Context: an optimization exercise on an open-source flow, tuned for small area. The choices shown serve that exercise and are no tape-out recipe. At most, simulation tests tie the RTL to the original design; equivalence was not proved. Not every run is shown, and edits may drop behaviour that the tests do not exercise. Function not checked in run 4: the RTL went through the layout flow alone. Power and IR drop assume default switching activity.

==> flow/design.v <==
module processor(clk, rst_n, load, dload, laddr, insload, loadreg, reg_addr, reg_load,
                 pc_out, rf_we, rf_waddr, rf_wdata, dm_we, dm_addr, dm_wdata);
	input clk;
	input rst_n;
	input load,dload;
	input [15:0]laddr;
	input [15:0]insload;
	input loadreg;
	input [3:0]reg_addr;
	input [15:0]reg_load;
	output [15:0]pc_out;
	output rf_we;
	output [3:0]rf_waddr;
	output [15:0]rf_wdata;
	output dm_we;
	output [15:0]dm_addr;
	output [15:0]dm_wdata;
	wire [16:1]insout;
	wire [15:0]pcaddr;
	wire c_load;
	wire [15:0] w_write;
	wire [15:0] A,B;
	wire [15:0]m0_out;
	wire [15:0]i2,i3;
	wire c_m0,c_m1,cout,lt,eq,gt,overf;
	wire cout1,lt1,eq1,gt1,overf1;
	wire cout2,lt2,eq2,gt2,overf2;
	wire [15:0]w_extend,reginput;
	wire [15:0]alu0_out;
	wire [2:0] c_alu0;
	wire [15:0]mem_out;
	wire memread,memwrite,c_and,c_m2,c_m3,cload;
	wire [15:0]m2_out;
	wire [15:0] alu1_out,alu2_out,m3_out,jump_out;
	wire [3:0]regload,iMe1,iMe2;
	assign i2 = 16'd0;
	assign i3 = 16'd0;
	assign iMe1 = 4'd0;
	assign iMe2 = 4'd0;
	MUX4bit Me0(regload,insout[4:1],reg_addr,iMe1, iMe2, 1'b0,loadreg);
	MUX Me(w_write,reginput,reg_load, i2, i3, 1'b0,loadreg);
	assign c_load = loadreg | (cload & rst_n);
	pc progcounter(pcaddr,m2_out,rst_n,clk);
	insmemory insfetch(insout,insload,laddr,pcaddr,load,rst_n,clk);
	registerfile reg_file(A,B,insout[12:9],insout[8:5],regload,w_write,c_load,rst_n,clk);
	MUX M0(m0_out, B,w_extend, i2, i3, 1'b0, c_m0);
	signextender wordextend(w_extend,insout[4:1]);
	alu alu0(alu0_out,cout,lt,eq,gt,overf,A,m0_out,1'b0,c_alu0);
	memory datamem(mem_out,alu0_out,B,memread & rst_n,memwrite & rst_n,insload,laddr,dload,rst_n,clk);
	MUX M1(reginput,mem_out,alu0_out, i2, i3, 1'b0, c_m1);
	alu alu1(alu1_out,cout1,lt1,eq1,gt1,overf1,pcaddr,16'd2,1'b0,3'b010);
	alu alu2(alu2_out,cout2,lt2,eq2,gt2,overf2,alu1_out,w_extend,1'b0,3'b010);
	MUX M3(m3_out,alu1_out,alu2_out, i2, i3, 1'b0, c_and);
	and (c_and ,~eq ,c_m3);
	MUX M2(m2_out,m3_out,jump_out, i2, i3, 1'b0, c_m2);
	jump jumpins(jump_out,insout[12:1],pcaddr[15:13]);
	controller maincontroller({c_m2,c_m1,c_m0},c_m3,c_alu0,memread,memwrite,cload,insout[16:13],rst_n,clk);
	assign pc_out = pcaddr;
	assign rf_we = c_load;
	assign rf_waddr = regload;
	assign rf_wdata = w_write;
	assign dm_we = memwrite & rst_n;
	assign dm_addr = alu0_out;
	assign dm_wdata = B;
endmodule
module insmemory(ins_out,ins_load,l_addr,pc_addr,load,rst_n,clock);
input  clock,load,rst_n;
input  [15:0]ins_load;   
input  [15:0]l_addr;      
input  [15:0]pc_addr;     
output reg[15:0]ins_out;    
reg [7:0]mem_file[63:0];    
wire [5:0] l0 = l_addr[5:0];
wire [5:0] l1 = l_addr[5:0] + 6'd1;
wire [5:0] p0 = pc_addr[5:0];
wire [5:0] p1 = pc_addr[5:0] + 6'd1;
always @(posedge clock)
begin
    if (load)
    begin
        mem_file[l0] <= ins_load[15:8];
        mem_file[l1] <= ins_load[7:0];
    end
end
always @(posedge clock)
begin
     if (!rst_n)
         ins_out <= 16'd0;
     else
         ins_out[15:0] <= {mem_file[p0],mem_file[p1]};
end
endmodule
module registerfile(A,B,Aaddr,Baddr,Caddr,C,load,rst_n,clock);
input [3:0] Aaddr,Baddr,Caddr;
input [15:0]C;
input load,rst_n,clock;
output reg [15:0] A,B;
reg [15:0]reg_file[15:0];
always @(posedge clock)
begin
	if(load)
		begin
		reg_file[Caddr]	<= C;
		end
end
always @(posedge clock)
begin
	if (!rst_n)
	begin
		A <= 16'd0;
		B <= 16'd0;
	end
	else
	begin
		A <= reg_file[Aaddr];
		B <= reg_file[Baddr];
	end
end
endmodule
module MUX(out, i0, i1, i2, i3, s1, s0);
	output [15:0]out;
	input [15:0]i0, i1, i2, i3;
	input s1, s0;
	reg [15:0]tempout;
	always @(*)
	begin	
		case ({s1,s0})
			2'd0 : tempout = i0;
			2'd1 : tempout = i1;
			2'd2 : tempout = i2;
			default : tempout = i3;
		endcase
	end	
	assign out=tempout;
endmodule
module MUX4bit(out, i0, i1, i2, i3, s1, s0);
	output [3:0]out;
	input [3:0]i0, i1, i2, i3;
	input s1, s0;
	reg [3:0]tempout;
	always @(*)
	begin	
		case ({s1,s0})
			2'd0 : tempout = i0;
			2'd1 : tempout = i1;
			2'd2 : tempout = i2;
			default : tempout = i3;
		endcase
	end	
	assign out=tempout;
endmodule
module signextender(out,in);
input [3:0]in;
output reg [15:0] out;
always @(*)
begin
	case(in[3])
		1'd0 : 	out = {12'b0,in};
		default :	out = {12'b1,in};
	endcase	
end
endmodule
module alu(z,c_out,lt,eq,gt,overflow,x,y,c_in,c);
input c_in;
input [2:0] c;
input [15:0]x,y;
output reg [15:0] z;
output reg c_out,lt,eq,gt,overflow;
always @(*)
begin
	c_out = 1'b0;
	case(c)
		3'd0:	z = x & y;
		3'd1:	z = x | y;
		3'd2:	{c_out,z} = x + y + c_in ; 	
		3'd3:	z = x - y;
		3'd7:	z = (x < y) ? 16'd1 : 16'd0;
		default : z = 16'd0;
	endcase
	overflow = c_out;
end
always @(*)
begin
	lt = (x < y);
	gt = (x > y);
	eq = (x == y);
end
endmodule 
module memory(read,addr,write,memread,memwrite,ld_data,ld_addr,ld,rst_n,clock);
input [15:0] addr,write;
input memread,memwrite,clock;
input [15:0] ld_data,ld_addr;
input ld,rst_n;
output reg [15:0] read;
reg [15:0]reg_file[31:0];
always @(posedge clock)
begin
	if(ld == 1)
		begin
		reg_file[ld_addr[4:0]] <= ld_data;
		end
	else if(memwrite == 1)
		begin
		reg_file[addr[4:0]] <= write;
		end
end
always @(posedge clock)
begin
	if(!rst_n)
		read <= 16'd0;
	else if(memwrite == 0 && memread == 1)
		read <= reg_file[addr[4:0]];
end
endmodule
module pc(pc_old,pc_new,rst_n,clock);
input clock,rst_n;
input [15:0]pc_new;
output reg[15:0]pc_old;
always@(posedge clock)
begin
   if (!rst_n)
      pc_old <= 16'd0;
   else
      pc_old <= pc_new; 
end
endmodule
module jump(out,offset,pc);
input [11:0] offset;
input [2:0] pc;
output reg [15:0] out;
always @(*)
begin
	out = {pc,offset,1'b0};
end
endmodule
module controller(muxinput,inputofand,aluinput,memread,memwrite,regload,opcode,rst_n,clock);
input [3:0] opcode;
input clock,rst_n;
output reg [2:0] muxinput;	 
output reg inputofand,memread,memwrite,regload;	 
output reg [2:0] aluinput;	 
always @(posedge clock)
begin
	if (!rst_n)
	begin
		regload <= 0;
		memread <= 0;
		memwrite <= 0;
		inputofand <= 0;
		aluinput <= 3'd0;
		muxinput <= 3'd0;
	end
	else
	case(opcode)
	4'd0:	begin
				regload <= 1;
				memread <= 0;
				memwrite <= 0;
				inputofand <= 0;
				aluinput <= 3'd0;
				muxinput[0] <= 0;
				muxinput[1] <= 1;
				muxinput[2] <= 0;
			end
	4'd1:	begin
				regload <= 1;
				memread <= 0;
				memwrite <= 0;
				inputofand <= 0;
				aluinput <= 3'd1;
				muxinput[0] <= 0;
				muxinput[1] <= 1;
				muxinput[2] <= 0;
			end
	4'd2:	begin
				regload <= 1;
				memread <= 0;
				memwrite <= 0;
				inputofand <= 0;
				aluinput <= 3'd2;
				muxinput[0] <= 0;
				muxinput[1] <= 1;
				muxinput[2] <= 0;
			end
	4'd6:	begin
				regload <= 1;
				memread <= 0;
				memwrite <= 0;
				inputofand <= 0;
				aluinput <= 3'd3;
				muxinput[0] <= 0;
				muxinput[1] <= 1;
				muxinput[2] <= 0;
			end
	4'd7:	begin
				regload <= 1;
				memread <= 0;
				memwrite <= 0;
				inputofand <= 0;
				aluinput <= 3'd7;
				muxinput[0] <= 0;
				muxinput[1] <= 1;
				muxinput[2] <= 0;
			end
	4'd8:	begin
				regload <= 1;
				inputofand <= 0;
				aluinput <= 3'd2;
				memread <= 1;
				memwrite <= 0;
				muxinput[0] <= 1;
				muxinput[1] <= 0;
				muxinput[2] <= 0;
			end
	4'd10:	begin
				regload <= 0;
				inputofand <= 0;
				aluinput <= 3'd2;
				memread <= 0;
				memwrite <= 1;
				muxinput[0] <= 1;
				muxinput[2] <= 0;
			end
	4'd14:	begin
				regload <= 0;
				inputofand <= 1;
				aluinput <= 3'd7;
				memread <= 0;
				memwrite <= 0;
				muxinput[0] <= 0;
				muxinput[2] <= 0;
			end		
	4'd15:	begin
				regload <= 0;
				memread <= 0;
				memwrite <= 0;
				muxinput[2] <= 1;
			end	
	default: ;
	endcase
end
endmodule
==> flow/run.sh <==
#!/bin/bash
# synth_recipe.tcl (not shown) runs the flow's synth.tcl, then flattens the netlist and writes it again
# the make line also repeats each setting of config.mk as NAME=value (left out here)
make -C /OpenROAD-flow-scripts/flow DESIGN_CONFIG=/design/flow/config.mk WORK_HOME=/design/flow/orfs CLKGATE_MAP_FILE= SYNTH_SCRIPT=/design/flow/synth_recipe.tcl finish
==> flow/config.mk <==
export PLATFORM = sky130hd
export DESIGN_NAME = processor
export DESIGN_NICKNAME = processor
export VERILOG_FILES = /design/flow/design.v
export SDC_FILE = /design/flow/constraint.sdc
export NUM_CORES = 4
export LEC_CHECK = 0
export CAP_MARGIN = 20
export CORE_MARGIN = 2
export CORE_UTILIZATION = 40
export SLEW_MARGIN = 20
==> flow/constraint.sdc <==
create_clock -name core_clock -period 10.0 [get_ports {clk}]
set_input_delay 2.0000 -clock core_clock [delete_from_list [all_inputs] [get_ports {clk}]]
set_output_delay 2.0000 -clock core_clock [all_outputs]
set_load 0.01 [all_outputs]
run_1/cell_density.png
Bar = 100 um. The die is cut into 21 by 21 equal tiles; dark blue is low, red is high, 0 to 100% covered.
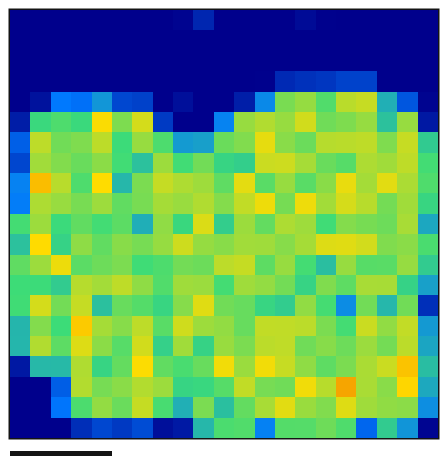
mean over tiles = 42%
fullest tile = 81%
emptiest ninth of the die = north

run_1/metal_density.png
The die is cut into 21 by 21 equal tiles; dark blue is low, red is high, scaled to the fullest tile. Values are wire area over tile area, all layers added.
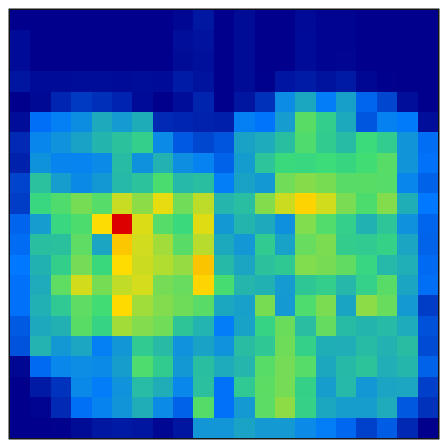
tiles over half the peak = 20%
emptiest ninth of the die = north
nearly empty tiles = 16%
mean over tiles = 0.19
DRT Wirelength: 209 mm
GR Util All Layers: 0.232
WL/cell: 29.1 um
Via Count: 43900

run_1/io_fan.png
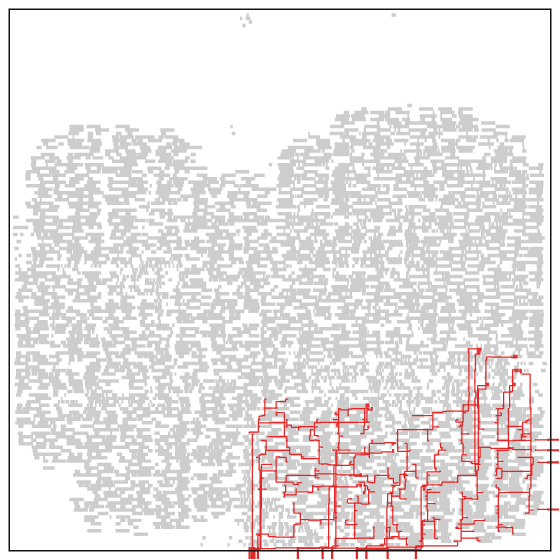
rf_wdata -> red  # bits 16, direction output, edge 12 south, 4 east, end cells 16, buffers 25, wire 3920 um

run_1/clocks.png
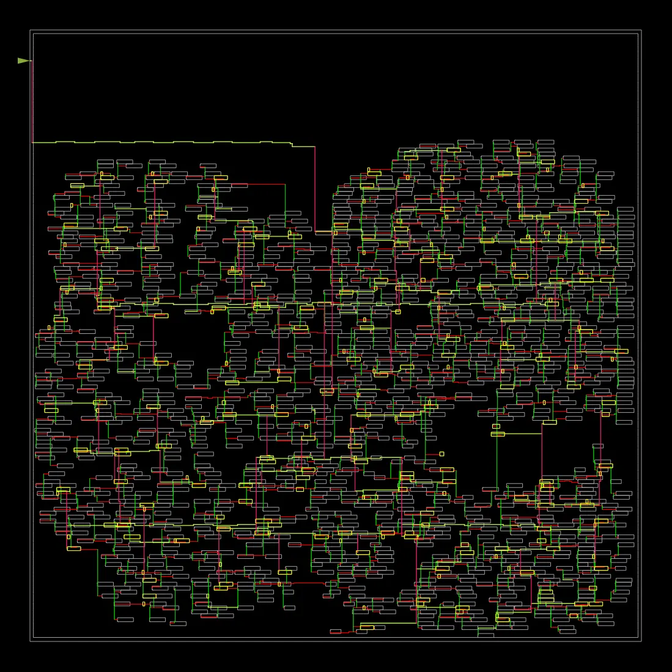
clk sinks: 1370
Setup Skew: 0.0401 ns
Clock buffer cells: 195
Power Clock: 5190 uW
FFs & Latches: 1370

==> out/results.txt, run 1 <==
CP startpoint -> maincontroller.muxinput[0]
Num ports -> 127
Slew margin rel. -> 0.187
Cell mode on critical path -> a221o_1
Num rows -> 153
First-pass GRT wire length -> 304 mm
Slew Viols, Final -> 0
Status -> complete, no violations
Switching power -> 4350 uW
Largest net degree at the start of global routing -> 99
Hpwl dp -> 132 mm
Seq/total area -> 0.515
Buffers on Ports -> 116
CTS resizes -> 0
Register area -> 40300 um2
Diode count -> 2
CP endpoint kind -> primary output
Reg2Reg Depth -> 17
Die width -> 421 um
Synth Area in Adders -> 0.0113
Detail Route Antenna Nets -> 0
Placed Area -> 73500 um2
Combinational share of power -> 0.200
Top pwr grp -> registers
Compound-gate portion of the synthesized area -> 0.0639
Clock-cell share of area -> 0.0583
Synth unique cells -> 84
Top FF cell, synth -> edfxtp_1
Inst Count DP -> 6928
PD cells -> 188 nW/um2
RSZ-0062 raised after global routing -> false
Most common cell after layout, fill and taps aside -> edfxtp_1
Hold crit path type -> reg -> reg
Fillcell total -> 15300
Largest regs -> datamem.reg_file: 512 flops, insfetch.mem_file: 512 flops, reg_file.reg_file: 256 flops
Fraction of area in multi-input gates -> 0.355
RR Endpoint -> datamem.read[15]
CP Buf/Inv Count -> 1
Antenna violations before repair -> 9
Vias in the first global route -> 43000
Hold Crit Depth -> 2
Syn-to-layout area delta -> 12.2%
Switching Share -> 0.296
Area used by multi-input combinational logic -> 27700 um2
Hold slack -> 0.517 ns
==> run 1: kinds of logic after synthesis <==
| group | count (synthesis) |
|---|---|
| AOI/OAI and AO/OA | 660 |
| xor gates and xnor gates | 36 |
| adders and majority gates | 61 |
| buffers and inverters | 497 |
| DFF | 1370 |
| muxes | 1120 |
| and+or+nand+nor | 987 |
==> run 1: Yosys cell counts (12+ instances only) <==
| cell type | instances | area share |
|---|---|---|
| buf_2 | 51 | 0.0037 |
| dfxtp_1 | 90 | 0.026 |
| nand2_1 | 397 | 0.021 |
| mux4_2 | 431 | 0.14 |
| edfxtp_1 | 1280 | 0.55 |
| xor2_1 | 12 | 0.0015 |
| and3_1 | 27 | 0.0024 |
| nand2b_1 | 34 | 0.0031 |
| buf_4 | 14 | 0.0015 |
| and2_1 | 53 | 0.0048 |
| a31oi_1 | 20 | 0.0018 |
| o221ai_1 | 13 | 0.0016 |
| nor2b_1 | 39 | 0.0035 |
| a21oi_1 | 109 | 0.0078 |
| nor3_1 | 56 | 0.0040 |
| nor2_1 | 165 | 0.0089 |
| inv_1 | 80 | 0.0043 |
| a21o_1 | 24 | 0.0026 |
| mux2_2 | 549 | 0.089 |
| o21ai_0 | 161 | 0.012 |
| a311oi_1 | 33 | 0.0041 |
| buf_1 | 54 | 0.0029 |
| o22ai_1 | 60 | 0.0054 |
| a211oi_1 | 61 | 0.0066 |
| a31o_2 | 13 | 0.0016 |
| or3_1 | 16 | 0.0014 |
| a221oi_1 | 19 | 0.0024 |
| xnor2_1 | 24 | 0.0030 |
| nand4_1 | 21 | 0.0019 |
| o211ai_1 | 35 | 0.0038 |
| mux2i_1 | 138 | 0.020 |
| ha_1 | 58 | 0.010 |
| nand3_1 | 138 | 0.0099 |
| clkbuf_1 | 290 | 0.016 |
==> run 1: worst max path at each step <==
stage                         to  cells past startpoint
global placement    rf_wdata[14]                     14
finish              rf_wdata[15]                     11
floorplan            rf_wdata[0]                     17
global route        rf_wdata[14]                     11
detailed placement  rf_wdata[14]                     14
CTS                 rf_wdata[14]                     14
==> run 1: layer usage <==
| metal | vias to the layer above | routed length (um) | track usage |
|---|---|---|---|
| met5 | - | 33 | 0 |
| met1 | 22900 | 86800 | 0.319 |
| li1 | 18800 | - | - |
| met4 | 4 | 7620 | 0.0821 |
| met2 | 1836 | 100000 | 0.376 |
| met3 | 350 | 14300 | 0.0338 |
run_1/detail.png
Window x 80 to 130, y 291 to 341 um. Cells in grey, sequential cells in the stronger grey; small squares are vias.
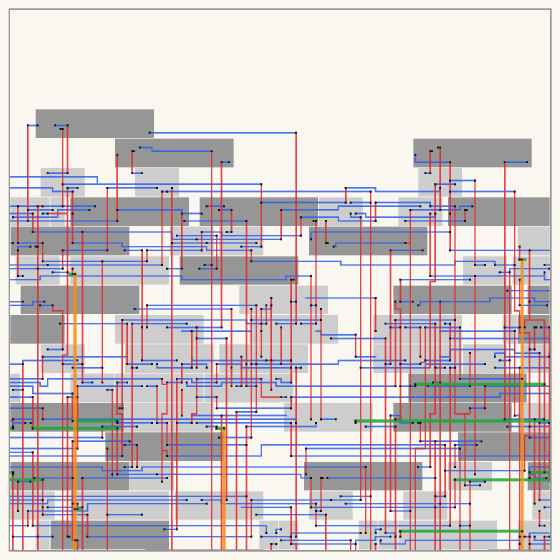

## Run 2: files that changed since run 1, shown whole
removed: flow/run.sh
==> flow/design.v <==
module bcell(clk, w, wn, cd, s);
	input clk, w, wn, cd;
	output reg s;
	always @(posedge clk)
		s <= ~((s | w) & (wn | cd));
endmodule
module aoi222(a1, b1, a2, b2, a3, b3, y);
	input a1, b1, a2, b2, a3, b3;
	output y;
	assign y = ~((a1 & b1) | (a2 & b2) | (a3 & b3));
endmodule
module aoi22(a1, b1, a2, b2, y);
	input a1, b1, a2, b2;
	output y;
	assign y = ~((a1 & b1) | (a2 & b2));
endmodule
module nand4(a, b, c, d, y);
	input a, b, c, d;
	output y;
	assign y = ~(a & b & c & d);
endmodule
module nand3(a, b, c, y);
	input a, b, c;
	output y;
	assign y = ~(a & b & c);
endmodule
module nand2(a, b, y);
	input a, b;
	output y;
	assign y = ~(a & b);
endmodule
module or3(a, b, c, y);
	input a, b, c;
	output y;
	assign y = a | b | c;
endmodule
module or2(a, b, y);
	input a, b;
	output y;
	assign y = a | b;
endmodule
module xor2(a, b, y);
	input a, b;
	output y;
	assign y = a ^ b;
endmodule
module nor2(a, b, y);
	input a, b;
	output y;
	assign y = ~(a | b);
endmodule
module rd32(sel, d, ph, y);
	input [31:0] sel, d;
	input ph;
	output y;
	wire [11:0] t;
	wire [2:0] u;
	wire v;
	genvar k;
	generate
		for (k = 0; k < 10; k = k + 1) begin : g
			aoi222 a(.a1(sel[3*k]), .b1(d[3*k]), .a2(sel[3*k+1]), .b2(d[3*k+1]),
			         .a3(sel[3*k+2]), .b3(d[3*k+2]), .y(t[k]));
		end
	endgenerate
	nand2 a10(.a(sel[30]), .b(d[30]), .y(t[10]));
	nand2 a11(.a(sel[31]), .b(d[31]), .y(t[11]));
	nand4 n0(.a(t[0]), .b(t[1]), .c(t[2]), .d(t[3]), .y(u[0]));
	nand4 n1(.a(t[4]), .b(t[5]), .c(t[6]), .d(t[7]), .y(u[1]));
	nand4 n2(.a(t[8]), .b(t[9]), .c(t[10]), .d(t[11]), .y(u[2]));
	or3 o(.a(u[0]), .b(u[1]), .c(u[2]), .y(v));
	xor2 x(.a(v), .b(ph), .y(y));
endmodule
module rd16(sel, d, ph, y);
	input [15:0] sel, d;
	input ph;
	output y;
	wire [5:0] t;
	wire [1:0] u;
	wire v;
	genvar k;
	generate
		for (k = 0; k < 5; k = k + 1) begin : g
			aoi222 a(.a1(sel[3*k]), .b1(d[3*k]), .a2(sel[3*k+1]), .b2(d[3*k+1]),
			         .a3(sel[3*k+2]), .b3(d[3*k+2]), .y(t[k]));
		end
	endgenerate
	nand2 a5(.a(sel[15]), .b(d[15]), .y(t[5]));
	nand3 n0(.a(t[0]), .b(t[1]), .c(t[2]), .y(u[0]));
	nand3 n1(.a(t[3]), .b(t[4]), .c(t[5]), .y(u[1]));
	or2 o(.a(u[0]), .b(u[1]), .y(v));
	xor2 x(.a(v), .b(ph), .y(y));
endmodule
module srow #(parameter W = 16) (clk, w, wn, cd, s);
	input clk, w, wn;
	input [W-1:0] cd;
	output [W-1:0] s;
	genvar b;
	generate
		for (b = 0; b < W; b = b + 1) begin : g
			bcell c(.clk(clk), .w(w), .wn(wn), .cd(cd[b]), .s(s[b]));
		end
	endgenerate
endmodule
module pre2(a, y, yn);
	input [1:0] a;
	output [3:0] y, yn;
	assign y = 4'b0001 << a;
	assign yn = ~y;
endmodule
module pre2n(a, yn);
	input [1:0] a;
	output [3:0] yn;
	assign yn = ~(4'b0001 << a);
endmodule
module pre3(a, en, y, yn);
	input [2:0] a;
	input en;
	output [7:0] y, yn;
	assign y = {7'd0, en} << a;
	assign yn = ~y;
endmodule
module pre3n(a, en, yn);
	input [2:0] a;
	input en;
	output [7:0] yn;
	assign yn = ~({7'd0, en} << a);
endmodule
module pre2en(a, en, y, yn);
	input [1:0] a;
	input en;
	output [3:0] y, yn;
	assign y = {3'd0, en} << a;
	assign yn = ~y;
endmodule
module pre2enn(a, en, yn);
	input [1:0] a;
	input en;
	output [3:0] yn;
	assign yn = ~({3'd0, en} << a);
endmodule
module dec5w(a, en, y, yn);
	input [4:0] a;
	input en;
	output [31:0] y, yn;
	wire [3:0] l, ln;
	wire [7:0] h, hn;
	pre2 pl(.a(a[1:0]), .y(l), .yn(ln));
	pre3 ph(.a(a[4:2]), .en(en), .y(h), .yn(hn));
	genvar i;
	generate
		for (i = 0; i < 32; i = i + 1) begin : g
			nor2 p(.a(ln[i%4]), .b(hn[i/4]), .y(y[i]));
			nand2 n(.a(l[i%4]), .b(h[i/4]), .y(yn[i]));
		end
	endgenerate
endmodule
module dec5r(a, en, y);
	input [4:0] a;
	input en;
	output [31:0] y;
	wire [3:0] ln;
	wire [7:0] hn;
	pre2n pl(.a(a[1:0]), .yn(ln));
	pre3n ph(.a(a[4:2]), .en(en), .yn(hn));
	genvar i;
	generate
		for (i = 0; i < 32; i = i + 1) begin : g
			nor2 p(.a(ln[i%4]), .b(hn[i/4]), .y(y[i]));
		end
	endgenerate
endmodule
module dec4w(a, en, y, yn);
	input [3:0] a;
	input en;
	output [15:0] y, yn;
	wire [3:0] l, ln, h, hn;
	pre2 pl(.a(a[1:0]), .y(l), .yn(ln));
	pre2en ph(.a(a[3:2]), .en(en), .y(h), .yn(hn));
	genvar i;
	generate
		for (i = 0; i < 16; i = i + 1) begin : g
			nor2 p(.a(ln[i%4]), .b(hn[i/4]), .y(y[i]));
			nand2 n(.a(l[i%4]), .b(h[i/4]), .y(yn[i]));
		end
	endgenerate
endmodule
module dec4r(a, en, y);
	input [3:0] a;
	input en;
	output [15:0] y;
	wire [3:0] ln, hn;
	pre2n pl(.a(a[1:0]), .yn(ln));
	pre2enn ph(.a(a[3:2]), .en(en), .yn(hn));
	genvar i;
	generate
		for (i = 0; i < 16; i = i + 1) begin : g
			nor2 p(.a(ln[i%4]), .b(hn[i/4]), .y(y[i]));
		end
	endgenerate
endmodule
module ha(a, b, s, co);
	input a, b;
	output s, co;
	assign {co, s} = a + b;
endmodule
module fa(a, b, c, s, co);
	input a, b, c;
	output s, co;
	assign {co, s} = a + b + c;
endmodule
module a21o(a, b, c, y);
	input a, b, c;
	output y;
	assign y = (a & b) | c;
endmodule
module aluout(g, p, s, kor, klog, kar, y);
	input g, p, s, kor, klog, kar;
	output y;
	assign y = (klog & (g | (kor & p))) | (kar & s);
endmodule
module processor(clk, rst_n, load, dload, laddr, insload, loadreg, reg_addr, reg_load,
                 pc_out, rf_we, rf_waddr, rf_wdata, dm_we, dm_addr, dm_wdata);
	input clk;
	input rst_n;
	input load,dload;
	input [15:0]laddr;
	input [15:0]insload;
	input loadreg;
	input [3:0]reg_addr;
	input [15:0]reg_load;
	output [15:0]pc_out;
	output rf_we;
	output [3:0]rf_waddr;
	output [15:0]rf_wdata;
	output dm_we;
	output [15:0]dm_addr;
	output [15:0]dm_wdata;
	reg ph;
	always @(posedge clk) ph <= ~ph;
	wire phr = ph & rst_n;
	reg [15:0] pc, ins, A, B, mrd;
	reg regload, memread, memwrite, inputofand;
	reg [2:0] aluop;
	reg c_m0, c_m1, c_m2;
	genvar i, b;
	wire [4:0] lE = laddr[5:1] + {4'd0, laddr[0]};
	wire [4:0] lO = laddr[5:1];
	wire [7:0] lhi = insload[15:8], llo = insload[7:0];
	wire [7:0] cdE = (laddr[0] ? llo : lhi) ^ {8{ph}};
	wire [7:0] cdO = (laddr[0] ? lhi : llo) ^ {8{ph}};
	wire [31:0] wE, wEn, wO, wOn;
	dec5w dwE(.a(lE), .en(load), .y(wE), .yn(wEn));
	dec5w dwO(.a(lO), .en(load), .y(wO), .yn(wOn));
	wire [4:0] pE = pc[5:1] + {4'd0, pc[0]};
	wire [4:0] pO = pc[5:1];
	wire [31:0] rselE, rselO;
	dec5r drE(.a(pE), .en(rst_n), .y(rselE));
	dec5r drO(.a(pO), .en(rst_n), .y(rselO));
	wire [7:0] qE [0:31];
	wire [7:0] qO [0:31];
	generate
		for (i = 0; i < 32; i = i + 1) begin : im
			srow #(8) e(.clk(clk), .w(wE[i]), .wn(wEn[i]), .cd(cdE), .s(qE[i]));
			srow #(8) o(.clk(clk), .w(wO[i]), .wn(wOn[i]), .cd(cdO), .s(qO[i]));
		end
	endgenerate
	wire [7:0] bE, bO;
	generate
		for (b = 0; b < 8; b = b + 1) begin : imr
			wire [31:0] cE, cO;
			for (i = 0; i < 32; i = i + 1) begin : c
				assign cE[i] = qE[i][b];
				assign cO[i] = qO[i][b];
			end
			rd32 re(.sel(rselE), .d(cE), .ph(phr), .y(bE[b]));
			rd32 ro(.sel(rselO), .d(cO), .ph(phr), .y(bO[b]));
		end
	endgenerate
	wire [15:0] fetch = pc[0] ? {bO, bE} : {bE, bO};
	wire [15:0] wext = {11'd0, ins[3], ins[3:0]};
	wire [15:0] y = c_m0 ? wext : B;
	wire sub = aluop[0] & aluop[1];
	wire klog = ~aluop[1];
	wire kor = aluop[0];
	wire kar = aluop[1] & ~aluop[2];
	wire kslt = aluop[2];
	wire [15:0] yb = y ^ {16{sub}};
	wire [15:0] p, g, s;
	wire [16:0] c;
	wire [15:0] alu;
	assign c[0] = sub;
	generate
		for (i = 0; i < 16; i = i + 1) begin : al
			ha h(.a(A[i]), .b(yb[i]), .s(p[i]), .co(g[i]));
			a21o cy(.a(p[i]), .b(c[i]), .c(g[i]), .y(c[i+1]));
			xor2 sx(.a(p[i]), .b(c[i]), .y(s[i]));
			if (i == 0) begin : b0
				wire o;
				aluout u(.g(g[i]), .p(p[i]), .s(s[i]), .kor(kor), .klog(klog), .kar(kar), .y(o));
				assign alu[0] = o | (kslt & ~c[16]);
			end else begin : bn
				aluout u(.g(g[i]), .p(p[i]), .s(s[i]), .kor(kor), .klog(klog), .kar(kar), .y(alu[i]));
			end
		end
	endgenerate
	wire c_and = inputofand & ~(&p);
	wire [4:0] m = c_and ? wext[4:0] : 5'd0;
	wire [5:0] off = {1'b0, m} + 6'd2;
	wire [15:0] pcadd;
	wire [15:0] pc_c;
	ha pa0(.a(pc[0]), .b(off[0]), .s(pcadd[0]), .co(pc_c[0]));
	generate
		for (i = 1; i < 16; i = i + 1) begin : pa
			if (i < 6) begin : f
				fa f(.a(pc[i]), .b(off[i]), .c(pc_c[i-1]), .s(pcadd[i]), .co(pc_c[i]));
			end else begin : h
				ha h(.a(pc[i]), .b(pc_c[i-1]), .s(pcadd[i]), .co(pc_c[i]));
			end
		end
	endgenerate
	wire [15:0] pcn = c_m2 ? {pc[15:13], ins[11:0], 1'b0} : pcadd;
	wire [15:0] reginput = c_m1 ? alu : mrd;
	wire rfwe = loadreg | (regload & rst_n);
	wire [3:0] rfwa = loadreg ? reg_addr : ins[3:0];
	wire [15:0] rfwd = loadreg ? reg_load : reginput;
	wire [15:0] cdR = rfwd ^ {16{ph}};
	wire [15:0] wR, wRn, rselA, rselB;
	dec4w dwR(.a(rfwa), .en(rfwe), .y(wR), .yn(wRn));
	dec4r drA(.a(ins[11:8]), .en(rst_n), .y(rselA));
	dec4r drB(.a(ins[7:4]), .en(rst_n), .y(rselB));
	wire [15:0] qR [0:15];
	generate
		for (i = 0; i < 16; i = i + 1) begin : rf
			srow #(16) r(.clk(clk), .w(wR[i]), .wn(wRn[i]), .cd(cdR), .s(qR[i]));
		end
	endgenerate
	wire [15:0] nA, nB;
	generate
		for (b = 0; b < 16; b = b + 1) begin : rfr
			wire [15:0] cc;
			for (i = 0; i < 16; i = i + 1) begin : c_
				assign cc[i] = qR[i][b];
			end
			rd16 ra(.sel(rselA), .d(cc), .ph(phr), .y(nA[b]));
			rd16 rb(.sel(rselB), .d(cc), .ph(phr), .y(nB[b]));
		end
	endgenerate
	wire dmwe = dload | (memwrite & rst_n);
	wire [4:0] dmwa = dload ? laddr[4:0] : alu[4:0];
	wire [15:0] dmwd = dload ? insload : B;
	wire [15:0] cdD = dmwd ^ {16{ph}};
	wire [31:0] wD, wDn, rselD;
	dec5w dwD(.a(dmwa), .en(dmwe), .y(wD), .yn(wDn));
	dec5r drD(.a(alu[4:0]), .en(rst_n), .y(rselD));
	wire [15:0] qD [0:31];
	generate
		for (i = 0; i < 32; i = i + 1) begin : dm
			srow #(16) r(.clk(clk), .w(wD[i]), .wn(wDn[i]), .cd(cdD), .s(qD[i]));
		end
	endgenerate
	wire [15:0] nD;
	generate
		for (b = 0; b < 16; b = b + 1) begin : dmr
			wire [31:0] cc;
			for (i = 0; i < 32; i = i + 1) begin : c_
				assign cc[i] = qD[i][b];
			end
			rd32 rd(.sel(rselD), .d(cc), .ph(phr), .y(nD[b]));
		end
	endgenerate
	always @(posedge clk) begin
		pc  <= rst_n ? pcn : 16'd0;
		ins <= fetch;
		A   <= nA;
		B   <= nB;
		if (!rst_n || memread)
			mrd <= nD;
	end
	always @(posedge clk) begin
		if (!rst_n) begin
			regload <= 0; memread <= 0; memwrite <= 0; inputofand <= 0;
			aluop <= 3'd0; c_m0 <= 0; c_m1 <= 0; c_m2 <= 0;
		end else begin
			case (ins[15:12])
				4'd0, 4'd1, 4'd2, 4'd6, 4'd7: begin
					regload <= 1; memread <= 0; memwrite <= 0; inputofand <= 0;
					aluop <= (ins[15:12] == 4'd6) ? 3'd3 : ins[14:12];
					c_m0 <= 0; c_m1 <= 1; c_m2 <= 0;
				end
				4'd8: begin
					regload <= 1; memread <= 1; memwrite <= 0; inputofand <= 0;
					aluop <= 3'd2; c_m0 <= 1; c_m1 <= 0; c_m2 <= 0;
				end
				4'd10: begin
					regload <= 0; memread <= 0; memwrite <= 1; inputofand <= 0;
					aluop <= 3'd2; c_m0 <= 1; c_m2 <= 0;
				end
				4'd14: begin
					regload <= 0; memread <= 0; memwrite <= 0; inputofand <= 1;
					aluop <= 3'd7; c_m0 <= 0; c_m2 <= 0;
				end
				4'd15: begin
					regload <= 0; memread <= 0; memwrite <= 0; c_m2 <= 1;
				end
				default: ;
			endcase
		end
	end
	assign pc_out = pc;
	assign rf_we = rfwe;
	assign rf_waddr = rfwa;
	assign rf_wdata = rfwd;
	assign dm_we = memwrite & rst_n;
	assign dm_addr = alu;
	assign dm_wdata = B;
endmodule
==> flow/flow/run.sh <==
#!/bin/bash
# Layout flow: the standard synthesis and ORFS steps (standard.sh), with
# three settings changed for area:
#  - ports are buffered with buf_1 instead of the default port buffer,
#  - buffers that ABC inserted are removed before placement (the resizer
#    re-buffers where slew or capacitance needs it),
#  - the clock tree is built without dummy balancing loads.
# Each step's full log is in orfs/logs/; make's own output is in flow_*.log.
set -euo pipefail
bash standard.sh synth > flow_synth.log 2>&1
bash standard.sh \
  REMOVE_ABC_BUFFERS=1 \
  "BUFFER_PORTS_ARGS=-buffer_cell sky130_fd_sc_hd__buf_1" \
  "CTS_ARGS=-sink_clustering_enable -repair_clock_nets -buf_list sky130_fd_sc_hd__clkbuf_16 -sink_clustering_size 25 -sink_clustering_max_diameter 150 -dont_use_dummy_load" \
  finish > flow_layout.log 2>&1
==> flow/standard.sh <==
#!/bin/bash
# synth_recipe.tcl (not shown) runs the flow's synth.tcl, then flattens the netlist and writes it again
# the make line also repeats each setting of config.mk as NAME=value (left out here)
make -C /OpenROAD-flow-scripts/flow DESIGN_CONFIG=/design/flow/config.mk WORK_HOME=/design/flow/orfs CLKGATE_MAP_FILE= SYNTH_SCRIPT=/design/flow/synth_recipe.tcl "${@:-finish}"
==> flow/config.mk <==
export PLATFORM = sky130hd
export DESIGN_NAME = processor
export DESIGN_NICKNAME = processor
export VERILOG_FILES = /design/flow/design.v
export SDC_FILE = /design/flow/constraint.sdc
export NUM_CORES = 4
export LEC_CHECK = 0
export CAP_MARGIN = 20
export CORE_MARGIN = 2
export CORE_UTILIZATION = 45
export CTS_BUF_LIST = sky130_fd_sc_hd__clkbuf_16
export CTS_CLUSTER_DIAMETER = 150
export CTS_CLUSTER_SIZE = 25
export SLEW_MARGIN = 20
export SYNTH_HIERARCHICAL = 1
export SYNTH_MINIMUM_KEEP_SIZE = 0
run_2/detail.png
Window x 58 to 108, y 225 to 275 um. Cells in grey, sequential cells in the stronger grey; small squares are vias.
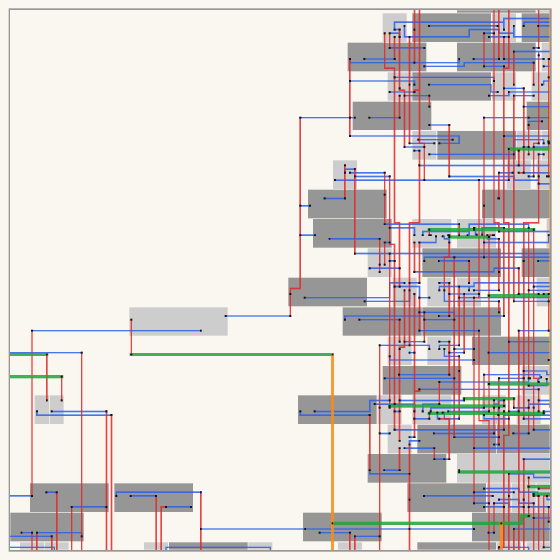
metal 2 -> red
metal 3 -> green
metal 1 -> blue
metal 4 -> orange
sequential cells in the window = 25
most frequent = dfxtp_1 (25), o22ai_1 (20), a222oi_1 (4)
cells with their middle in the window = 54
netlist names of flops here include = im.e.g.c.s (21), dm.r.g.c.s (4)

run_2/io_fan.png
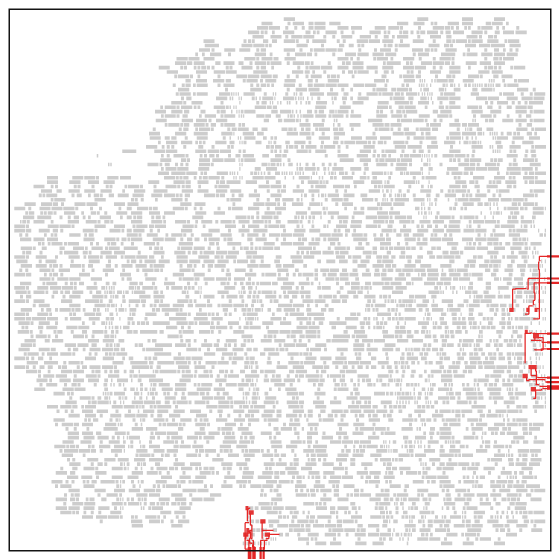
rf_wdata -> red  # bits 16, direction output, edge 10 east, 6 south, end cells 16, buffers 16, wire 388 um

==> out/results.txt, run 2 <==
WL met2 -> 76.6 mm
Via Count -> 44000
Most common cell after layout, fill and taps aside -> dfxtp_1
RSZ-0062 raised after global routing -> false
Clk sinks -> 1371
CP Launch Type -> flip-flop
Buffers on Ports -> 116
PD cells -> 364 nW/um2
GRT busiest layer -> met2
Die width -> 333 um
Top post-synthesis cells by count -> 1355 x dfxtp_1, 1280 x o22ai_1, 480 x a222oi_1
Final Core Density -> 0.501
Largest cells by area after synthesis -> dfxtp_1 56%, o22ai_1 16%, a222oi_1 9.8%
Met3 WL -> 19.6 mm
Antenna violations before repair -> 4
Met1 usage -> 0.436
Slew Viols, Final -> 0
Num ports -> 127
Leak -> 0.0192 uW
Cell with the most instances after synthesis -> dfxtp_1
Vias in the first global route -> 40100
Setup Skew -> 0.0794 ns
Placed Area -> 52200 um2
GR Util All Layers -> 0.306
Largest net degree at the start of global routing -> 49
First-pass GRT wire length -> 263 mm
Hpwl dp -> 115 mm
Worst-Margin Slew -> 1.13 ns
CP endpoint kind -> primary output
Top FF cell, synth -> dfxtp_1
WL/cell -> 29.0 um
DRT Wirelength -> 179 mm
M2 GR Usage -> 0.454
Slew margin rel. -> 0.245
Fillcell total -> 9894
CTS resizes -> 0
Hold slack -> 0.446 ns
Status -> complete, no violations
Inst Count DP -> 6103
Cell taking the most area after synthesis -> dfxtp_1
Num rows -> 120
Detail Route Antenna Nets -> 0
-- run 2: cell count changes in the layout (fill, tap and decap cells not counted), sizes merged, moves of 102 or more --
cell / before / now
clkbuf: 196 / 63
o22ai: 60 / 1280
nor2: 165 / 270
edfxtp: 1280 / 16
mux2: 551 / 26
o21ai: 168 / 19
dfxtp: 90 / 1355
mux4: 431 / 0
a222oi: 0 / 480
a21oi: 109 / 7
nand2: 397 / 257
-- run 2: final timing paths --
check	startpoint	to	cells after the start
setup / recovery	aluop[0]	dm_addr[0]	22
setup reg to reg	aluop[0]	mrd[4]	28
hold reg to reg	im[8].o.g[4].c.s	im[8].o.g[4].c.s	1
hold / removal	im[8].o.g[4].c.s	im[8].o.g[4].c.s	1
-- run 2: critical path, stage by stage (launching register included) --
cell	delay, ns
dfxtp_1	0.80
nand2_1	0.43
xor2_1	0.27
ha_1	0.35
a21o_1	0.22
a21o_1	0.18
a21o_1	0.19
a21o_1	0.18
a21o_1	0.19
a21o_1	0.19
a21o_1	0.18
a21o_1	0.18
a21o_1	0.18
a21o_1	0.18
a21o_1	0.18
a21o_1	0.22
a21o_1	0.20
a21o_1	0.18
a21o_1	0.18
a21o_1	0.15
nand2b_1	0.17
nand2b_1	0.40
buf_1	0.28
-- run 2: area by class of cell --
class	instances	area (um2)	area share
sequential	1371	27600	0.513
clock buffer	60	1500	0.0279
multi-input combinational	3059	21300	0.396
timing repair buffer	266	1590	0.0296
tap	1403	1760	0.0326
inverter	6	22.5	0.000419
antenna	1	2.50	0.0000465
-- run 2: cells by family (layout without fill, tap and decap cells) --
logic type / Yosys count / count (layout) / synth area share
AO/OA/AOI/OAI: 1837 / 1837 / 0.274
flip-flops: 1371 / 1371 / 0.565
AND/OR/NAND/NOR: 942 / 942 / 0.0983
XOR/XNOR: 149 / 149 / 0.0267
multiplexers: 93 / 93 / 0.0197
buffers and inverters: 47 / 332 / 0.00530
adder cells (fa/ha/maj): 38 / 38 / 0.0105
other: 0 / 1 / 0
-- run 2: report_power, final --
group / leakage [uW] / switching [uW] / total, uW / internal, uW
Combinational: 0.00666 / 4530 / 7250 / 2720
Sequential: 0.0118 / 1610 / 9570 / 7960
Clock: 0.000739 / 1700 / 2770 / 1070
run_2/clocks.png
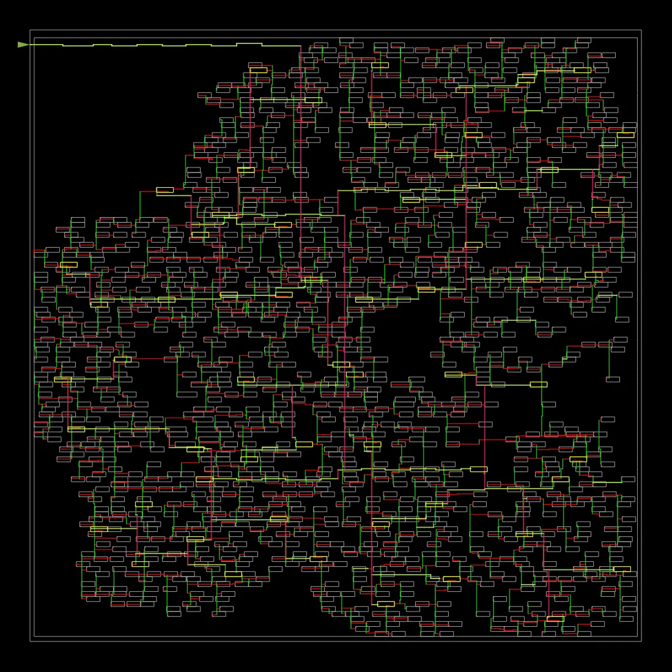

==> run 3, diff against run 2 <==
==> flow/run.sh (new file) <==
#!/bin/bash
# synth_recipe.tcl (not shown) runs the flow's synth.tcl, then flattens the netlist and writes it again
# the make line also repeats each setting of config.mk as NAME=value (left out here)
make -C /OpenROAD-flow-scripts/flow DESIGN_CONFIG=/design/flow/config.mk WORK_HOME=/design/flow/orfs CLKGATE_MAP_FILE= SYNTH_SCRIPT=/design/flow/synth_recipe.tcl finish
--- a/flow/config.mk
+++ b/flow/config.mk
@@ -8,5 +8,5 @@
 export CAP_MARGIN = 20
 export CORE_MARGIN = 2
-export CORE_UTILIZATION = 45
+export CORE_UTILIZATION = 50
 export CTS_BUF_LIST = sky130_fd_sc_hd__clkbuf_16
 export CTS_CLUSTER_DIAMETER = 150
removed: flow/flow/run.sh
removed: flow/standard.sh
run_3/clocks.png
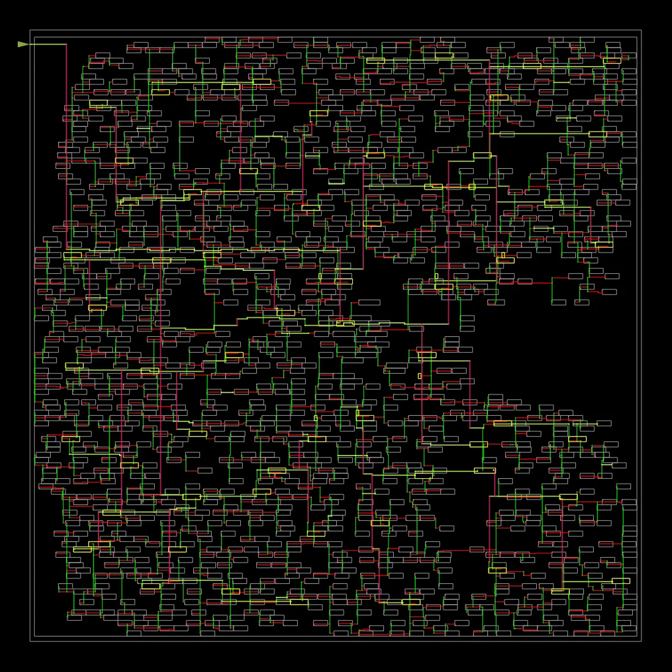
total CTS buffers: 60
FFs & Latches: 1371
worst skew pair latency: 0.75 ns

==> out/results.txt, run 3 <==
Status -> complete, no violations
Fillcell total -> 8562
Cell taking the most area after synthesis -> dfxtp_1
Cell mode on critical path -> a21o_1
Buffers on Ports -> 116
Slew margin rel. -> 0.200
Cell with the largest stage delay on the worst path -> dfxtp_1
Area used by multi-input combinational logic -> 21500 um2
PD cells -> 366 nW/um2
Detail Route Antenna Nets -> 0
Cell with the most instances after synthesis -> dfxtp_1
Worst-Margin Slew -> 1.19 ns
Largest cells by area after synthesis -> dfxtp_1 56%, o22ai_1 16%, a222oi_1 9.8%
Inst Count DP -> 5945
RSZ-0062 raised after global routing -> false
Register area -> 27600 um2
WL/cell -> 29.4 um
Most common cell after layout, fill and taps aside -> dfxtp_1
Slew Viols, Final -> 0
Vias in the first global route -> 39200
Leak -> 0.0194 uW
Clk sinks -> 1371
DRT Wirelength -> 177 mm
Largest net degree at the start of global routing -> 43
Num rows -> 114
GR Util All Layers -> 0.337
Num ports -> 127
First-pass GRT wire length -> 258 mm
CP cell instances -> mux2i_1, xor2_1, ha_1, a21o_1, a21o_1, a21o_1, a21o_1, a21o_1, a21o_1, a21o_1, a21o_1, a21o_1, a21o_1, a21o_1, a21o_1, a21o_1, a21o_1, a21o_1, a21o_1, nand2b_1, nand2b_1, clkdlybuf4s50_1
run_3/io_fan.png
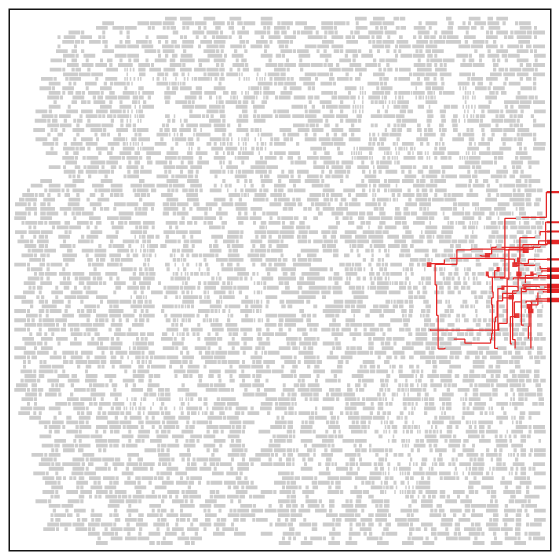
rf_wdata -> red  # bits 16, direction output, edge east, end cells 16, buffers 16, wire 979 um

-- run 3: cell counts after synthesis --
No cell type changed its count.
-- run 3: per-module statistics from Yosys, one instance, submodules excluded, a selection --
module   area (um2)  flops+latches
nand3          5.00              0
fa             20.0              0
aluout         16.3              0
pre2en         63.8              0
nor2           3.75              0
pre2enn        28.8              0
pre3n          76.3              0
bcell          26.3              1
xor2           8.76              0
pre3            188              0
pre2           46.3              0
ha             12.5              0
a21o           7.51              0
aoi222         10.0              0
or3            6.26              0
-- run 3: final cells by class --
class	instances	area share
clock inverters	10	0.00184
repair buffers	235	0.0378
clock buffers	60	0.0276
diodes	1	0.0000460
well taps	1276	0.0294
flip-flops and latches	1371	0.508
inverters	6	0.000414
multi-input cells	3059	0.395
-- run 3: logic make-up (layout without fill, tap and decap cells) --
kind of cell,Yosys count,after routing,share of synthesized area
XOR/XNOR,149,149,0.0267
multiplexers,93,93,0.0197
buffers and inverters,47,311,0.00530
AO/OA/AOI/OAI,1837,1837,0.274
adder cells (fa/ha/maj),38,38,0.0105
flip-flops,1371,1371,0.565
other,0,1,0
AND/OR/NAND/NOR,942,942,0.0983
-- run 3: stage by stage --
step | utilization | area [um2] | hold slack, ns
finish | 0.562 | 54300 | 0.447
global route | 0.562 | 54300 | 0.457
CTS | 0.561 | 54200 | 0.449
detailed placement | 0.544 | 52600 | 0.436
global placement | 0.543 | 52500 | 0.428
floorplan | - | 48800 | 0.421
-- run 3: path summary, 6_finish.rpt --
check | end | depth (start not counted) | from | slack, ns
worst max-delay path | dm_addr[0] | 22 | c_m0 | 1.35
worst min-delay path | im[8].e.g[5].c.s | 1 | im[8].e.g[5].c.s | 0.45
worst max register to register | mrd[0] | 27 | c_m0 | 1.66
worst min register to register | im[8].e.g[5].c.s | 1 | im[8].e.g[5].c.s | 0.45
-- run 3: where the power goes --
group | switching, uW | total, uW | internal (uW)
logic | 4550 | 7490 | 2940
clock network | 1730 | 2840 | 1110
registers | 1580 | 9540 | 7960
total | 7860 | 19900 | 12000
-- run 3: routing by layer --
| metal | vias up | part of all wire | GRT usage |
|---|---|---|---|
| met5 | - | 0.00013 | 0 |
| met2 | 2393 | 0.43 | 0.499 |
| li1 | 19400 | - | - |
| met3 | 393 | 0.098 | 0.0618 |
| met1 | 21400 | 0.43 | 0.491 |
| met4 | 4 | 0.042 | 0.120 |
run_3/metal_density.png
The die is cut into 32 by 32 equal tiles; dark blue is low, red is high, scaled to the fullest tile. Values are wire area over tile area, all layers added.
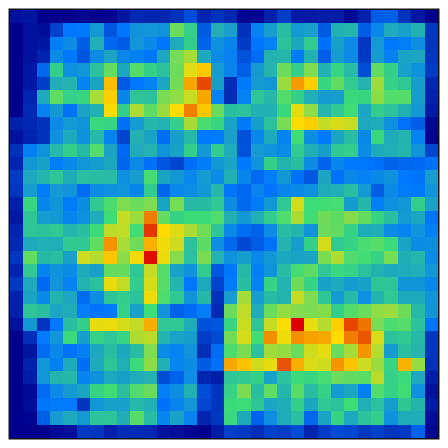

==> run 4, diff against run 3 <==
--- a/flow/design.v
+++ b/flow/design.v
@@ -200,24 +200,4 @@
 	endgenerate
 endmodule
-module ha(a, b, s, co);
-	input a, b;
-	output s, co;
-	assign {co, s} = a + b;
-endmodule
-module fa(a, b, c, s, co);
-	input a, b, c;
-	output s, co;
-	assign {co, s} = a + b + c;
-endmodule
-module a21o(a, b, c, y);
-	input a, b, c;
-	output y;
-	assign y = (a & b) | c;
-endmodule
-module aluout(g, p, s, kor, klog, kar, y);
-	input g, p, s, kor, klog, kar;
-	output y;
-	assign y = (klog & (g | (kor & p))) | (kar & s);
-endmodule
 module processor(clk, rst_n, load, dload, laddr, insload, loadreg, reg_addr, reg_load,
                  pc_out, rf_we, rf_waddr, rf_wdata, dm_we, dm_addr, dm_wdata);
@@ -282,43 +262,19 @@
 	wire [15:0] y = c_m0 ? wext : B;
 	wire sub = aluop[0] & aluop[1];
-	wire klog = ~aluop[1];
-	wire kor = aluop[0];
-	wire kar = aluop[1] & ~aluop[2];
-	wire kslt = aluop[2];
-	wire [15:0] yb = y ^ {16{sub}};
-	wire [15:0] p, g, s;
-	wire [16:0] c;
-	wire [15:0] alu;
-	assign c[0] = sub;
-	generate
-		for (i = 0; i < 16; i = i + 1) begin : al
-			ha h(.a(A[i]), .b(yb[i]), .s(p[i]), .co(g[i]));
-			a21o cy(.a(p[i]), .b(c[i]), .c(g[i]), .y(c[i+1]));
-			xor2 sx(.a(p[i]), .b(c[i]), .y(s[i]));
-			if (i == 0) begin : b0
-				wire o;
-				aluout u(.g(g[i]), .p(p[i]), .s(s[i]), .kor(kor), .klog(klog), .kar(kar), .y(o));
-				assign alu[0] = o | (kslt & ~c[16]);
-			end else begin : bn
-				aluout u(.g(g[i]), .p(p[i]), .s(s[i]), .kor(kor), .klog(klog), .kar(kar), .y(alu[i]));
-			end
-		end
-	endgenerate
-	wire c_and = inputofand & ~(&p);
-	wire [4:0] m = c_and ? wext[4:0] : 5'd0;
-	wire [5:0] off = {1'b0, m} + 6'd2;
-	wire [15:0] pcadd;
-	wire [15:0] pc_c;
-	ha pa0(.a(pc[0]), .b(off[0]), .s(pcadd[0]), .co(pc_c[0]));
-	generate
-		for (i = 1; i < 16; i = i + 1) begin : pa
-			if (i < 6) begin : f
-				fa f(.a(pc[i]), .b(off[i]), .c(pc_c[i-1]), .s(pcadd[i]), .co(pc_c[i]));
-			end else begin : h
-				ha h(.a(pc[i]), .b(pc_c[i-1]), .s(pcadd[i]), .co(pc_c[i]));
-			end
-		end
-	endgenerate
-	wire [15:0] pcn = c_m2 ? {pc[15:13], ins[11:0], 1'b0} : pcadd;
+	wire [16:0] sum = {1'b0, A} + {1'b0, y ^ {16{sub}}} + {16'd0, sub};
+	reg [15:0] alu;
+	always @(*) begin
+		case (aluop)
+			3'd0: alu = A & y;
+			3'd1: alu = A | y;
+			3'd2, 3'd3: alu = sum[15:0];
+			3'd7: alu = {15'd0, ~sum[16]};
+			default: alu = 16'd0;
+		endcase
+	end
+	wire c_and = inputofand & (|sum[15:0]);
+	wire [5:0] off = c_and ? ({1'b0, wext[4:0]} + 6'd2) : 6'd2;
+	wire [15:0] pcinc = pc + {10'd0, off};
+	wire [15:0] pcn = c_m2 ? {pc[15:13], ins[11:0], 1'b0} : pcinc;
 	wire [15:0] reginput = c_m1 ? alu : mrd;
 	wire rfwe = loadreg | (regload & rst_n);
@@ -339,10 +295,10 @@
 	generate
 		for (b = 0; b < 16; b = b + 1) begin : rfr
-			wire [15:0] cc;
+			wire [15:0] c;
 			for (i = 0; i < 16; i = i + 1) begin : c_
-				assign cc[i] = qR[i][b];
+				assign c[i] = qR[i][b];
 			end
-			rd16 ra(.sel(rselA), .d(cc), .ph(phr), .y(nA[b]));
-			rd16 rb(.sel(rselB), .d(cc), .ph(phr), .y(nB[b]));
+			rd16 ra(.sel(rselA), .d(c), .ph(phr), .y(nA[b]));
+			rd16 rb(.sel(rselB), .d(c), .ph(phr), .y(nB[b]));
 		end
 	endgenerate
@@ -363,9 +319,9 @@
 	generate
 		for (b = 0; b < 16; b = b + 1) begin : dmr
-			wire [31:0] cc;
+			wire [31:0] c;
 			for (i = 0; i < 32; i = i + 1) begin : c_
-				assign cc[i] = qD[i][b];
+				assign c[i] = qD[i][b];
 			end
-			rd32 rd(.sel(rselD), .d(cc), .ph(phr), .y(nD[b]));
+			rd32 rd(.sel(rselD), .d(c), .ph(phr), .y(nD[b]));
 		end
 	endgenerate
--- a/flow/config.mk
+++ b/flow/config.mk
@@ -8,8 +8,5 @@
 export CAP_MARGIN = 20
 export CORE_MARGIN = 2
-export CORE_UTILIZATION = 50
-export CTS_BUF_LIST = sky130_fd_sc_hd__clkbuf_16
-export CTS_CLUSTER_DIAMETER = 150
-export CTS_CLUSTER_SIZE = 25
+export CORE_UTILIZATION = 55
 export SLEW_MARGIN = 20
 export SYNTH_HIERARCHICAL = 1
run_4/metal_density.png
The die is cut into 30 by 30 equal tiles; dark blue is low, red is high, scaled to the fullest tile. Values are wire area over tile area, all layers added.
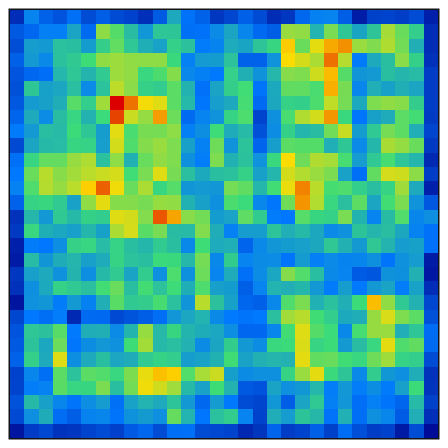
tiles over half the peak = 27%
mean over tiles = 0.33
fullest tile = 0.83

==> out/results.txt, run 4 <==
Status -> complete, no violations
GR Util All Layers -> 0.374
Syn-to-layout area delta -> 16.9%
Num ports -> 127
Num rows -> 110
Hold slack -> 0.440 ns
Slew Viols, Final -> 0
Cell taking the most area after synthesis -> dfxtp_1
Die width -> 304 um
Via Count -> 45800
Top sig layer -> met5
Cell with the most instances after synthesis -> dfxtp_1
Buffers on Ports -> 116
Slew margin rel. -> 0.218
Largest cells by area after synthesis -> dfxtp_1 55%, o22ai_1 16%, a222oi_1 9.7%
Leak -> 0.0213 uW
Setup Skew -> 0.0279 ns
CP Launch Type -> flip-flop
WL met2 -> 77.4 mm
Hold crit path type -> reg -> reg
Total CTS buffers -> 140
Met3 WL -> 20.3 mm
Antenna violations before repair -> 9
M1 wire length -> 76.5 mm
Hpwl dp -> 118 mm
Detail Route Antenna Nets -> 0
CTS resizes -> 0
Met1 usage -> 0.536
First-pass GRT wire length -> 268 mm
Top FF cell, synth -> dfxtp_1
Worst-Margin Slew -> 1.17 ns
CP endpoint kind -> primary output
Top post-synthesis cells by count -> 1355 x dfxtp_1, 1280 x o22ai_1, 480 x a222oi_1
Vias in the first global route -> 42200
Synth top area share -> 0.546
run_4/cell_density.png
Bar = 100 um. The die is cut into 30 by 30 equal tiles; dark blue is low, red is high, 0 to 100% covered.
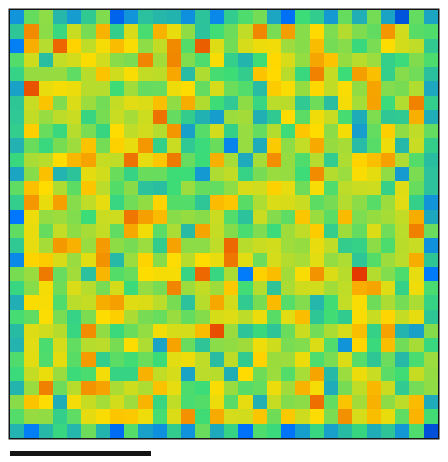
tiles over 75% full = 16%
mean over tiles = 61%
fullest tile = 94%

## run 4: cell types whose count changed after synthesis, sizes merged, moves of 12 or more
cell / delta
inv: +14
nand2: +16
buf: -12
nand3: -12
and2: +18
clkbuf: +28
o21ai: +26
mux2i: -23
xnor2: +16
a21oi: +40
a22oi: -16
## run 4: worst max-delay path, cell delays in order (launching register included)
cell             delay (ns)
dfxtp_1                0.84
nand2_1                0.77
xor2_1                 0.46
inv_1                  0.10
fa_1                   0.47
nor2b_4                0.14
o21ai_0                0.08
a21oi_1                0.20
nor2_1                 0.07
a211oi_2               0.81
mux2i_1                0.15
o21ai_0                0.74
clkdlybuf4s50_1        0.69
## run 4: stage by stage
stage                     worst slack (ns)  utilization  area (um2)  cells  power, uW
after CTS                             1.96        0.646       58000   6259      19200
after floorplan                       4.51            -       49700   4633      12000
after detailed placement              2.77        0.594       53300   6007      13900
after global placement                2.77        0.593       53200   6002      13700
after global routing                  1.60        0.647       58000   6259      20200
final                                 1.74        0.647       58100   6263      19400
## run 4: layout make-up
type,count,area [um2]
Antenna cell,4,10.0
Clock buffer,206,4200
Clock inverter,46,503
Fill cell,7419,31700
Inverter,20,75.1
Multi-Input combinational cell,3184,22000
Sequential cell,1371,27600
Tap cell,1176,1470
Timing Repair Buffer,256,2210
## run 4: cells by family (layout without fill, tap and decap cells)
family / Yosys count / in the layout / synth area share
other: 0 / 4 / 0
buffers and inverters: 78 / 528 / 0.00847
AOI/OAI and AO/OA: 1930 / 1930 / 0.281
muxes: 72 / 72 / 0.0155
DFF: 1371 / 1371 / 0.556
xor gates and xnor gates: 155 / 155 / 0.0273
adders and majority gates: 35 / 35 / 0.00882
and+or+nand+nor: 992 / 992 / 0.103
## run 4: final timing paths
path / startpoint / to / slack (ns) / cells past startpoint
worst min register to register: dm[22].r.g[1].c.s / dm[22].r.g[1].c.s / 0.44 / 1
worst max-delay path: aluop[0] / rf_wdata[4] / 1.74 / 12
worst min-delay path: dm[22].r.g[1].c.s / dm[22].r.g[1].c.s / 0.44 / 1
worst max register to register: aluop[0] / mrd[11] / 2.81 / 17
## run 4: report_power, final
| group | internal [uW] | switching (uW) |
|---|---|---|
| Clock | 3120 | 2200 |
| Combinational | 2070 | 2680 |
| Sequential | 7850 | 1460 |
| Total | 13000 | 6340 |
run_4/io_fan.png
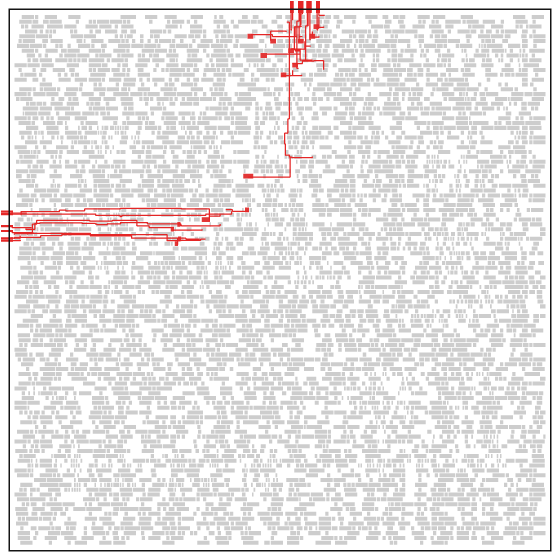

==> run 5, diff against run 4 <==
--- a/flow/design.v
+++ b/flow/design.v
@@ -92,4 +92,26 @@
 	xor2 x(.a(v), .b(ph), .y(y));
 endmodule
+module and2(a, b, y);
+	input a, b;
+	output y;
+	assign y = a & b;
+endmodule
+module inv(a, y);
+	input a;
+	output y;
+	assign y = ~a;
+endmodule
+module xnor2(a, b, y);
+	input a, b;
+	output y;
+	assign y = ~(a ^ b);
+endmodule
+module cddrv(a, b, y);
+	input a, b;
+	output y;
+	wire t;
+	xnor2 x(.a(a), .b(b), .y(t));
+	inv i(.a(t), .y(y));
+endmodule
 module srow #(parameter W = 16) (clk, w, wn, cd, s);
 	input clk, w, wn;
@@ -140,4 +162,21 @@
 	assign yn = ~({3'd0, en} << a);
 endmodule
+module pre2p(a, y);
+	input [1:0] a;
+	output [3:0] y;
+	assign y = 4'b0001 << a;
+endmodule
+module pre3p(a, en, y);
+	input [2:0] a;
+	input en;
+	output [7:0] y;
+	assign y = {7'd0, en} << a;
+endmodule
+module pre2enp(a, en, y);
+	input [1:0] a;
+	input en;
+	output [3:0] y;
+	assign y = {3'd0, en} << a;
+endmodule
 module dec5w(a, en, y, yn);
 	input [4:0] a;
@@ -200,4 +239,84 @@
 	endgenerate
 endmodule
+module dec5ws(a, en, y, yn);
+	input [4:0] a;
+	input en;
+	output [31:0] y, yn;
+	wire [3:0] l;
+	wire [7:0] h;
+	pre2p pl(.a(a[1:0]), .y(l));
+	pre3p ph(.a(a[4:2]), .en(en), .y(h));
+	genvar i;
+	generate
+		for (i = 0; i < 32; i = i + 1) begin : g
+			nand2 n(.a(l[i%4]), .b(h[i/4]), .y(yn[i]));
+			inv p(.a(yn[i]), .y(y[i]));
+		end
+	endgenerate
+endmodule
+module dec5rs(a, en, y);
+	input [4:0] a;
+	input en;
+	output [31:0] y;
+	wire [3:0] l;
+	wire [7:0] h;
+	pre2p pl(.a(a[1:0]), .y(l));
+	pre3p ph(.a(a[4:2]), .en(en), .y(h));
+	genvar i;
+	generate
+		for (i = 0; i < 32; i = i + 1) begin : g
+			and2 p(.a(l[i%4]), .b(h[i/4]), .y(y[i]));
+		end
+	endgenerate
+endmodule
+module dec4ws(a, en, y, yn);
+	input [3:0] a;
+	input en;
+	output [15:0] y, yn;
+	wire [3:0] l, h;
+	pre2p pl(.a(a[1:0]), .y(l));
+	pre2enp ph(.a(a[3:2]), .en(en), .y(h));
+	genvar i;
+	generate
+		for (i = 0; i < 16; i = i + 1) begin : g
+			nand2 n(.a(l[i%4]), .b(h[i/4]), .y(yn[i]));
+			inv p(.a(yn[i]), .y(y[i]));
+		end
+	endgenerate
+endmodule
+module dec4rs(a, en, y);
+	input [3:0] a;
+	input en;
+	output [15:0] y;
+	wire [3:0] l, h;
+	pre2p pl(.a(a[1:0]), .y(l));
+	pre2enp ph(.a(a[3:2]), .en(en), .y(h));
+	genvar i;
+	generate
+		for (i = 0; i < 16; i = i + 1) begin : g
+			and2 p(.a(l[i%4]), .b(h[i/4]), .y(y[i]));
+		end
+	endgenerate
+endmodule
+module ha(a, b, s, co);
+	input a, b;
+	output s, co;
+	assign {co, s} = a + b;
+endmodule
+module fa(a, b, c, s, co);
+	input a, b, c;
+	output s, co;
+	assign {co, s} = a + b + c;
+endmodule
+module a21o(a, b, c, y);
+	input a, b, c;
+	output y;
+	assign y = (a & b) | c;
+endmodule
+module aluout(g, p, s, kor, klog, kar, y);
+	input g, p, s, kor, klog, kar;
+	output y;
+	assign y = (klog & (g | (kor & p))) | (kar & s);
+endmodule
 module processor(clk, rst_n, load, dload, laddr, insload, loadreg, reg_addr, reg_load,
                  pc_out, rf_we, rf_waddr, rf_wdata, dm_we, dm_addr, dm_wdata);
@@ -228,6 +347,11 @@
 	wire [4:0] lO = laddr[5:1];
 	wire [7:0] lhi = insload[15:8], llo = insload[7:0];
-	wire [7:0] cdE = (laddr[0] ? llo : lhi) ^ {8{ph}};
-	wire [7:0] cdO = (laddr[0] ? lhi : llo) ^ {8{ph}};
+	wire [7:0] dE = laddr[0] ? llo : lhi;
+	wire [7:0] dO = laddr[0] ? lhi : llo;
+	wire [7:0] cdE, cdO;
+	generate for (i = 0; i < 8; i = i + 1) begin : ci
+		cddrv de(.a(dE[i]), .b(ph), .y(cdE[i]));
+		cddrv do_(.a(dO[i]), .b(ph), .y(cdO[i]));
+	end endgenerate
 	wire [31:0] wE, wEn, wO, wOn;
 	dec5w dwE(.a(lE), .en(load), .y(wE), .yn(wEn));
@@ -262,28 +386,55 @@
 	wire [15:0] y = c_m0 ? wext : B;
 	wire sub = aluop[0] & aluop[1];
-	wire [16:0] sum = {1'b0, A} + {1'b0, y ^ {16{sub}}} + {16'd0, sub};
-	reg [15:0] alu;
-	always @(*) begin
-		case (aluop)
-			3'd0: alu = A & y;
-			3'd1: alu = A | y;
-			3'd2, 3'd3: alu = sum[15:0];
-			3'd7: alu = {15'd0, ~sum[16]};
-			default: alu = 16'd0;
-		endcase
-	end
-	wire c_and = inputofand & (|sum[15:0]);
-	wire [5:0] off = c_and ? ({1'b0, wext[4:0]} + 6'd2) : 6'd2;
-	wire [15:0] pcinc = pc + {10'd0, off};
-	wire [15:0] pcn = c_m2 ? {pc[15:13], ins[11:0], 1'b0} : pcinc;
+	wire klog = ~aluop[1];
+	wire kor = aluop[0];
+	wire kar = aluop[1] & ~aluop[2];
+	wire kslt = aluop[2];
+	wire [15:0] yb = y ^ {16{sub}};
+	wire [15:0] p, g, s;
+	wire [16:0] c;
+	wire [15:0] alu;
+	assign c[0] = sub;
+	generate
+		for (i = 0; i < 16; i = i + 1) begin : al
+			ha h(.a(A[i]), .b(yb[i]), .s(p[i]), .co(g[i]));
+			a21o cy(.a(p[i]), .b(c[i]), .c(g[i]), .y(c[i+1]));
+			xor2 sx(.a(p[i]), .b(c[i]), .y(s[i]));
+			if (i == 0) begin : b0
+				wire o;
+				aluout u(.g(g[i]), .p(p[i]), .s(s[i]), .kor(kor), .klog(klog), .kar(kar), .y(o));
+				assign alu[0] = o | (kslt & ~c[16]);
+			end else begin : bn
+				aluout u(.g(g[i]), .p(p[i]), .s(s[i]), .kor(kor), .klog(klog), .kar(kar), .y(alu[i]));
+			end
+		end
+	endgenerate
+	wire c_and = inputofand & ~(&p);
+	wire [4:0] m = c_and ? wext[4:0] : 5'd0;
+	wire [5:0] off = {1'b0, m} + 6'd2;
+	wire [15:0] pcadd;
+	wire [15:0] pc_c;
+	ha pa0(.a(pc[0]), .b(off[0]), .s(pcadd[0]), .co(pc_c[0]));
+	generate
+		for (i = 1; i < 16; i = i + 1) begin : pa
+			if (i < 6) begin : f
+				fa f(.a(pc[i]), .b(off[i]), .c(pc_c[i-1]), .s(pcadd[i]), .co(pc_c[i]));
+			end else begin : h
+				ha h(.a(pc[i]), .b(pc_c[i-1]), .s(pcadd[i]), .co(pc_c[i]));
+			end
+		end
+	endgenerate
+	wire [15:0] pcn = c_m2 ? {pc[15:13], ins[11:0], 1'b0} : pcadd;
 	wire [15:0] reginput = c_m1 ? alu : mrd;
 	wire rfwe = loadreg | (regload & rst_n);
 	wire [3:0] rfwa = loadreg ? reg_addr : ins[3:0];
 	wire [15:0] rfwd = loadreg ? reg_load : reginput;
-	wire [15:0] cdR = rfwd ^ {16{ph}};
+	wire [15:0] cdR;
+	generate for (i = 0; i < 16; i = i + 1) begin : cr
+		cddrv d(.a(rfwd[i]), .b(ph), .y(cdR[i]));
+	end endgenerate
 	wire [15:0] wR, wRn, rselA, rselB;
-	dec4w dwR(.a(rfwa), .en(rfwe), .y(wR), .yn(wRn));
-	dec4r drA(.a(ins[11:8]), .en(rst_n), .y(rselA));
-	dec4r drB(.a(ins[7:4]), .en(rst_n), .y(rselB));
+	dec4ws dwR(.a(rfwa), .en(rfwe), .y(wR), .yn(wRn));
+	dec4rs drA(.a(ins[11:8]), .en(rst_n), .y(rselA));
+	dec4rs drB(.a(ins[7:4]), .en(rst_n), .y(rselB));
 	wire [15:0] qR [0:15];
 	generate
@@ -295,10 +446,10 @@
 	generate
 		for (b = 0; b < 16; b = b + 1) begin : rfr
-			wire [15:0] c;
+			wire [15:0] cc;
 			for (i = 0; i < 16; i = i + 1) begin : c_
-				assign c[i] = qR[i][b];
+				assign cc[i] = qR[i][b];
 			end
-			rd16 ra(.sel(rselA), .d(c), .ph(phr), .y(nA[b]));
-			rd16 rb(.sel(rselB), .d(c), .ph(phr), .y(nB[b]));
+			rd16 ra(.sel(rselA), .d(cc), .ph(phr), .y(nA[b]));
+			rd16 rb(.sel(rselB), .d(cc), .ph(phr), .y(nB[b]));
 		end
 	endgenerate
@@ -306,8 +457,11 @@
 	wire [4:0] dmwa = dload ? laddr[4:0] : alu[4:0];
 	wire [15:0] dmwd = dload ? insload : B;
-	wire [15:0] cdD = dmwd ^ {16{ph}};
+	wire [15:0] cdD;
+	generate for (i = 0; i < 16; i = i + 1) begin : cdm
+		cddrv d(.a(dmwd[i]), .b(ph), .y(cdD[i]));
+	end endgenerate
 	wire [31:0] wD, wDn, rselD;
-	dec5w dwD(.a(dmwa), .en(dmwe), .y(wD), .yn(wDn));
-	dec5r drD(.a(alu[4:0]), .en(rst_n), .y(rselD));
+	dec5ws dwD(.a(dmwa), .en(dmwe), .y(wD), .yn(wDn));
+	dec5rs drD(.a(alu[4:0]), .en(rst_n), .y(rselD));
 	wire [15:0] qD [0:31];
 	generate
@@ -319,9 +473,9 @@
 	generate
 		for (b = 0; b < 16; b = b + 1) begin : dmr
-			wire [31:0] c;
+			wire [31:0] cc;
 			for (i = 0; i < 32; i = i + 1) begin : c_
-				assign c[i] = qD[i][b];
+				assign cc[i] = qD[i][b];
 			end
-			rd32 rd(.sel(rselD), .d(c), .ph(phr), .y(nD[b]));
+			rd32 rd(.sel(rselD), .d(cc), .ph(phr), .y(nD[b]));
 		end
 	endgenerate
==> flow/flow/run.sh (new file) <==
#!/bin/bash
# Layout flow: the standard synthesis and ORFS steps (standard.sh), with
# three settings changed for area:
#  - ports are buffered with buf_1 instead of the default port buffer,
#  - buffers that ABC inserted are removed before placement (the resizer
#    re-buffers where slew or capacitance needs it),
#  - the clock tree is built without dummy balancing loads.
# Each step's full log is in orfs/logs/; make's own output is in flow_*.log.
set -euo pipefail
bash standard.sh synth > flow_synth.log 2>&1
bash standard.sh \
  REMOVE_ABC_BUFFERS=1 \
  "BUFFER_PORTS_ARGS=-buffer_cell sky130_fd_sc_hd__buf_1" \
  "CTS_ARGS=-sink_clustering_enable -repair_clock_nets -buf_list sky130_fd_sc_hd__clkbuf_16 -sink_clustering_size 25 -sink_clustering_max_diameter 150 -dont_use_dummy_load" \
  finish > flow_layout.log 2>&1
==> flow/standard.sh (new file) <==
#!/bin/bash
# synth_recipe.tcl (not shown) runs the flow's synth.tcl, then flattens the netlist and writes it again
# the make line also repeats each setting of config.mk as NAME=value (left out here)
make -C /OpenROAD-flow-scripts/flow DESIGN_CONFIG=/design/flow/config.mk WORK_HOME=/design/flow/orfs CLKGATE_MAP_FILE= SYNTH_SCRIPT=/design/flow/synth_recipe.tcl "${@:-finish}"
--- a/flow/config.mk
+++ b/flow/config.mk
@@ -8,5 +8,8 @@
 export CAP_MARGIN = 20
 export CORE_MARGIN = 2
-export CORE_UTILIZATION = 55
+export CORE_UTILIZATION = 45
+export CTS_BUF_LIST = sky130_fd_sc_hd__clkbuf_16
+export CTS_CLUSTER_DIAMETER = 150
+export CTS_CLUSTER_SIZE = 25
 export SLEW_MARGIN = 20
 export SYNTH_HIERARCHICAL = 1
removed: flow/run.sh
run_5/io_fan.png
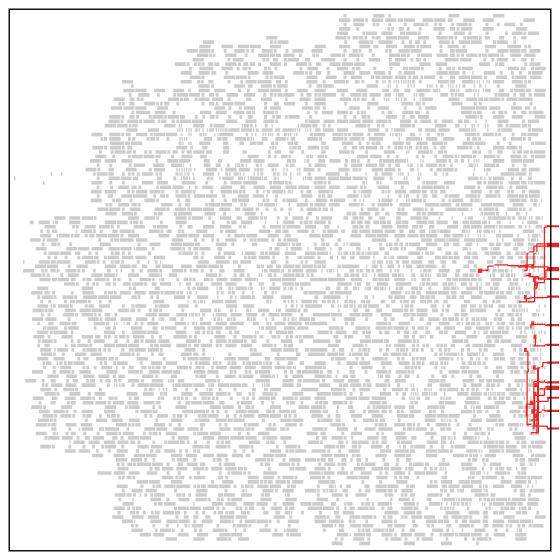
rf_wdata -> red  # bits 16, direction output, edge east, end cells 16, buffers 16, wire 525 um
num ports: 127
Buffers on Ports: 116

==> out/results.txt, run 5 <==
Leak -> 0.0194 uW
Slew Viols, Final -> 0
Min-delay src -> ph
CP endpoint kind -> primary output
Total CTS buffers -> 60
RSZ-0062 raised after global routing -> false
Top post-synthesis cells by count -> 1355 x dfxtp_1, 1280 x o22ai_1, 480 x a222oi_1
Antenna violations before repair -> 8
CP Buf/Inv Count -> 2
Crit path max-delay family -> compound AO/OA/AOI/OAI gates
Top sig layer -> met5
Synth unique cells -> 64
Reg2Reg Depth -> 27
Worst skew pair latency -> 0.72 ns
Syn-to-layout area delta -> 8.46%
CTS resizes -> 0
Cell taking the most area after synthesis -> dfxtp_1
Via Count -> 43400
Most common cell after layout, fill and taps aside -> dfxtp_1
RR Endpoint -> mrd[3]
Hpwl dp -> 112 mm
Cell with the largest stage delay on the worst path -> o31ai_1
Hold crit path type -> reg -> reg
Num rows -> 121
Commonest cells after routing, fill and taps aside -> 1354 x dfxtp_1, 1280 x o22ai_1, 480 x a222oi_1, 252 x nand2_1, 159 x nor2_1
Met3 WL -> 17.4 mm
FF-to-FF Start -> aluop[0]
Clk sinks -> 1371
Yosys warning total -> 8
DRC Markers -> 0
Largest cells by area after synthesis -> dfxtp_1 55%, o22ai_1 16%, a222oi_1 9.8%
Slowest stage delay, CP -> 0.37 ns
WHS Endpoint -> ph
M1 wire length -> 74.7 mm
Largest net degree at the start of global routing -> 49
GR Util All Layers -> 0.294
PD cells -> 363 nW/um2
Vias in the first global route -> 39800
Die width -> 334 um
DRT Wirelength -> 173 mm
WL/cell -> 28.2 um
Top FF cell, synth -> dfxtp_1
R2R Setup Slk -> 2.26 ns
Setup Skew -> 0.0583 ns
Detail Route Antenna Nets -> 0
Cell mode on critical path -> a21o_1
First-pass GRT wire length -> 256 mm
Synth top area share -> 0.553
Core Area -> 108000 um2
Status -> complete, no violations
Slew margin rel. -> 0.251
Fin Setup TNS -> 0 ns
Final Instance Area -> 53200 um2
Placed Area -> 51600 um2
CP cell instances -> nand2_2, xor2_1, ha_1, a21o_1, a21o_1, a21o_1, a21o_1, a21o_1, a21o_1, a21o_1, a21o_1, a21o_1, a21o_1, a21o_1, a21o_1, a21o_1, a21o_1, a21o_1, a21o_1, inv_2, a211oi_1, o31ai_1, buf_1
Height of the die -> 334 um
Worst-Margin Slew -> 1.12 ns
CP Launch Type -> flip-flop
Cell with the most instances after synthesis -> dfxtp_1
WL met2 -> 74.2 mm
run_5/metal_density.png
The die is cut into 33 by 33 equal tiles; dark blue is low, red is high, scaled to the fullest tile. Values are wire area over tile area, all layers added.
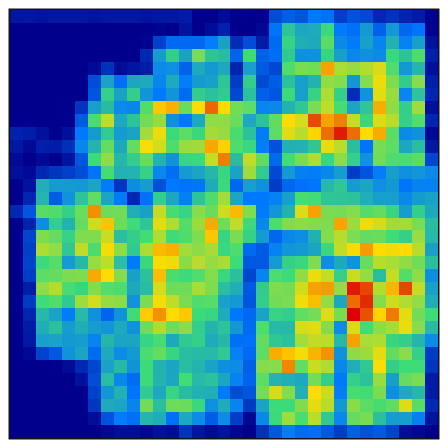
tiles over half the peak = 33%
fullest tile = 0.70
mean over tiles = 0.26
nearly empty tiles = 13%
emptiest ninth of the die = north-west

run 5: through the flow:
| stage | power [uW] | utilization | setup WS (ns) | cells | hold slack [ns] |
|---|---|---|---|---|---|
| finish | 19300 | 0.490 | 2.15 | 6128 | 0.442 |
| global route | 20100 | 0.490 | 1.89 | 6126 | 0.456 |
| CTS | 19000 | 0.490 | 2.19 | 6122 | 0.438 |
| detailed placement | 16300 | 0.476 | 2.54 | 6062 | 0.423 |
| global placement | 16100 | 0.476 | 2.65 | 6062 | 0.417 |
| floorplan | 13400 | - | 3.15 | 4457 | 0.421 |
run 5: cells by family (layout without fill, tap and decap cells):
kind of cell,after synthesis,after routing,share of synthesized area
flip-flops,1371,1371,0.563
other,0,4,0
AO/OA/AOI/OAI,1836,1836,0.272
XOR/XNOR,150,150,0.0268
multiplexers,94,94,0.0207
adder cells (fa/ha/maj),38,38,0.0105
AND/OR/NAND/NOR,865,865,0.0949
buffers and inverters,134,356,0.0117
run 5: final cells by class:
cell class,count,area [um2]
Multi-Input combinational cell,2983,20800
Timing Repair Buffer,193,1040
Antenna cell,4,10.0
Clock buffer,60,1500
Tap cell,1414,1770
Sequential cell,1371,27600
Inverter,103,387
Fill cell,10100,55200
run 5: where the power goes:
| part | switching, uW | internal (uW) |
|---|---|---|
| Sequential | 1560 | 7960 |
| Clock | 1690 | 1070 |
| Combinational | 4370 | 2640 |
| Total | 7610 | 11700 |
run 5: per-module statistics from Yosys, one instance, submodules excluded, excerpt:
module  cell area (um2)  cells inside  times used  flops+latches
ha                 12.5             1          27              0
and2               6.26             1          64              0
pre2               46.3             8           2              0
xnor2              8.76             1          48              0
aoi222             10.0             1         480              0
nor2               3.75             1         128              0
pre3p              96.3             8           2              0
run 5: worst max-delay path by stage:
stage | start | to | slack [ns] | cells after the start
2_1_floorplan | aluop[0] | rf_wdata[15] | 3.15 | 23
3_3_place_gp | aluop[1] | mrd[8] | 2.65 | 27
3_5_place_dp | aluop[1] | mrd[3] | 2.54 | 27
4_1_cts | aluop[1] | rf_wdata[15] | 2.19 | 24
5_1_grt | aluop[0] | rf_wdata[0] | 1.89 | 23
6_report | aluop[0] | rf_wdata[0] | 2.15 | 23
run 5: routing by layer:
layer / vias to the layer above / GRT usage
met5: - / 0
met4: 4 / 0.0994
met2: 2321 / 0.439
met3: 329 / 0.0565
met1: 21500 / 0.425
li1: 19300 / -
run_5/detail.png
Window x 59 to 109, y 226 to 276 um. Cells in grey, sequential cells in the stronger grey; small squares are vias.
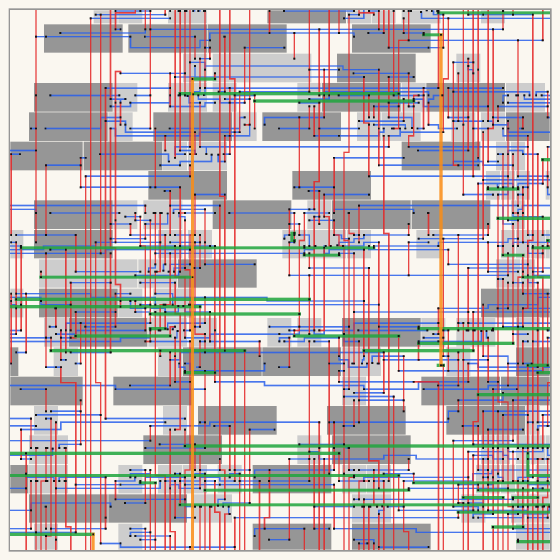

==> run 6, diff against run 5 <==
==> flow/flow/run.sh (replaced) <==
#!/bin/bash
# Layout flow: the standard synthesis and ORFS steps (standard.sh), with
# a few settings changed for area:
#  - ports are buffered with buf_1 instead of the default port buffer,
#  - buffers that ABC inserted are removed before placement (the resizer
#    re-buffers where slew or capacitance needs it),
#  - the clock tree is built without dummy balancing loads,
#  - after global routing, gates off the critical paths are downsized
#    (ORFS's power recovery, which also recovers area).
# Each step's full log is in orfs/logs/; make's own output is in flow_*.log.
set -euo pipefail
bash standard.sh synth > flow_synth.log 2>&1
bash standard.sh \
  REMOVE_ABC_BUFFERS=1 \
  "BUFFER_PORTS_ARGS=-buffer_cell sky130_fd_sc_hd__buf_1" \
  "CTS_ARGS=-sink_clustering_enable -repair_clock_nets -buf_list sky130_fd_sc_hd__clkbuf_16 -sink_clustering_size 25 -sink_clustering_max_diameter 100 -dont_use_dummy_load" \
  RECOVER_POWER=100 \
  finish > flow_layout.log 2>&1
--- a/flow/config.mk
+++ b/flow/config.mk
@@ -10,6 +10,7 @@
 export CORE_UTILIZATION = 45
 export CTS_BUF_LIST = sky130_fd_sc_hd__clkbuf_16
-export CTS_CLUSTER_DIAMETER = 150
+export CTS_CLUSTER_DIAMETER = 100
 export CTS_CLUSTER_SIZE = 25
+export GPL_TIMING_DRIVEN = 0
 export SLEW_MARGIN = 20
 export SYNTH_HIERARCHICAL = 1
run_6/detail.png
Window x 59 to 109, y 226 to 276 um. Cells in grey, sequential cells in the stronger grey; small squares are vias.
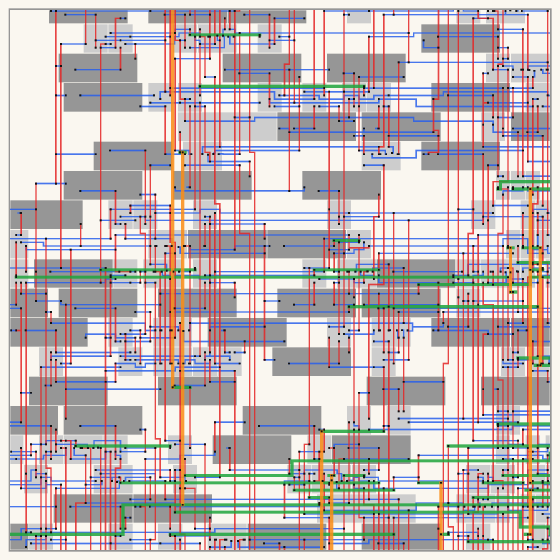
metal 4 -> orange
metal 1 -> blue
metal 2 -> red
metal 3 -> green
sequential cells in the window = 39
netlist names of flops here include = im.e.g.c.s (39)
most frequent = o22ai_1 (48), dfxtp_1 (39), a222oi_1 (16)
cells with their middle in the window = 125

==> out/results.txt, run 6 <==
Largest cells by area after synthesis -> dfxtp_1 55%, o22ai_1 16%, a222oi_1 9.8%
Detail Route Antenna Nets -> 0
Slew margin rel. -> -0.261
Placed Area -> 51300 um2
DRT Wirelength -> 171 mm
Area used by multi-input combinational logic -> 20800 um2
Setup Skew -> 0.0764 ns
Finished Layout Cells -> 6062
Fin Setup TNS -> 0 ns
Slowest stage delay, CP -> 0.86 ns
Most common cell after layout, fill and taps aside -> dfxtp_1
Slew Viols, Final -> 78
CP startpoint -> aluop[0]
CP endpoint kind -> flip-flop
Antenna violations before repair -> 6
Yosys warning total -> 8
Failing Checks -> capacitance limit, slew limit
Hold crit path type -> reg -> reg
DRC Markers -> 0
Min-delay src -> dm[1].r.g[4].c.s
Cell with the most instances after synthesis -> dfxtp_1
Num rows -> 121
Cell taking the most area after synthesis -> dfxtp_1
Via Count -> 43000
PD cells -> 365 nW/um2
WL/cell -> 28.2 um
CTS resizes -> 0
Synth unique cells -> 64
Status -> complete, but fails checks
First-pass GRT wire length -> 254 mm
RSZ-0062 raised after global routing -> false
Worst Setup Slack post-DPL -> 1.71 ns
Worst-Margin Slew -> 1.89 ns
Vias in the first global route -> 39400
Height of the die -> 334 um
Commonest cells after routing, fill and taps aside -> 1355 x dfxtp_1, 1280 x o22ai_1, 480 x a222oi_1, 253 x nand2_1, 159 x nor2_1
Top FF cell, synth -> dfxtp_1
CP Launch Type -> flip-flop
Hpwl dp -> 112 mm
Inst Count DP -> 5997
Final Instance Area -> 52700 um2
Clk sinks -> 1371
Top post-synthesis cells by count -> 1355 x dfxtp_1, 1280 x o22ai_1, 480 x a222oi_1
Post-route setup slack -> 0.784 ns
Synth top area share -> 0.553
Fillcell total -> 10200
Max Cap Violations -> 4
Buffers on Ports -> 116
Leak -> 0.0191 uW
FF-to-FF Start -> aluop[0]
run_6/io_fan.png
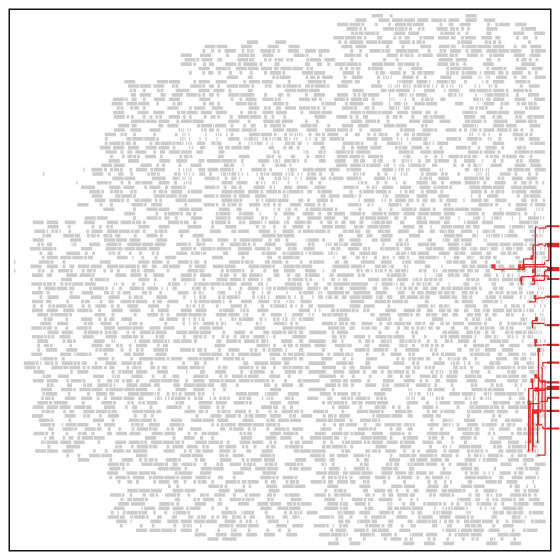
rf_wdata -> red  # bits 16, direction output, edge east, end cells 16, buffers 16, wire 577 um

-- run 6: routing by layer --
layer  global-route usage  up-vias  routed length (um)
met5                    0        -                  13
met1                0.422    21100               73000
met2                0.435     2369               73600
li1                     -    19100                   -
met3               0.0632      329               18700
met4               0.0903        2                5830
-- run 6: area by class of cell --
class,instances,share of cell area
diodes,2,0.0000950
multi-input cells,2983,0.395
clock buffers,61,0.0290
well taps,1414,0.0336
inverters,103,0.00734
flip-flops and latches,1371,0.524
repair buffers,128,0.0111
-- run 6: worst paths after layout --
check / slack [ns] / cells after the start / end
max reg2reg: 0.78 / 27 / mrd[8]
min reg2reg: 0.45 / 1 / dm[1].r.g[4].c.s
max: 0.78 / 27 / mrd[8]
min: 0.45 / 1 / dm[1].r.g[4].c.s
-- run 6: per-module statistics from Yosys (local to each module, per instance), a selection --
module   copies in the design  area [um2]
pre2enp                     3        37.5
inv                        96        3.75
bcell                    1280        26.3
and2                       64        6.26
nand3                      64        5.00
aoi222                    480        10.0
pre2                        2        46.3
or3                        32        6.26
fa                          5        20.0
pre2p                       5        26.3
nand2                     208        3.75
aluout                     16        16.3
-- run 6: logic make-up after synthesis --
kind of cell	Yosys count	synth area share
AO/OA/AOI/OAI	1836	0.272
flip-flops	1371	0.563
AND/OR/NAND/NOR	865	0.0949
XOR/XNOR	150	0.0268
buffers and inverters	134	0.0117
multiplexers	94	0.0207
adder cells (fa/ha/maj)	38	0.0105
-- run 6: worst max-delay path: cells and delay by family (launching register included) --
family,cells,cell delay [ns]
and+or+nand+nor,5,2.85
adders and majority gates,1,0.37
AOI/OAI and AO/OA,18,4.22
DFF,1,0.83
buffers and inverters,1,0.07
xor gates and xnor gates,2,0.55
-- run 6: report_power, final --
group | internal [uW] | switching (uW) | leakage (uW) | total (uW)
clock | 1090 | 1690 | 0.000752 | 2780
sequential | 7970 | 1590 | 0.0117 | 9560
combinational | 2570 | 4300 | 0.00655 | 6870
-- run 6: metrics by stage --
stage	util	hold slack [ns]
final	0.486	0.445
after floorplan	-	0.421
after CTS	0.487	0.445
after global routing	0.486	0.455
after global placement	0.471	0.428
after detailed placement	0.473	0.436
run_6/cell_density.png
Bar = 100 um. The die is cut into 33 by 33 equal tiles; dark blue is low, red is high, 0 to 100% covered.
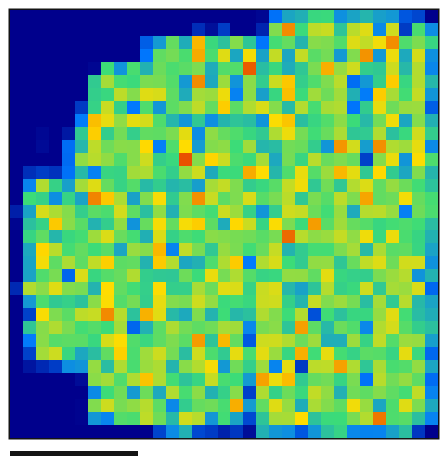

==> run 7, diff against run 6 <==
--- a/flow/design.v
+++ b/flow/design.v
@@ -10,9 +10,4 @@
 	assign y = ~((a1 & b1) | (a2 & b2) | (a3 & b3));
 endmodule
-module aoi22(a1, b1, a2, b2, y);
-	input a1, b1, a2, b2;
-	output y;
-	assign y = ~((a1 & b1) | (a2 & b2));
-endmodule
 module nand4(a, b, c, d, y);
 	input a, b, c, d;
@@ -125,9 +120,8 @@
 	endgenerate
 endmodule
-module pre2(a, y, yn);
-	input [1:0] a;
-	output [3:0] y, yn;
-	assign y = 4'b0001 << a;
-	assign yn = ~y;
+module nand2b(a, bn, y);
+	input a, bn;
+	output y;
+	assign y = ~(a & ~bn);
 endmodule
 module pre2n(a, yn);
@@ -136,34 +130,32 @@
 	assign yn = ~(4'b0001 << a);
 endmodule
-module pre3(a, en, y, yn);
-	input [2:0] a;
-	input en;
-	output [7:0] y, yn;
-	assign y = {7'd0, en} << a;
-	assign yn = ~y;
-endmodule
 module pre3n(a, en, yn);
 	input [2:0] a;
 	input en;
 	output [7:0] yn;
-	assign yn = ~({7'd0, en} << a);
-endmodule
-module pre2en(a, en, y, yn);
-	input [1:0] a;
-	input en;
-	output [3:0] y, yn;
-	assign y = {3'd0, en} << a;
-	assign yn = ~y;
-endmodule
-module pre2enn(a, en, yn);
-	input [1:0] a;
-	input en;
-	output [3:0] yn;
-	assign yn = ~({3'd0, en} << a);
+	wire [3:0] q;
+	wire [1:0] e;
+	wire enn;
+	pre2p pq(.a(a[1:0]), .y(q));
+	inv ie(.a(en), .y(enn));
+	nor2 e0(.a(enn), .b(a[2]), .y(e[0]));
+	and2 e1(.a(en), .b(a[2]), .y(e[1]));
+	genvar k;
+	generate
+		for (k = 0; k < 8; k = k + 1) begin : g
+			nand2 h(.a(q[k%4]), .b(e[k/4]), .y(yn[k]));
+		end
+	endgenerate
 endmodule
 module pre2p(a, y);
 	input [1:0] a;
 	output [3:0] y;
-	assign y = 4'b0001 << a;
+	wire [1:0] an;
+	inv i0(.a(a[0]), .y(an[0]));
+	inv i1(.a(a[1]), .y(an[1]));
+	nor2 g0(.a(a[1]), .b(a[0]), .y(y[0]));
+	nor2 g1(.a(a[1]), .b(an[0]), .y(y[1]));
+	nor2 g2(.a(an[1]), .b(a[0]), .y(y[2]));
+	nor2 g3(.a(an[1]), .b(an[0]), .y(y[3]));
 endmodule
 module pre3p(a, en, y);
@@ -171,5 +163,18 @@
 	input en;
 	output [7:0] y;
-	assign y = {7'd0, en} << a;
+	wire [3:0] qn;
+	wire [1:0] en_n;
+	or2 q0(.a(a[1]), .b(a[0]), .y(qn[0]));
+	nand2b q1(.a(a[0]), .bn(a[1]), .y(qn[1]));
+	nand2b q2(.a(a[1]), .bn(a[0]), .y(qn[2]));
+	nand2 q3(.a(a[1]), .b(a[0]), .y(qn[3]));
+	nand2b e0(.a(en), .bn(a[2]), .y(en_n[0]));
+	nand2 e1(.a(en), .b(a[2]), .y(en_n[1]));
+	genvar k;
+	generate
+		for (k = 0; k < 8; k = k + 1) begin : g
+			nor2 h(.a(qn[k%4]), .b(en_n[k/4]), .y(y[k]));
+		end
+	endgenerate
 endmodule
 module pre2enp(a, en, y);
@@ -179,20 +184,4 @@
 	assign y = {3'd0, en} << a;
 endmodule
-module dec5w(a, en, y, yn);
-	input [4:0] a;
-	input en;
-	output [31:0] y, yn;
-	wire [3:0] l, ln;
-	wire [7:0] h, hn;
-	pre2 pl(.a(a[1:0]), .y(l), .yn(ln));
-	pre3 ph(.a(a[4:2]), .en(en), .y(h), .yn(hn));
-	genvar i;
-	generate
-		for (i = 0; i < 32; i = i + 1) begin : g
-			nor2 p(.a(ln[i%4]), .b(hn[i/4]), .y(y[i]));
-			nand2 n(.a(l[i%4]), .b(h[i/4]), .y(yn[i]));
-		end
-	endgenerate
-endmodule
 module dec5r(a, en, y);
 	input [4:0] a;
@@ -210,33 +199,4 @@
 	endgenerate
 endmodule
-module dec4w(a, en, y, yn);
-	input [3:0] a;
-	input en;
-	output [15:0] y, yn;
-	wire [3:0] l, ln, h, hn;
-	pre2 pl(.a(a[1:0]), .y(l), .yn(ln));
-	pre2en ph(.a(a[3:2]), .en(en), .y(h), .yn(hn));
-	genvar i;
-	generate
-		for (i = 0; i < 16; i = i + 1) begin : g
-			nor2 p(.a(ln[i%4]), .b(hn[i/4]), .y(y[i]));
-			nand2 n(.a(l[i%4]), .b(h[i/4]), .y(yn[i]));
-		end
-	endgenerate
-endmodule
-module dec4r(a, en, y);
-	input [3:0] a;
-	input en;
-	output [15:0] y;
-	wire [3:0] ln, hn;
-	pre2n pl(.a(a[1:0]), .yn(ln));
-	pre2enn ph(.a(a[3:2]), .en(en), .yn(hn));
-	genvar i;
-	generate
-		for (i = 0; i < 16; i = i + 1) begin : g
-			nor2 p(.a(ln[i%4]), .b(hn[i/4]), .y(y[i]));
-		end
-	endgenerate
-endmodule
 module dec5ws(a, en, y, yn);
 	input [4:0] a;
@@ -355,6 +315,6 @@
 	end endgenerate
 	wire [31:0] wE, wEn, wO, wOn;
-	dec5w dwE(.a(lE), .en(load), .y(wE), .yn(wEn));
-	dec5w dwO(.a(lO), .en(load), .y(wO), .yn(wOn));
+	dec5ws dwE(.a(lE), .en(load), .y(wE), .yn(wEn));
+	dec5ws dwO(.a(lO), .en(load), .y(wO), .yn(wOn));
 	wire [4:0] pE = pc[5:1] + {4'd0, pc[0]};
 	wire [4:0] pO = pc[5:1];
==> flow/flow/run.sh (replaced) <==
#!/bin/bash
# Layout flow: the standard synthesis and ORFS steps (standard.sh), with
# a few settings changed for area:
#  - ports are buffered with buf_1 instead of the default port buffer,
#  - buffers that ABC inserted are removed before placement (the resizer
#    re-buffers where slew or capacitance needs it),
#  - the clock tree is built without dummy balancing loads.
# Each step's full log is in orfs/logs/; make's own output is in flow_*.log.
set -euo pipefail
bash standard.sh synth > flow_synth.log 2>&1
bash standard.sh \
  REMOVE_ABC_BUFFERS=1 \
  "BUFFER_PORTS_ARGS=-buffer_cell sky130_fd_sc_hd__buf_1" \
  "CTS_ARGS=-sink_clustering_enable -repair_clock_nets -buf_list sky130_fd_sc_hd__clkbuf_16 -sink_clustering_size 25 -sink_clustering_max_diameter 100 -dont_use_dummy_load" \
  finish > flow_layout.log 2>&1
run_7/cell_density.png
Bar = 100 um. The die is cut into 33 by 33 equal tiles; dark blue is low, red is high, 0 to 100% covered.
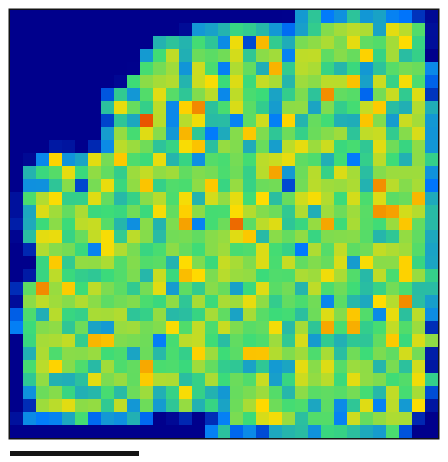
fullest tile = 90%
nearly empty tiles = 13%
emptiest ninth of the die = north-west
tiles over 75% full = 4.6%

run_7/detail.png
Window x 58 to 108, y 224 to 274 um. Cells in grey, sequential cells in the stronger grey; small squares are vias.
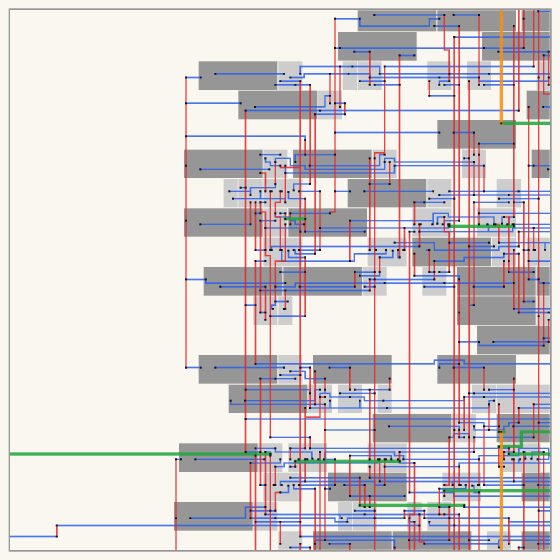
metal 1 -> blue
metal 4 -> orange
metal 2 -> red
metal 3 -> green
sequential cells in the window = 29
netlist names of flops here include = im.e.g.c.s (29)
cells with their middle in the window = 76
most frequent = o22ai_1 (29), dfxtp_1 (29), a222oi_1 (11)

==> out/results.txt, run 7 <==
Status -> complete, no violations
Compound-gate portion of the synthesized area -> 0.274
R2R Setup Slk -> 1.24 ns
Worst skew pair latency -> 0.74 ns
Total CTS buffers -> 61
Cell taking the most area after synthesis -> dfxtp_1
Combinational share of power -> 0.361
Clk sinks -> 1371
Setup Skew -> 0.101 ns
First-pass GRT wire length -> 254 mm
Vias in the first global route -> 38600
Switching power -> 7750 uW
Leak -> 0.0197 uW
Mux share of post-synthesis cell area -> 0.0209
DRC Markers -> 0
Seq. pwr -> 9550 uW
Num ports -> 127
Cell with the largest stage delay on the worst path -> dfxtp_1
Power Total -> 19300 uW
CP startpoint -> aluop[0]
Slew margin rel. -> 0.233
Inst Count DP -> 6018
Hold Crit Depth -> 1
Cell-internal power -> 11600 uW
CP endpoint kind -> primary output
Final Instance Area -> 52500 um2
WHS Endpoint -> dm[6].r.g[2].c.s
DRT Wirelength -> 174 mm
==> run 7: cell count changes after synthesis, moves of 7 or more <==
cell and delta:
inv_1 +84, nand2b_1 +8, nand4b_1 -12, nor2b_1 -9
nand2_1 +22, nand4bb_1 -12, and4bb_2 -10, and2_2 -7
==> run 7: cell type report <==
type / count / area, um2
inverter: 187 / 702
sequential: 1371 / 27600
antenna: 3 / 7.51
fill: 9955 / 54600
multi-input combinational: 2931 / 20200
clock buffer: 61 / 1530
timing repair buffer: 126 / 686
tap: 1403 / 1760
==> run 7: modules after synthesis, one instance, submodules excluded, excerpt <==
| module | cells | area (um2) |
|---|---|---|
| processor | 376 | 4190 |
| pre2enp | 4 | 37.5 |
| bcell | 2 | 26.3 |
| ha | 1 | 12.5 |
| aoi222 | 1 | 10.0 |
| xnor2 | 1 | 8.76 |
| a21o | 1 | 7.51 |
| and2 | 1 | 6.26 |
| nand2b | 1 | 6.26 |
| nand3 | 1 | 5.00 |
| nor2 | 1 | 3.75 |
| nand2 | 1 | 3.75 |
==> run 7: worst register-to-register path, cell delays in order, from the launching register on <==
cell and delay (ns):
dfxtp_1 0.83, nand2_2 0.55, xor2_1 0.32, ha_1 0.36, a21o_1 0.22, a21o_1 0.18, a21o_1 0.18, a21o_1 0.19
a21o_1 0.18, a21o_1 0.18, a21o_1 0.18, a21o_1 0.18, a21o_1 0.18, a21o_1 0.18, a21o_1 0.19, a21o_1 0.24
a21o_1 0.21, a21o_1 0.18, a21o_1 0.18, a21o_1 0.18, inv_2 0.06, a21o_1 0.49, nor2_1 0.43, and2_1 0.52
a222oi_1 0.88, nand4_1 0.29, or3_1 0.56, xor2_1 0.19
==> run 7: logic make-up after synthesis <==
logic type                 Yosys count
AOI/OAI and AO/OA                 1836
xor gates and xnor gates           150
adders and majority gates           38
buffers and inverters              210
DFF                               1371
muxes                               94
and+or+nand+nor                    813
==> run 7: how the worst max path moves through the flow <==
stage	end	slack, ns	depth (start not counted)
finish	rf_wdata[0]	1.21	23
global route	rf_wdata[0]	0.99	23
CTS	rf_wdata[0]	1.29	23
detailed placement	mrd[3]	1.65	27
global placement	ins[9]	-1.14	5
floorplan	rf_wdata[15]	3.15	23
==> run 7: metal layers <==
layer,global-route usage,vias up
met5,0,-
met4,0.0918,10
met3,0.0563,324
met2,0.443,2368
met1,0.432,20900
li1,-,19000
run_7/metal_density.png
The die is cut into 33 by 33 equal tiles; dark blue is low, red is high, scaled to the fullest tile. Values are wire area over tile area, all layers added.
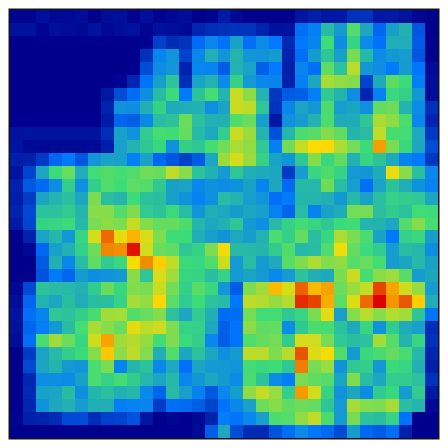

==> run 8, diff against run 7 <==
--- a/flow/config.mk
+++ b/flow/config.mk
@@ -12,5 +12,4 @@
 export CTS_CLUSTER_DIAMETER = 100
 export CTS_CLUSTER_SIZE = 25
-export GPL_TIMING_DRIVEN = 0
 export SLEW_MARGIN = 20
 export SYNTH_HIERARCHICAL = 1
run_8/metal_density.png
The die is cut into 33 by 33 equal tiles; dark blue is low, red is high, scaled to the fullest tile. Values are wire area over tile area, all layers added.
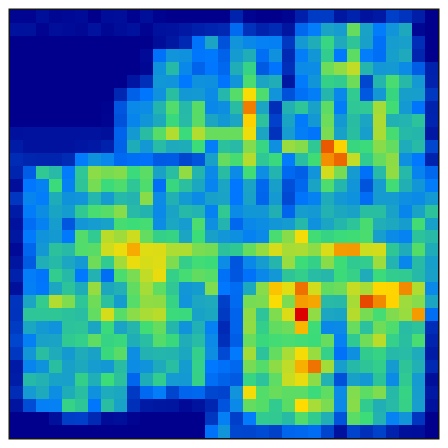
nearly empty tiles = 11%
emptiest ninth of the die = north-west
mean over tiles = 0.26
WL/cell: 27.6 um
GR Util All Layers: 0.293
DRT Wirelength: 169 mm
Via Count: 42700

run_8/detail.png
Window x 58 to 108, y 224 to 274 um. Cells in grey, sequential cells in the stronger grey; small squares are vias.
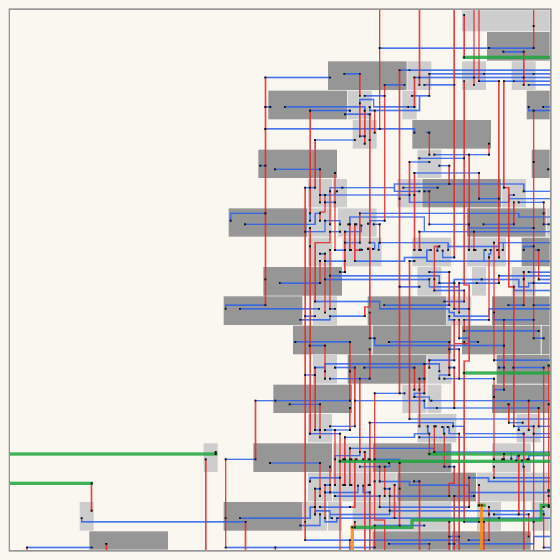
metal 3 -> green
metal 2 -> red
metal 4 -> orange
metal 1 -> blue
most frequent = dfxtp_1 (26), o22ai_1 (25), a222oi_1 (8)
cells with their middle in the window = 69
netlist names of flops here include = im.e.g.c.s (24), dm.r.g.c.s (2)
sequential cells in the window = 26

==> out/results.txt, run 8 <==
Post-route setup slack -> 1.29 ns
Peak supply drop -> 0.194 mV
Leak -> 0.0199 uW
Buffers on Ports -> 116
CP Launch Type -> flip-flop
DRC Markers -> 0
Finished Layout Cells -> 6143
Slowest stage delay, CP -> 0.84 ns
Core Area -> 107000 um2
Yosys warning total -> 8
Largest cells by area after synthesis -> dfxtp_1 56%, o22ai_1 16%, a222oi_1 9.9%
Most common cell after layout, fill and taps aside -> dfxtp_1
CP endpoint kind -> primary output
Inst Count DP -> 6080
CP Buf/Inv Count -> 2
Num rows -> 120
Cell with the most instances after synthesis -> dfxtp_1
Detail Route Antenna Nets -> 0
Synth unique cells -> 51
Cell mode on critical path -> a21o_1
Height of the die -> 333 um
Vias in the first global route -> 39100
Largest net degree at the start of global routing -> 49
Fillcell total -> 9946
Cell taking the most area after synthesis -> dfxtp_1
Total CTS buffers -> 61
Worst Setup Slack post-DPL -> 1.89 ns
Crit path max-delay family -> compound AO/OA/AOI/OAI gates
Top post-synthesis cells by count -> 1355 x dfxtp_1, 1280 x o22ai_1, 480 x a222oi_1
Worst-Margin Slew -> 1.22 ns
Fin Setup TNS -> 0 ns
Synth top area share -> 0.558
Antenna violations before repair -> 8
Status -> complete, no violations
CP cell instances -> nand2_2, xor2_1, ha_1, a21o_1, a21o_1, a21o_1, a21o_1, a21o_1, a21o_1, a21o_1, a21o_1, a21o_1, a21o_1, a21o_1, a21o_1, a21o_1, a21o_1, a21o_1, a21o_1, inv_2, a211oi_1, o31ai_1, buf_1
Cell with the largest stage delay on the worst path -> dfxtp_1
Worst skew pair latency -> 0.74 ns
Syn-to-layout area delta -> 8.49%
Commonest cells after routing, fill and taps aside -> 1354 x dfxtp_1, 1280 x o22ai_1, 480 x a222oi_1, 274 x nand2_1, 185 x inv_1
Clk sinks -> 1371
PD cells -> 365 nW/um2
Hpwl dp -> 113 mm
Slew margin rel. -> 0.186
Top FF cell, synth -> dfxtp_1
First-pass GRT wire length -> 253 mm
Slew Viols, Final -> 0
Die width -> 333 um
Setup Skew -> 0.100 ns
Hold slack -> 0.436 ns
Hold_buf cts -> 0
CTS resizes -> 0
Hold crit path type -> reg -> reg
Starting Density -> 0.454
Final min period -> 8.71 ns
Max Cap Violations -> 0
[run 8: cell counts after synthesis]
Identical to the previous run, type by type.
[run 8: cells by family (layout without fill, tap and decap cells)]
| group | Yosys count | after routing | share of synthesized area |
|---|---|---|---|
| simple gates | 813 | 813 | 0.0817 |
| mux | 94 | 94 | 0.0209 |
| xor+xnor | 150 | 150 | 0.0270 |
| buf+inv | 210 | 436 | 0.0175 |
| compound gates | 1836 | 1836 | 0.274 |
| other cells | 0 | 2 | 0 |
| flops | 1371 | 1371 | 0.568 |
| fa+ha+maj | 38 | 38 | 0.0106 |
[run 8: Yosys stat by module (local to each module, per instance), a selection]
| module | flops+latches | cells inside |
|---|---|---|
| pre2enp | 0 | 4 |
| aluout | 0 | 3 |
| ha | 0 | 1 |
| and2 | 0 | 1 |
| nand2b | 0 | 1 |
| nor2 | 0 | 1 |
[run 8: layer usage]
layer,vias to the layer above,part of all wire,global-route usage,wire length (um)
li1,19100,-,-,-
met1,21100,0.44,0.432,75200
met2,2265,0.42,0.431,71900
met3,275,0.10,0.0576,17400
met4,6,0.030,0.0856,5000
met5,-,0.00020,0,34
[run 8: path summary, 6_finish.rpt]
path | from | endpoint | slack, ns | depth (start not counted)
min | ph | ph | 0.44 | 1
max reg2reg | aluop[0] | dm[5].r.g[2].c.s | 1.49 | 27
min reg2reg | ph | ph | 0.44 | 1
max | aluop[0] | rf_wdata[0] | 1.29 | 23
[run 8: stage by stage]
step,power [uW],utilization,instance area [um2]
4_1_cts,19000,0.493,52700
2_1_floorplan,13400,-,48500
3_5_place_dp,16300,0.478,51200
5_1_grt,20100,0.493,52700
6_report,19200,0.493,52700
3_3_place_gp,16100,0.478,51200
[run 8: layout make-up]
class | instances | area, um2 | area share
Timing Repair Buffer | 188 | 977 | 0.0185
Tap cell | 1403 | 1760 | 0.0333
Inverter | 187 | 702 | 0.0133
Antenna cell | 2 | 5.00 | 0.0000949
Clock buffer | 61 | 1530 | 0.0289
Multi-Input combinational cell | 2931 | 20200 | 0.382
Sequential cell | 1371 | 27600 | 0.524
[run 8: power by group]
group	internal (uW)	switching, uW
clock	1090	1710
sequential	7960	1570
combinational	2560	4360
run_8/io_fan.png
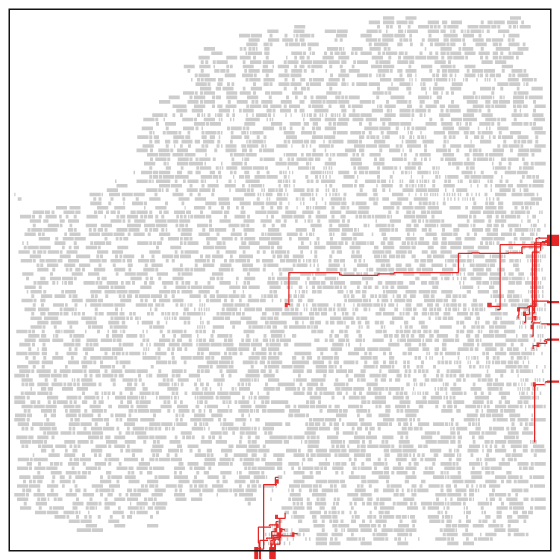

==> run 9, diff against run 8 <==
--- a/flow/flow/run.sh
+++ b/flow/flow/run.sh
@@ -12,4 +12,4 @@
   REMOVE_ABC_BUFFERS=1 \
   "BUFFER_PORTS_ARGS=-buffer_cell sky130_fd_sc_hd__buf_1" \
-  "CTS_ARGS=-sink_clustering_enable -repair_clock_nets -buf_list sky130_fd_sc_hd__clkbuf_16 -sink_clustering_size 25 -sink_clustering_max_diameter 100 -dont_use_dummy_load" \
+  "CTS_ARGS=-sink_clustering_enable -repair_clock_nets -buf_list sky130_fd_sc_hd__clkbuf_16 -sink_clustering_size 30 -sink_clustering_max_diameter 80 -dont_use_dummy_load" \
   finish > flow_layout.log 2>&1
--- a/flow/config.mk
+++ b/flow/config.mk
@@ -10,6 +10,7 @@
 export CORE_UTILIZATION = 45
 export CTS_BUF_LIST = sky130_fd_sc_hd__clkbuf_16
-export CTS_CLUSTER_DIAMETER = 100
-export CTS_CLUSTER_SIZE = 25
+export CTS_CLUSTER_DIAMETER = 80
+export CTS_CLUSTER_SIZE = 30
+export GPL_TIMING_DRIVEN = 0
 export SLEW_MARGIN = 20
 export SYNTH_HIERARCHICAL = 1
run_9/io_fan.png
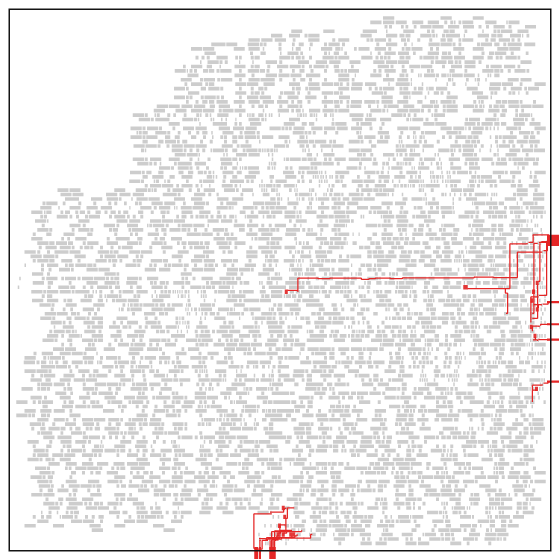
rf_wdata -> red  # bits 16, direction output, edge 9 east, 7 south, end cells 16, buffers 16, wire 765 um

run_9/detail.png
Window x 58 to 108, y 224 to 274 um. Cells in grey, sequential cells in the stronger grey; small squares are vias.
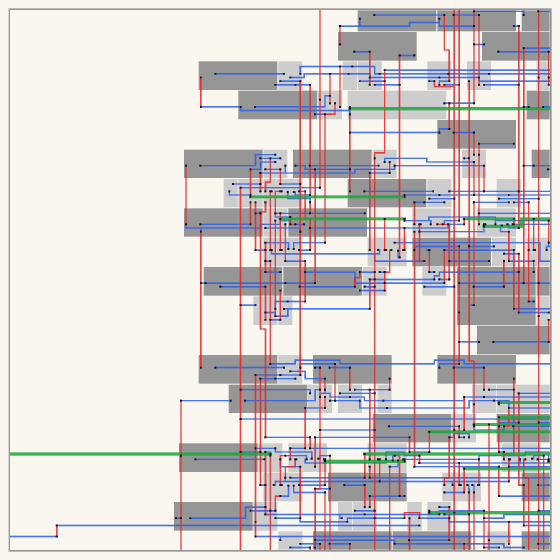
metal 1 -> blue
metal 3 -> green
metal 2 -> red
sequential cells in the window = 29
most frequent = o22ai_1 (29), dfxtp_1 (29), a222oi_1 (11)
cells with their middle in the window = 77
netlist names of flops here include = im.e.g.c.s (29)

==> out/results.txt, run 9 <==
Status -> complete, no violations
Num rows -> 120
Top FF cell, synth -> dfxtp_1
Max Cap Violations -> 0
CP endpoint kind -> primary output
Largest net degree at the start of global routing -> 42
Slew margin rel. -> 0.212
Final hold violations -> 0
Worst Setup Slack post-DPL -> 1.65 ns
Core Area -> 107000 um2
Via Count -> 42700
Peak supply drop -> 0.250 mV
Most common cell after layout, fill and taps aside -> dfxtp_1
Buffers on Ports -> 116
Hold_buf cts -> 0
Leak -> 0.0196 uW
Total CTS buffers -> 56
DRT Wirelength -> 174 mm
M2 GR Usage -> 0.443
RSZ-0062 raised after global routing -> false
Met3 Use GR -> 0.0585
Largest cells by area after synthesis -> dfxtp_1 56%, o22ai_1 16%, a222oi_1 9.9%
Detail Route Antenna Nets -> 0
CTS resizes -> 0
First-pass GRT wire length -> 254 mm
Commonest cells after routing, fill and taps aside -> 1353 x dfxtp_1, 1280 x o22ai_1, 480 x a222oi_1, 274 x nand2_1, 156 x nor2_1
Slew Viols, Final -> 0
M1 wire length -> 76.0 mm
Yosys warning total -> 8
WL/cell -> 28.6 um
Hold crit path type -> reg -> reg
Synth top area share -> 0.558
Num ports -> 127
Syn-to-layout area delta -> 7.65%
Placer Congestion -> 0.903
Worst skew pair latency -> 0.74 ns
Met3 WL -> 18.0 mm
Clk sinks -> 1371
Hpwl dp -> 114 mm
CP Launch Type -> flip-flop
GRT busiest layer -> met2
Worst-Margin Slew -> 1.18 ns
WL met2 -> 74.0 mm
Cell with the most instances after synthesis -> dfxtp_1
Fillcell total -> 9969
Final min period -> 8.82 ns
Inst Count DP -> 6018
Top post-synthesis cells by count -> 1355 x dfxtp_1, 1280 x o22ai_1, 480 x a222oi_1
Met1 usage -> 0.433
Synth unique cells -> 51
Starting Density -> 0.454
Setup Skew -> 0.110 ns
==> run 9: worst paths after layout <==
path	from	to	slack, ns	depth (start not counted)
worst max-delay path	aluop[0]	rf_wdata[0]	1.18	23
worst min-delay path	dm[7].r.g[0].c.s	dm[7].r.g[0].c.s	0.44	1
worst max register to register	aluop[0]	dm[7].r.g[4].c.s	1.20	27
worst min register to register	dm[7].r.g[0].c.s	dm[7].r.g[0].c.s	0.44	1
==> run 9: power by group <==
group / internal [uW] / switching [uW] / total [uW]
clock: 1000 / 1690 / 2700
sequential: 7960 / 1590 / 9550
combinational: 2540 / 4420 / 6960
==> run 9: layout make-up <==
| class | count | area [um2] | share of cell area |
|---|---|---|---|
| flip-flops and latches | 1371 | 27600 | 0.528 |
| multi-input cells | 2931 | 20200 | 0.385 |
| clock buffers | 56 | 1400 | 0.0268 |
| repair buffers | 126 | 686 | 0.0131 |
| inverters | 187 | 702 | 0.0134 |
| well taps | 1403 | 1760 | 0.0336 |
| diodes | 2 | 5.00 | 0.0000957 |
==> run 9: logic make-up (layout without fill, tap and decap cells) <==
family | Yosys count | after routing | share of synthesized area
compound gates | 1836 | 1836 | 0.274
buf+inv | 210 | 369 | 0.0175
fa+ha+maj | 38 | 38 | 0.0106
mux | 94 | 94 | 0.0209
simple gates | 813 | 813 | 0.0817
xor+xnor | 150 | 150 | 0.0270
other cells | 0 | 2 | 0
flops | 1371 | 1371 | 0.568
==> run 9: critical path, stage by stage (launching register included) <==
cell and delay [ns]:
dfxtp_1 0.84, nand2_2 0.56, xor2_1 0.30, ha_1 0.35, a21o_1 0.22, a21o_1 0.18
a21o_1 0.18, a21o_1 0.19, a21o_1 0.18, a21o_1 0.18, a21o_1 0.18, a21o_1 0.18
a21o_1 0.18, a21o_1 0.18, a21o_1 0.19, a21o_1 0.23, a21o_1 0.20, a21o_1 0.18
a21o_1 0.18, a21o_1 0.18, inv_2 0.06, a211oi_1 0.08, o31ai_1 0.63, buf_1 0.23
==> run 9: stage by stage <==
stage,hold slack [ns],TNS (ns),area (um2),power [uW],utilization
after detailed placement,0.436,0,50900,16300,0.476
after global routing,0.460,0,52300,20000,0.489
after floorplan,0.421,0,48500,13400,-
final,0.442,0,52300,19200,0.489
after CTS,0.444,0,52300,19000,0.489
after global placement,0.429,-29.36,50600,16100,0.473

==> screenshots <==
Routed metal per tile.
The die is cut into 33 by 33 equal tiles; dark blue is low, red is high, scaled to the fullest tile. Values are wire area over tile area, all layers added.
picture 1
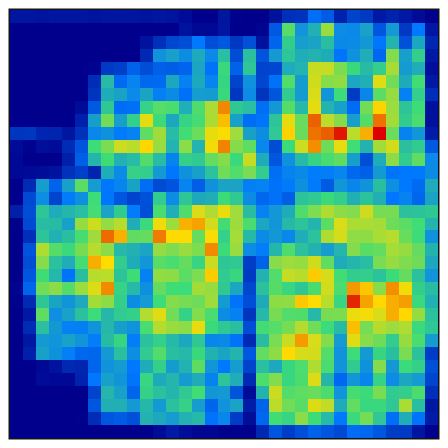
picture 2
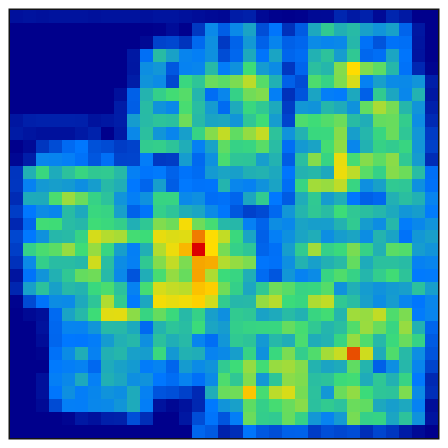
| picture | from |
|---|---|
| picture 1 | run 6 |
| picture 2 | run 2 |

Key to picture 1:
emptiest ninth of the die = north-west
mean over tiles = 0.26
nearly empty tiles = 12%
tiles over half the peak = 29%
fullest tile = 0.73


==> screenshots <==
Local utilization.
shot_01.png
Bar = 100 um. The die is cut into 33 by 33 equal tiles; dark blue is low, red is high, 0 to 100% covered.
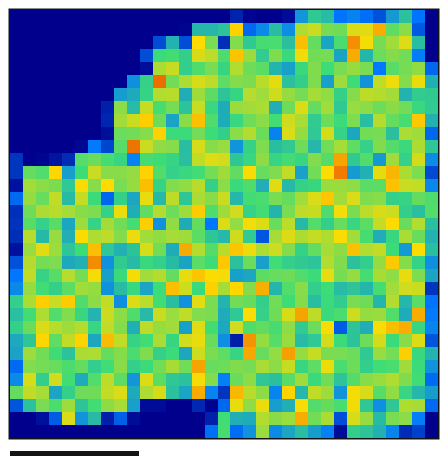
shot_02.png
Bar = 100 um. The die is cut into 32 by 32 equal tiles; dark blue is low, red is high, 0 to 100% covered.
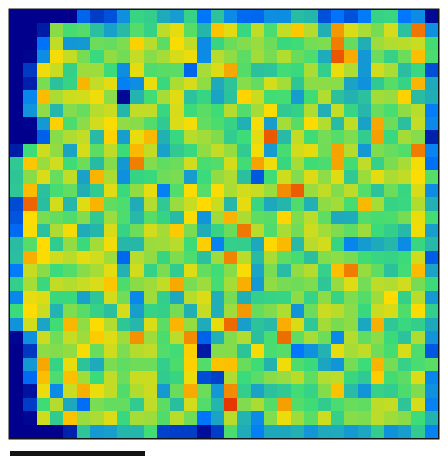
shot_01.png -> run 8
shot_02.png -> run 3

[port drivers added, routing unchanged]
No port has a modelled driver above. Below, the same layouts with a new extraction and two added sets of constraints.
Step 1, drivers: a clkbuf_16 drives clk and a buf_2 each remaining input, both assumed.
Step 2, shift: input delay + t, output delay - t, t = (earliest + latest rising clock arrival at the registers) / 2. This alone moves slack from input paths to output paths.
Slacks: ideal ports / drivers / drivers and shift; pairs: ideal ports / drivers.
run | t (ns) | setup slack, ns | worst setup path at the end | worst register clock-pin slew, ns | pins driven straight from the clock port
run 1 | 0.882 | 2.017 / 1.930 / 2.812 | register to output | 0.07 / 0.07 | 1
run 2 | 0.768 | 1.609 / 1.540 / 1.626 | register to register | 0.12 / 0.12 | 1
run 3 | 0.805 | 1.355 / 1.282 / 1.662 | register to register | 0.11 / 0.11 | 1
run 4 | 0.819 | 1.736 / 1.661 / 2.480 | register to output | 0.07 / 0.07 | 1
run 5 | 0.764 | 2.150 / 2.078 / 2.257 | register to register | 0.11 / 0.11 | 1
run 6 | 0.766 | 0.784 / 0.784 / 0.784 | register to register | 0.11 / 0.11 | 1
run 7 | 0.768 | 1.210 / 1.140 / 1.237 | register to register | 0.11 / 0.11 | 1
run 8 | 0.763 | 1.291 / 1.220 / 1.487 | register to register | 0.11 / 0.11 | 1
run 9 | 0.759 | 1.181 / 1.106 / 1.201 | register to register | 0.12 / 0.12 | 1
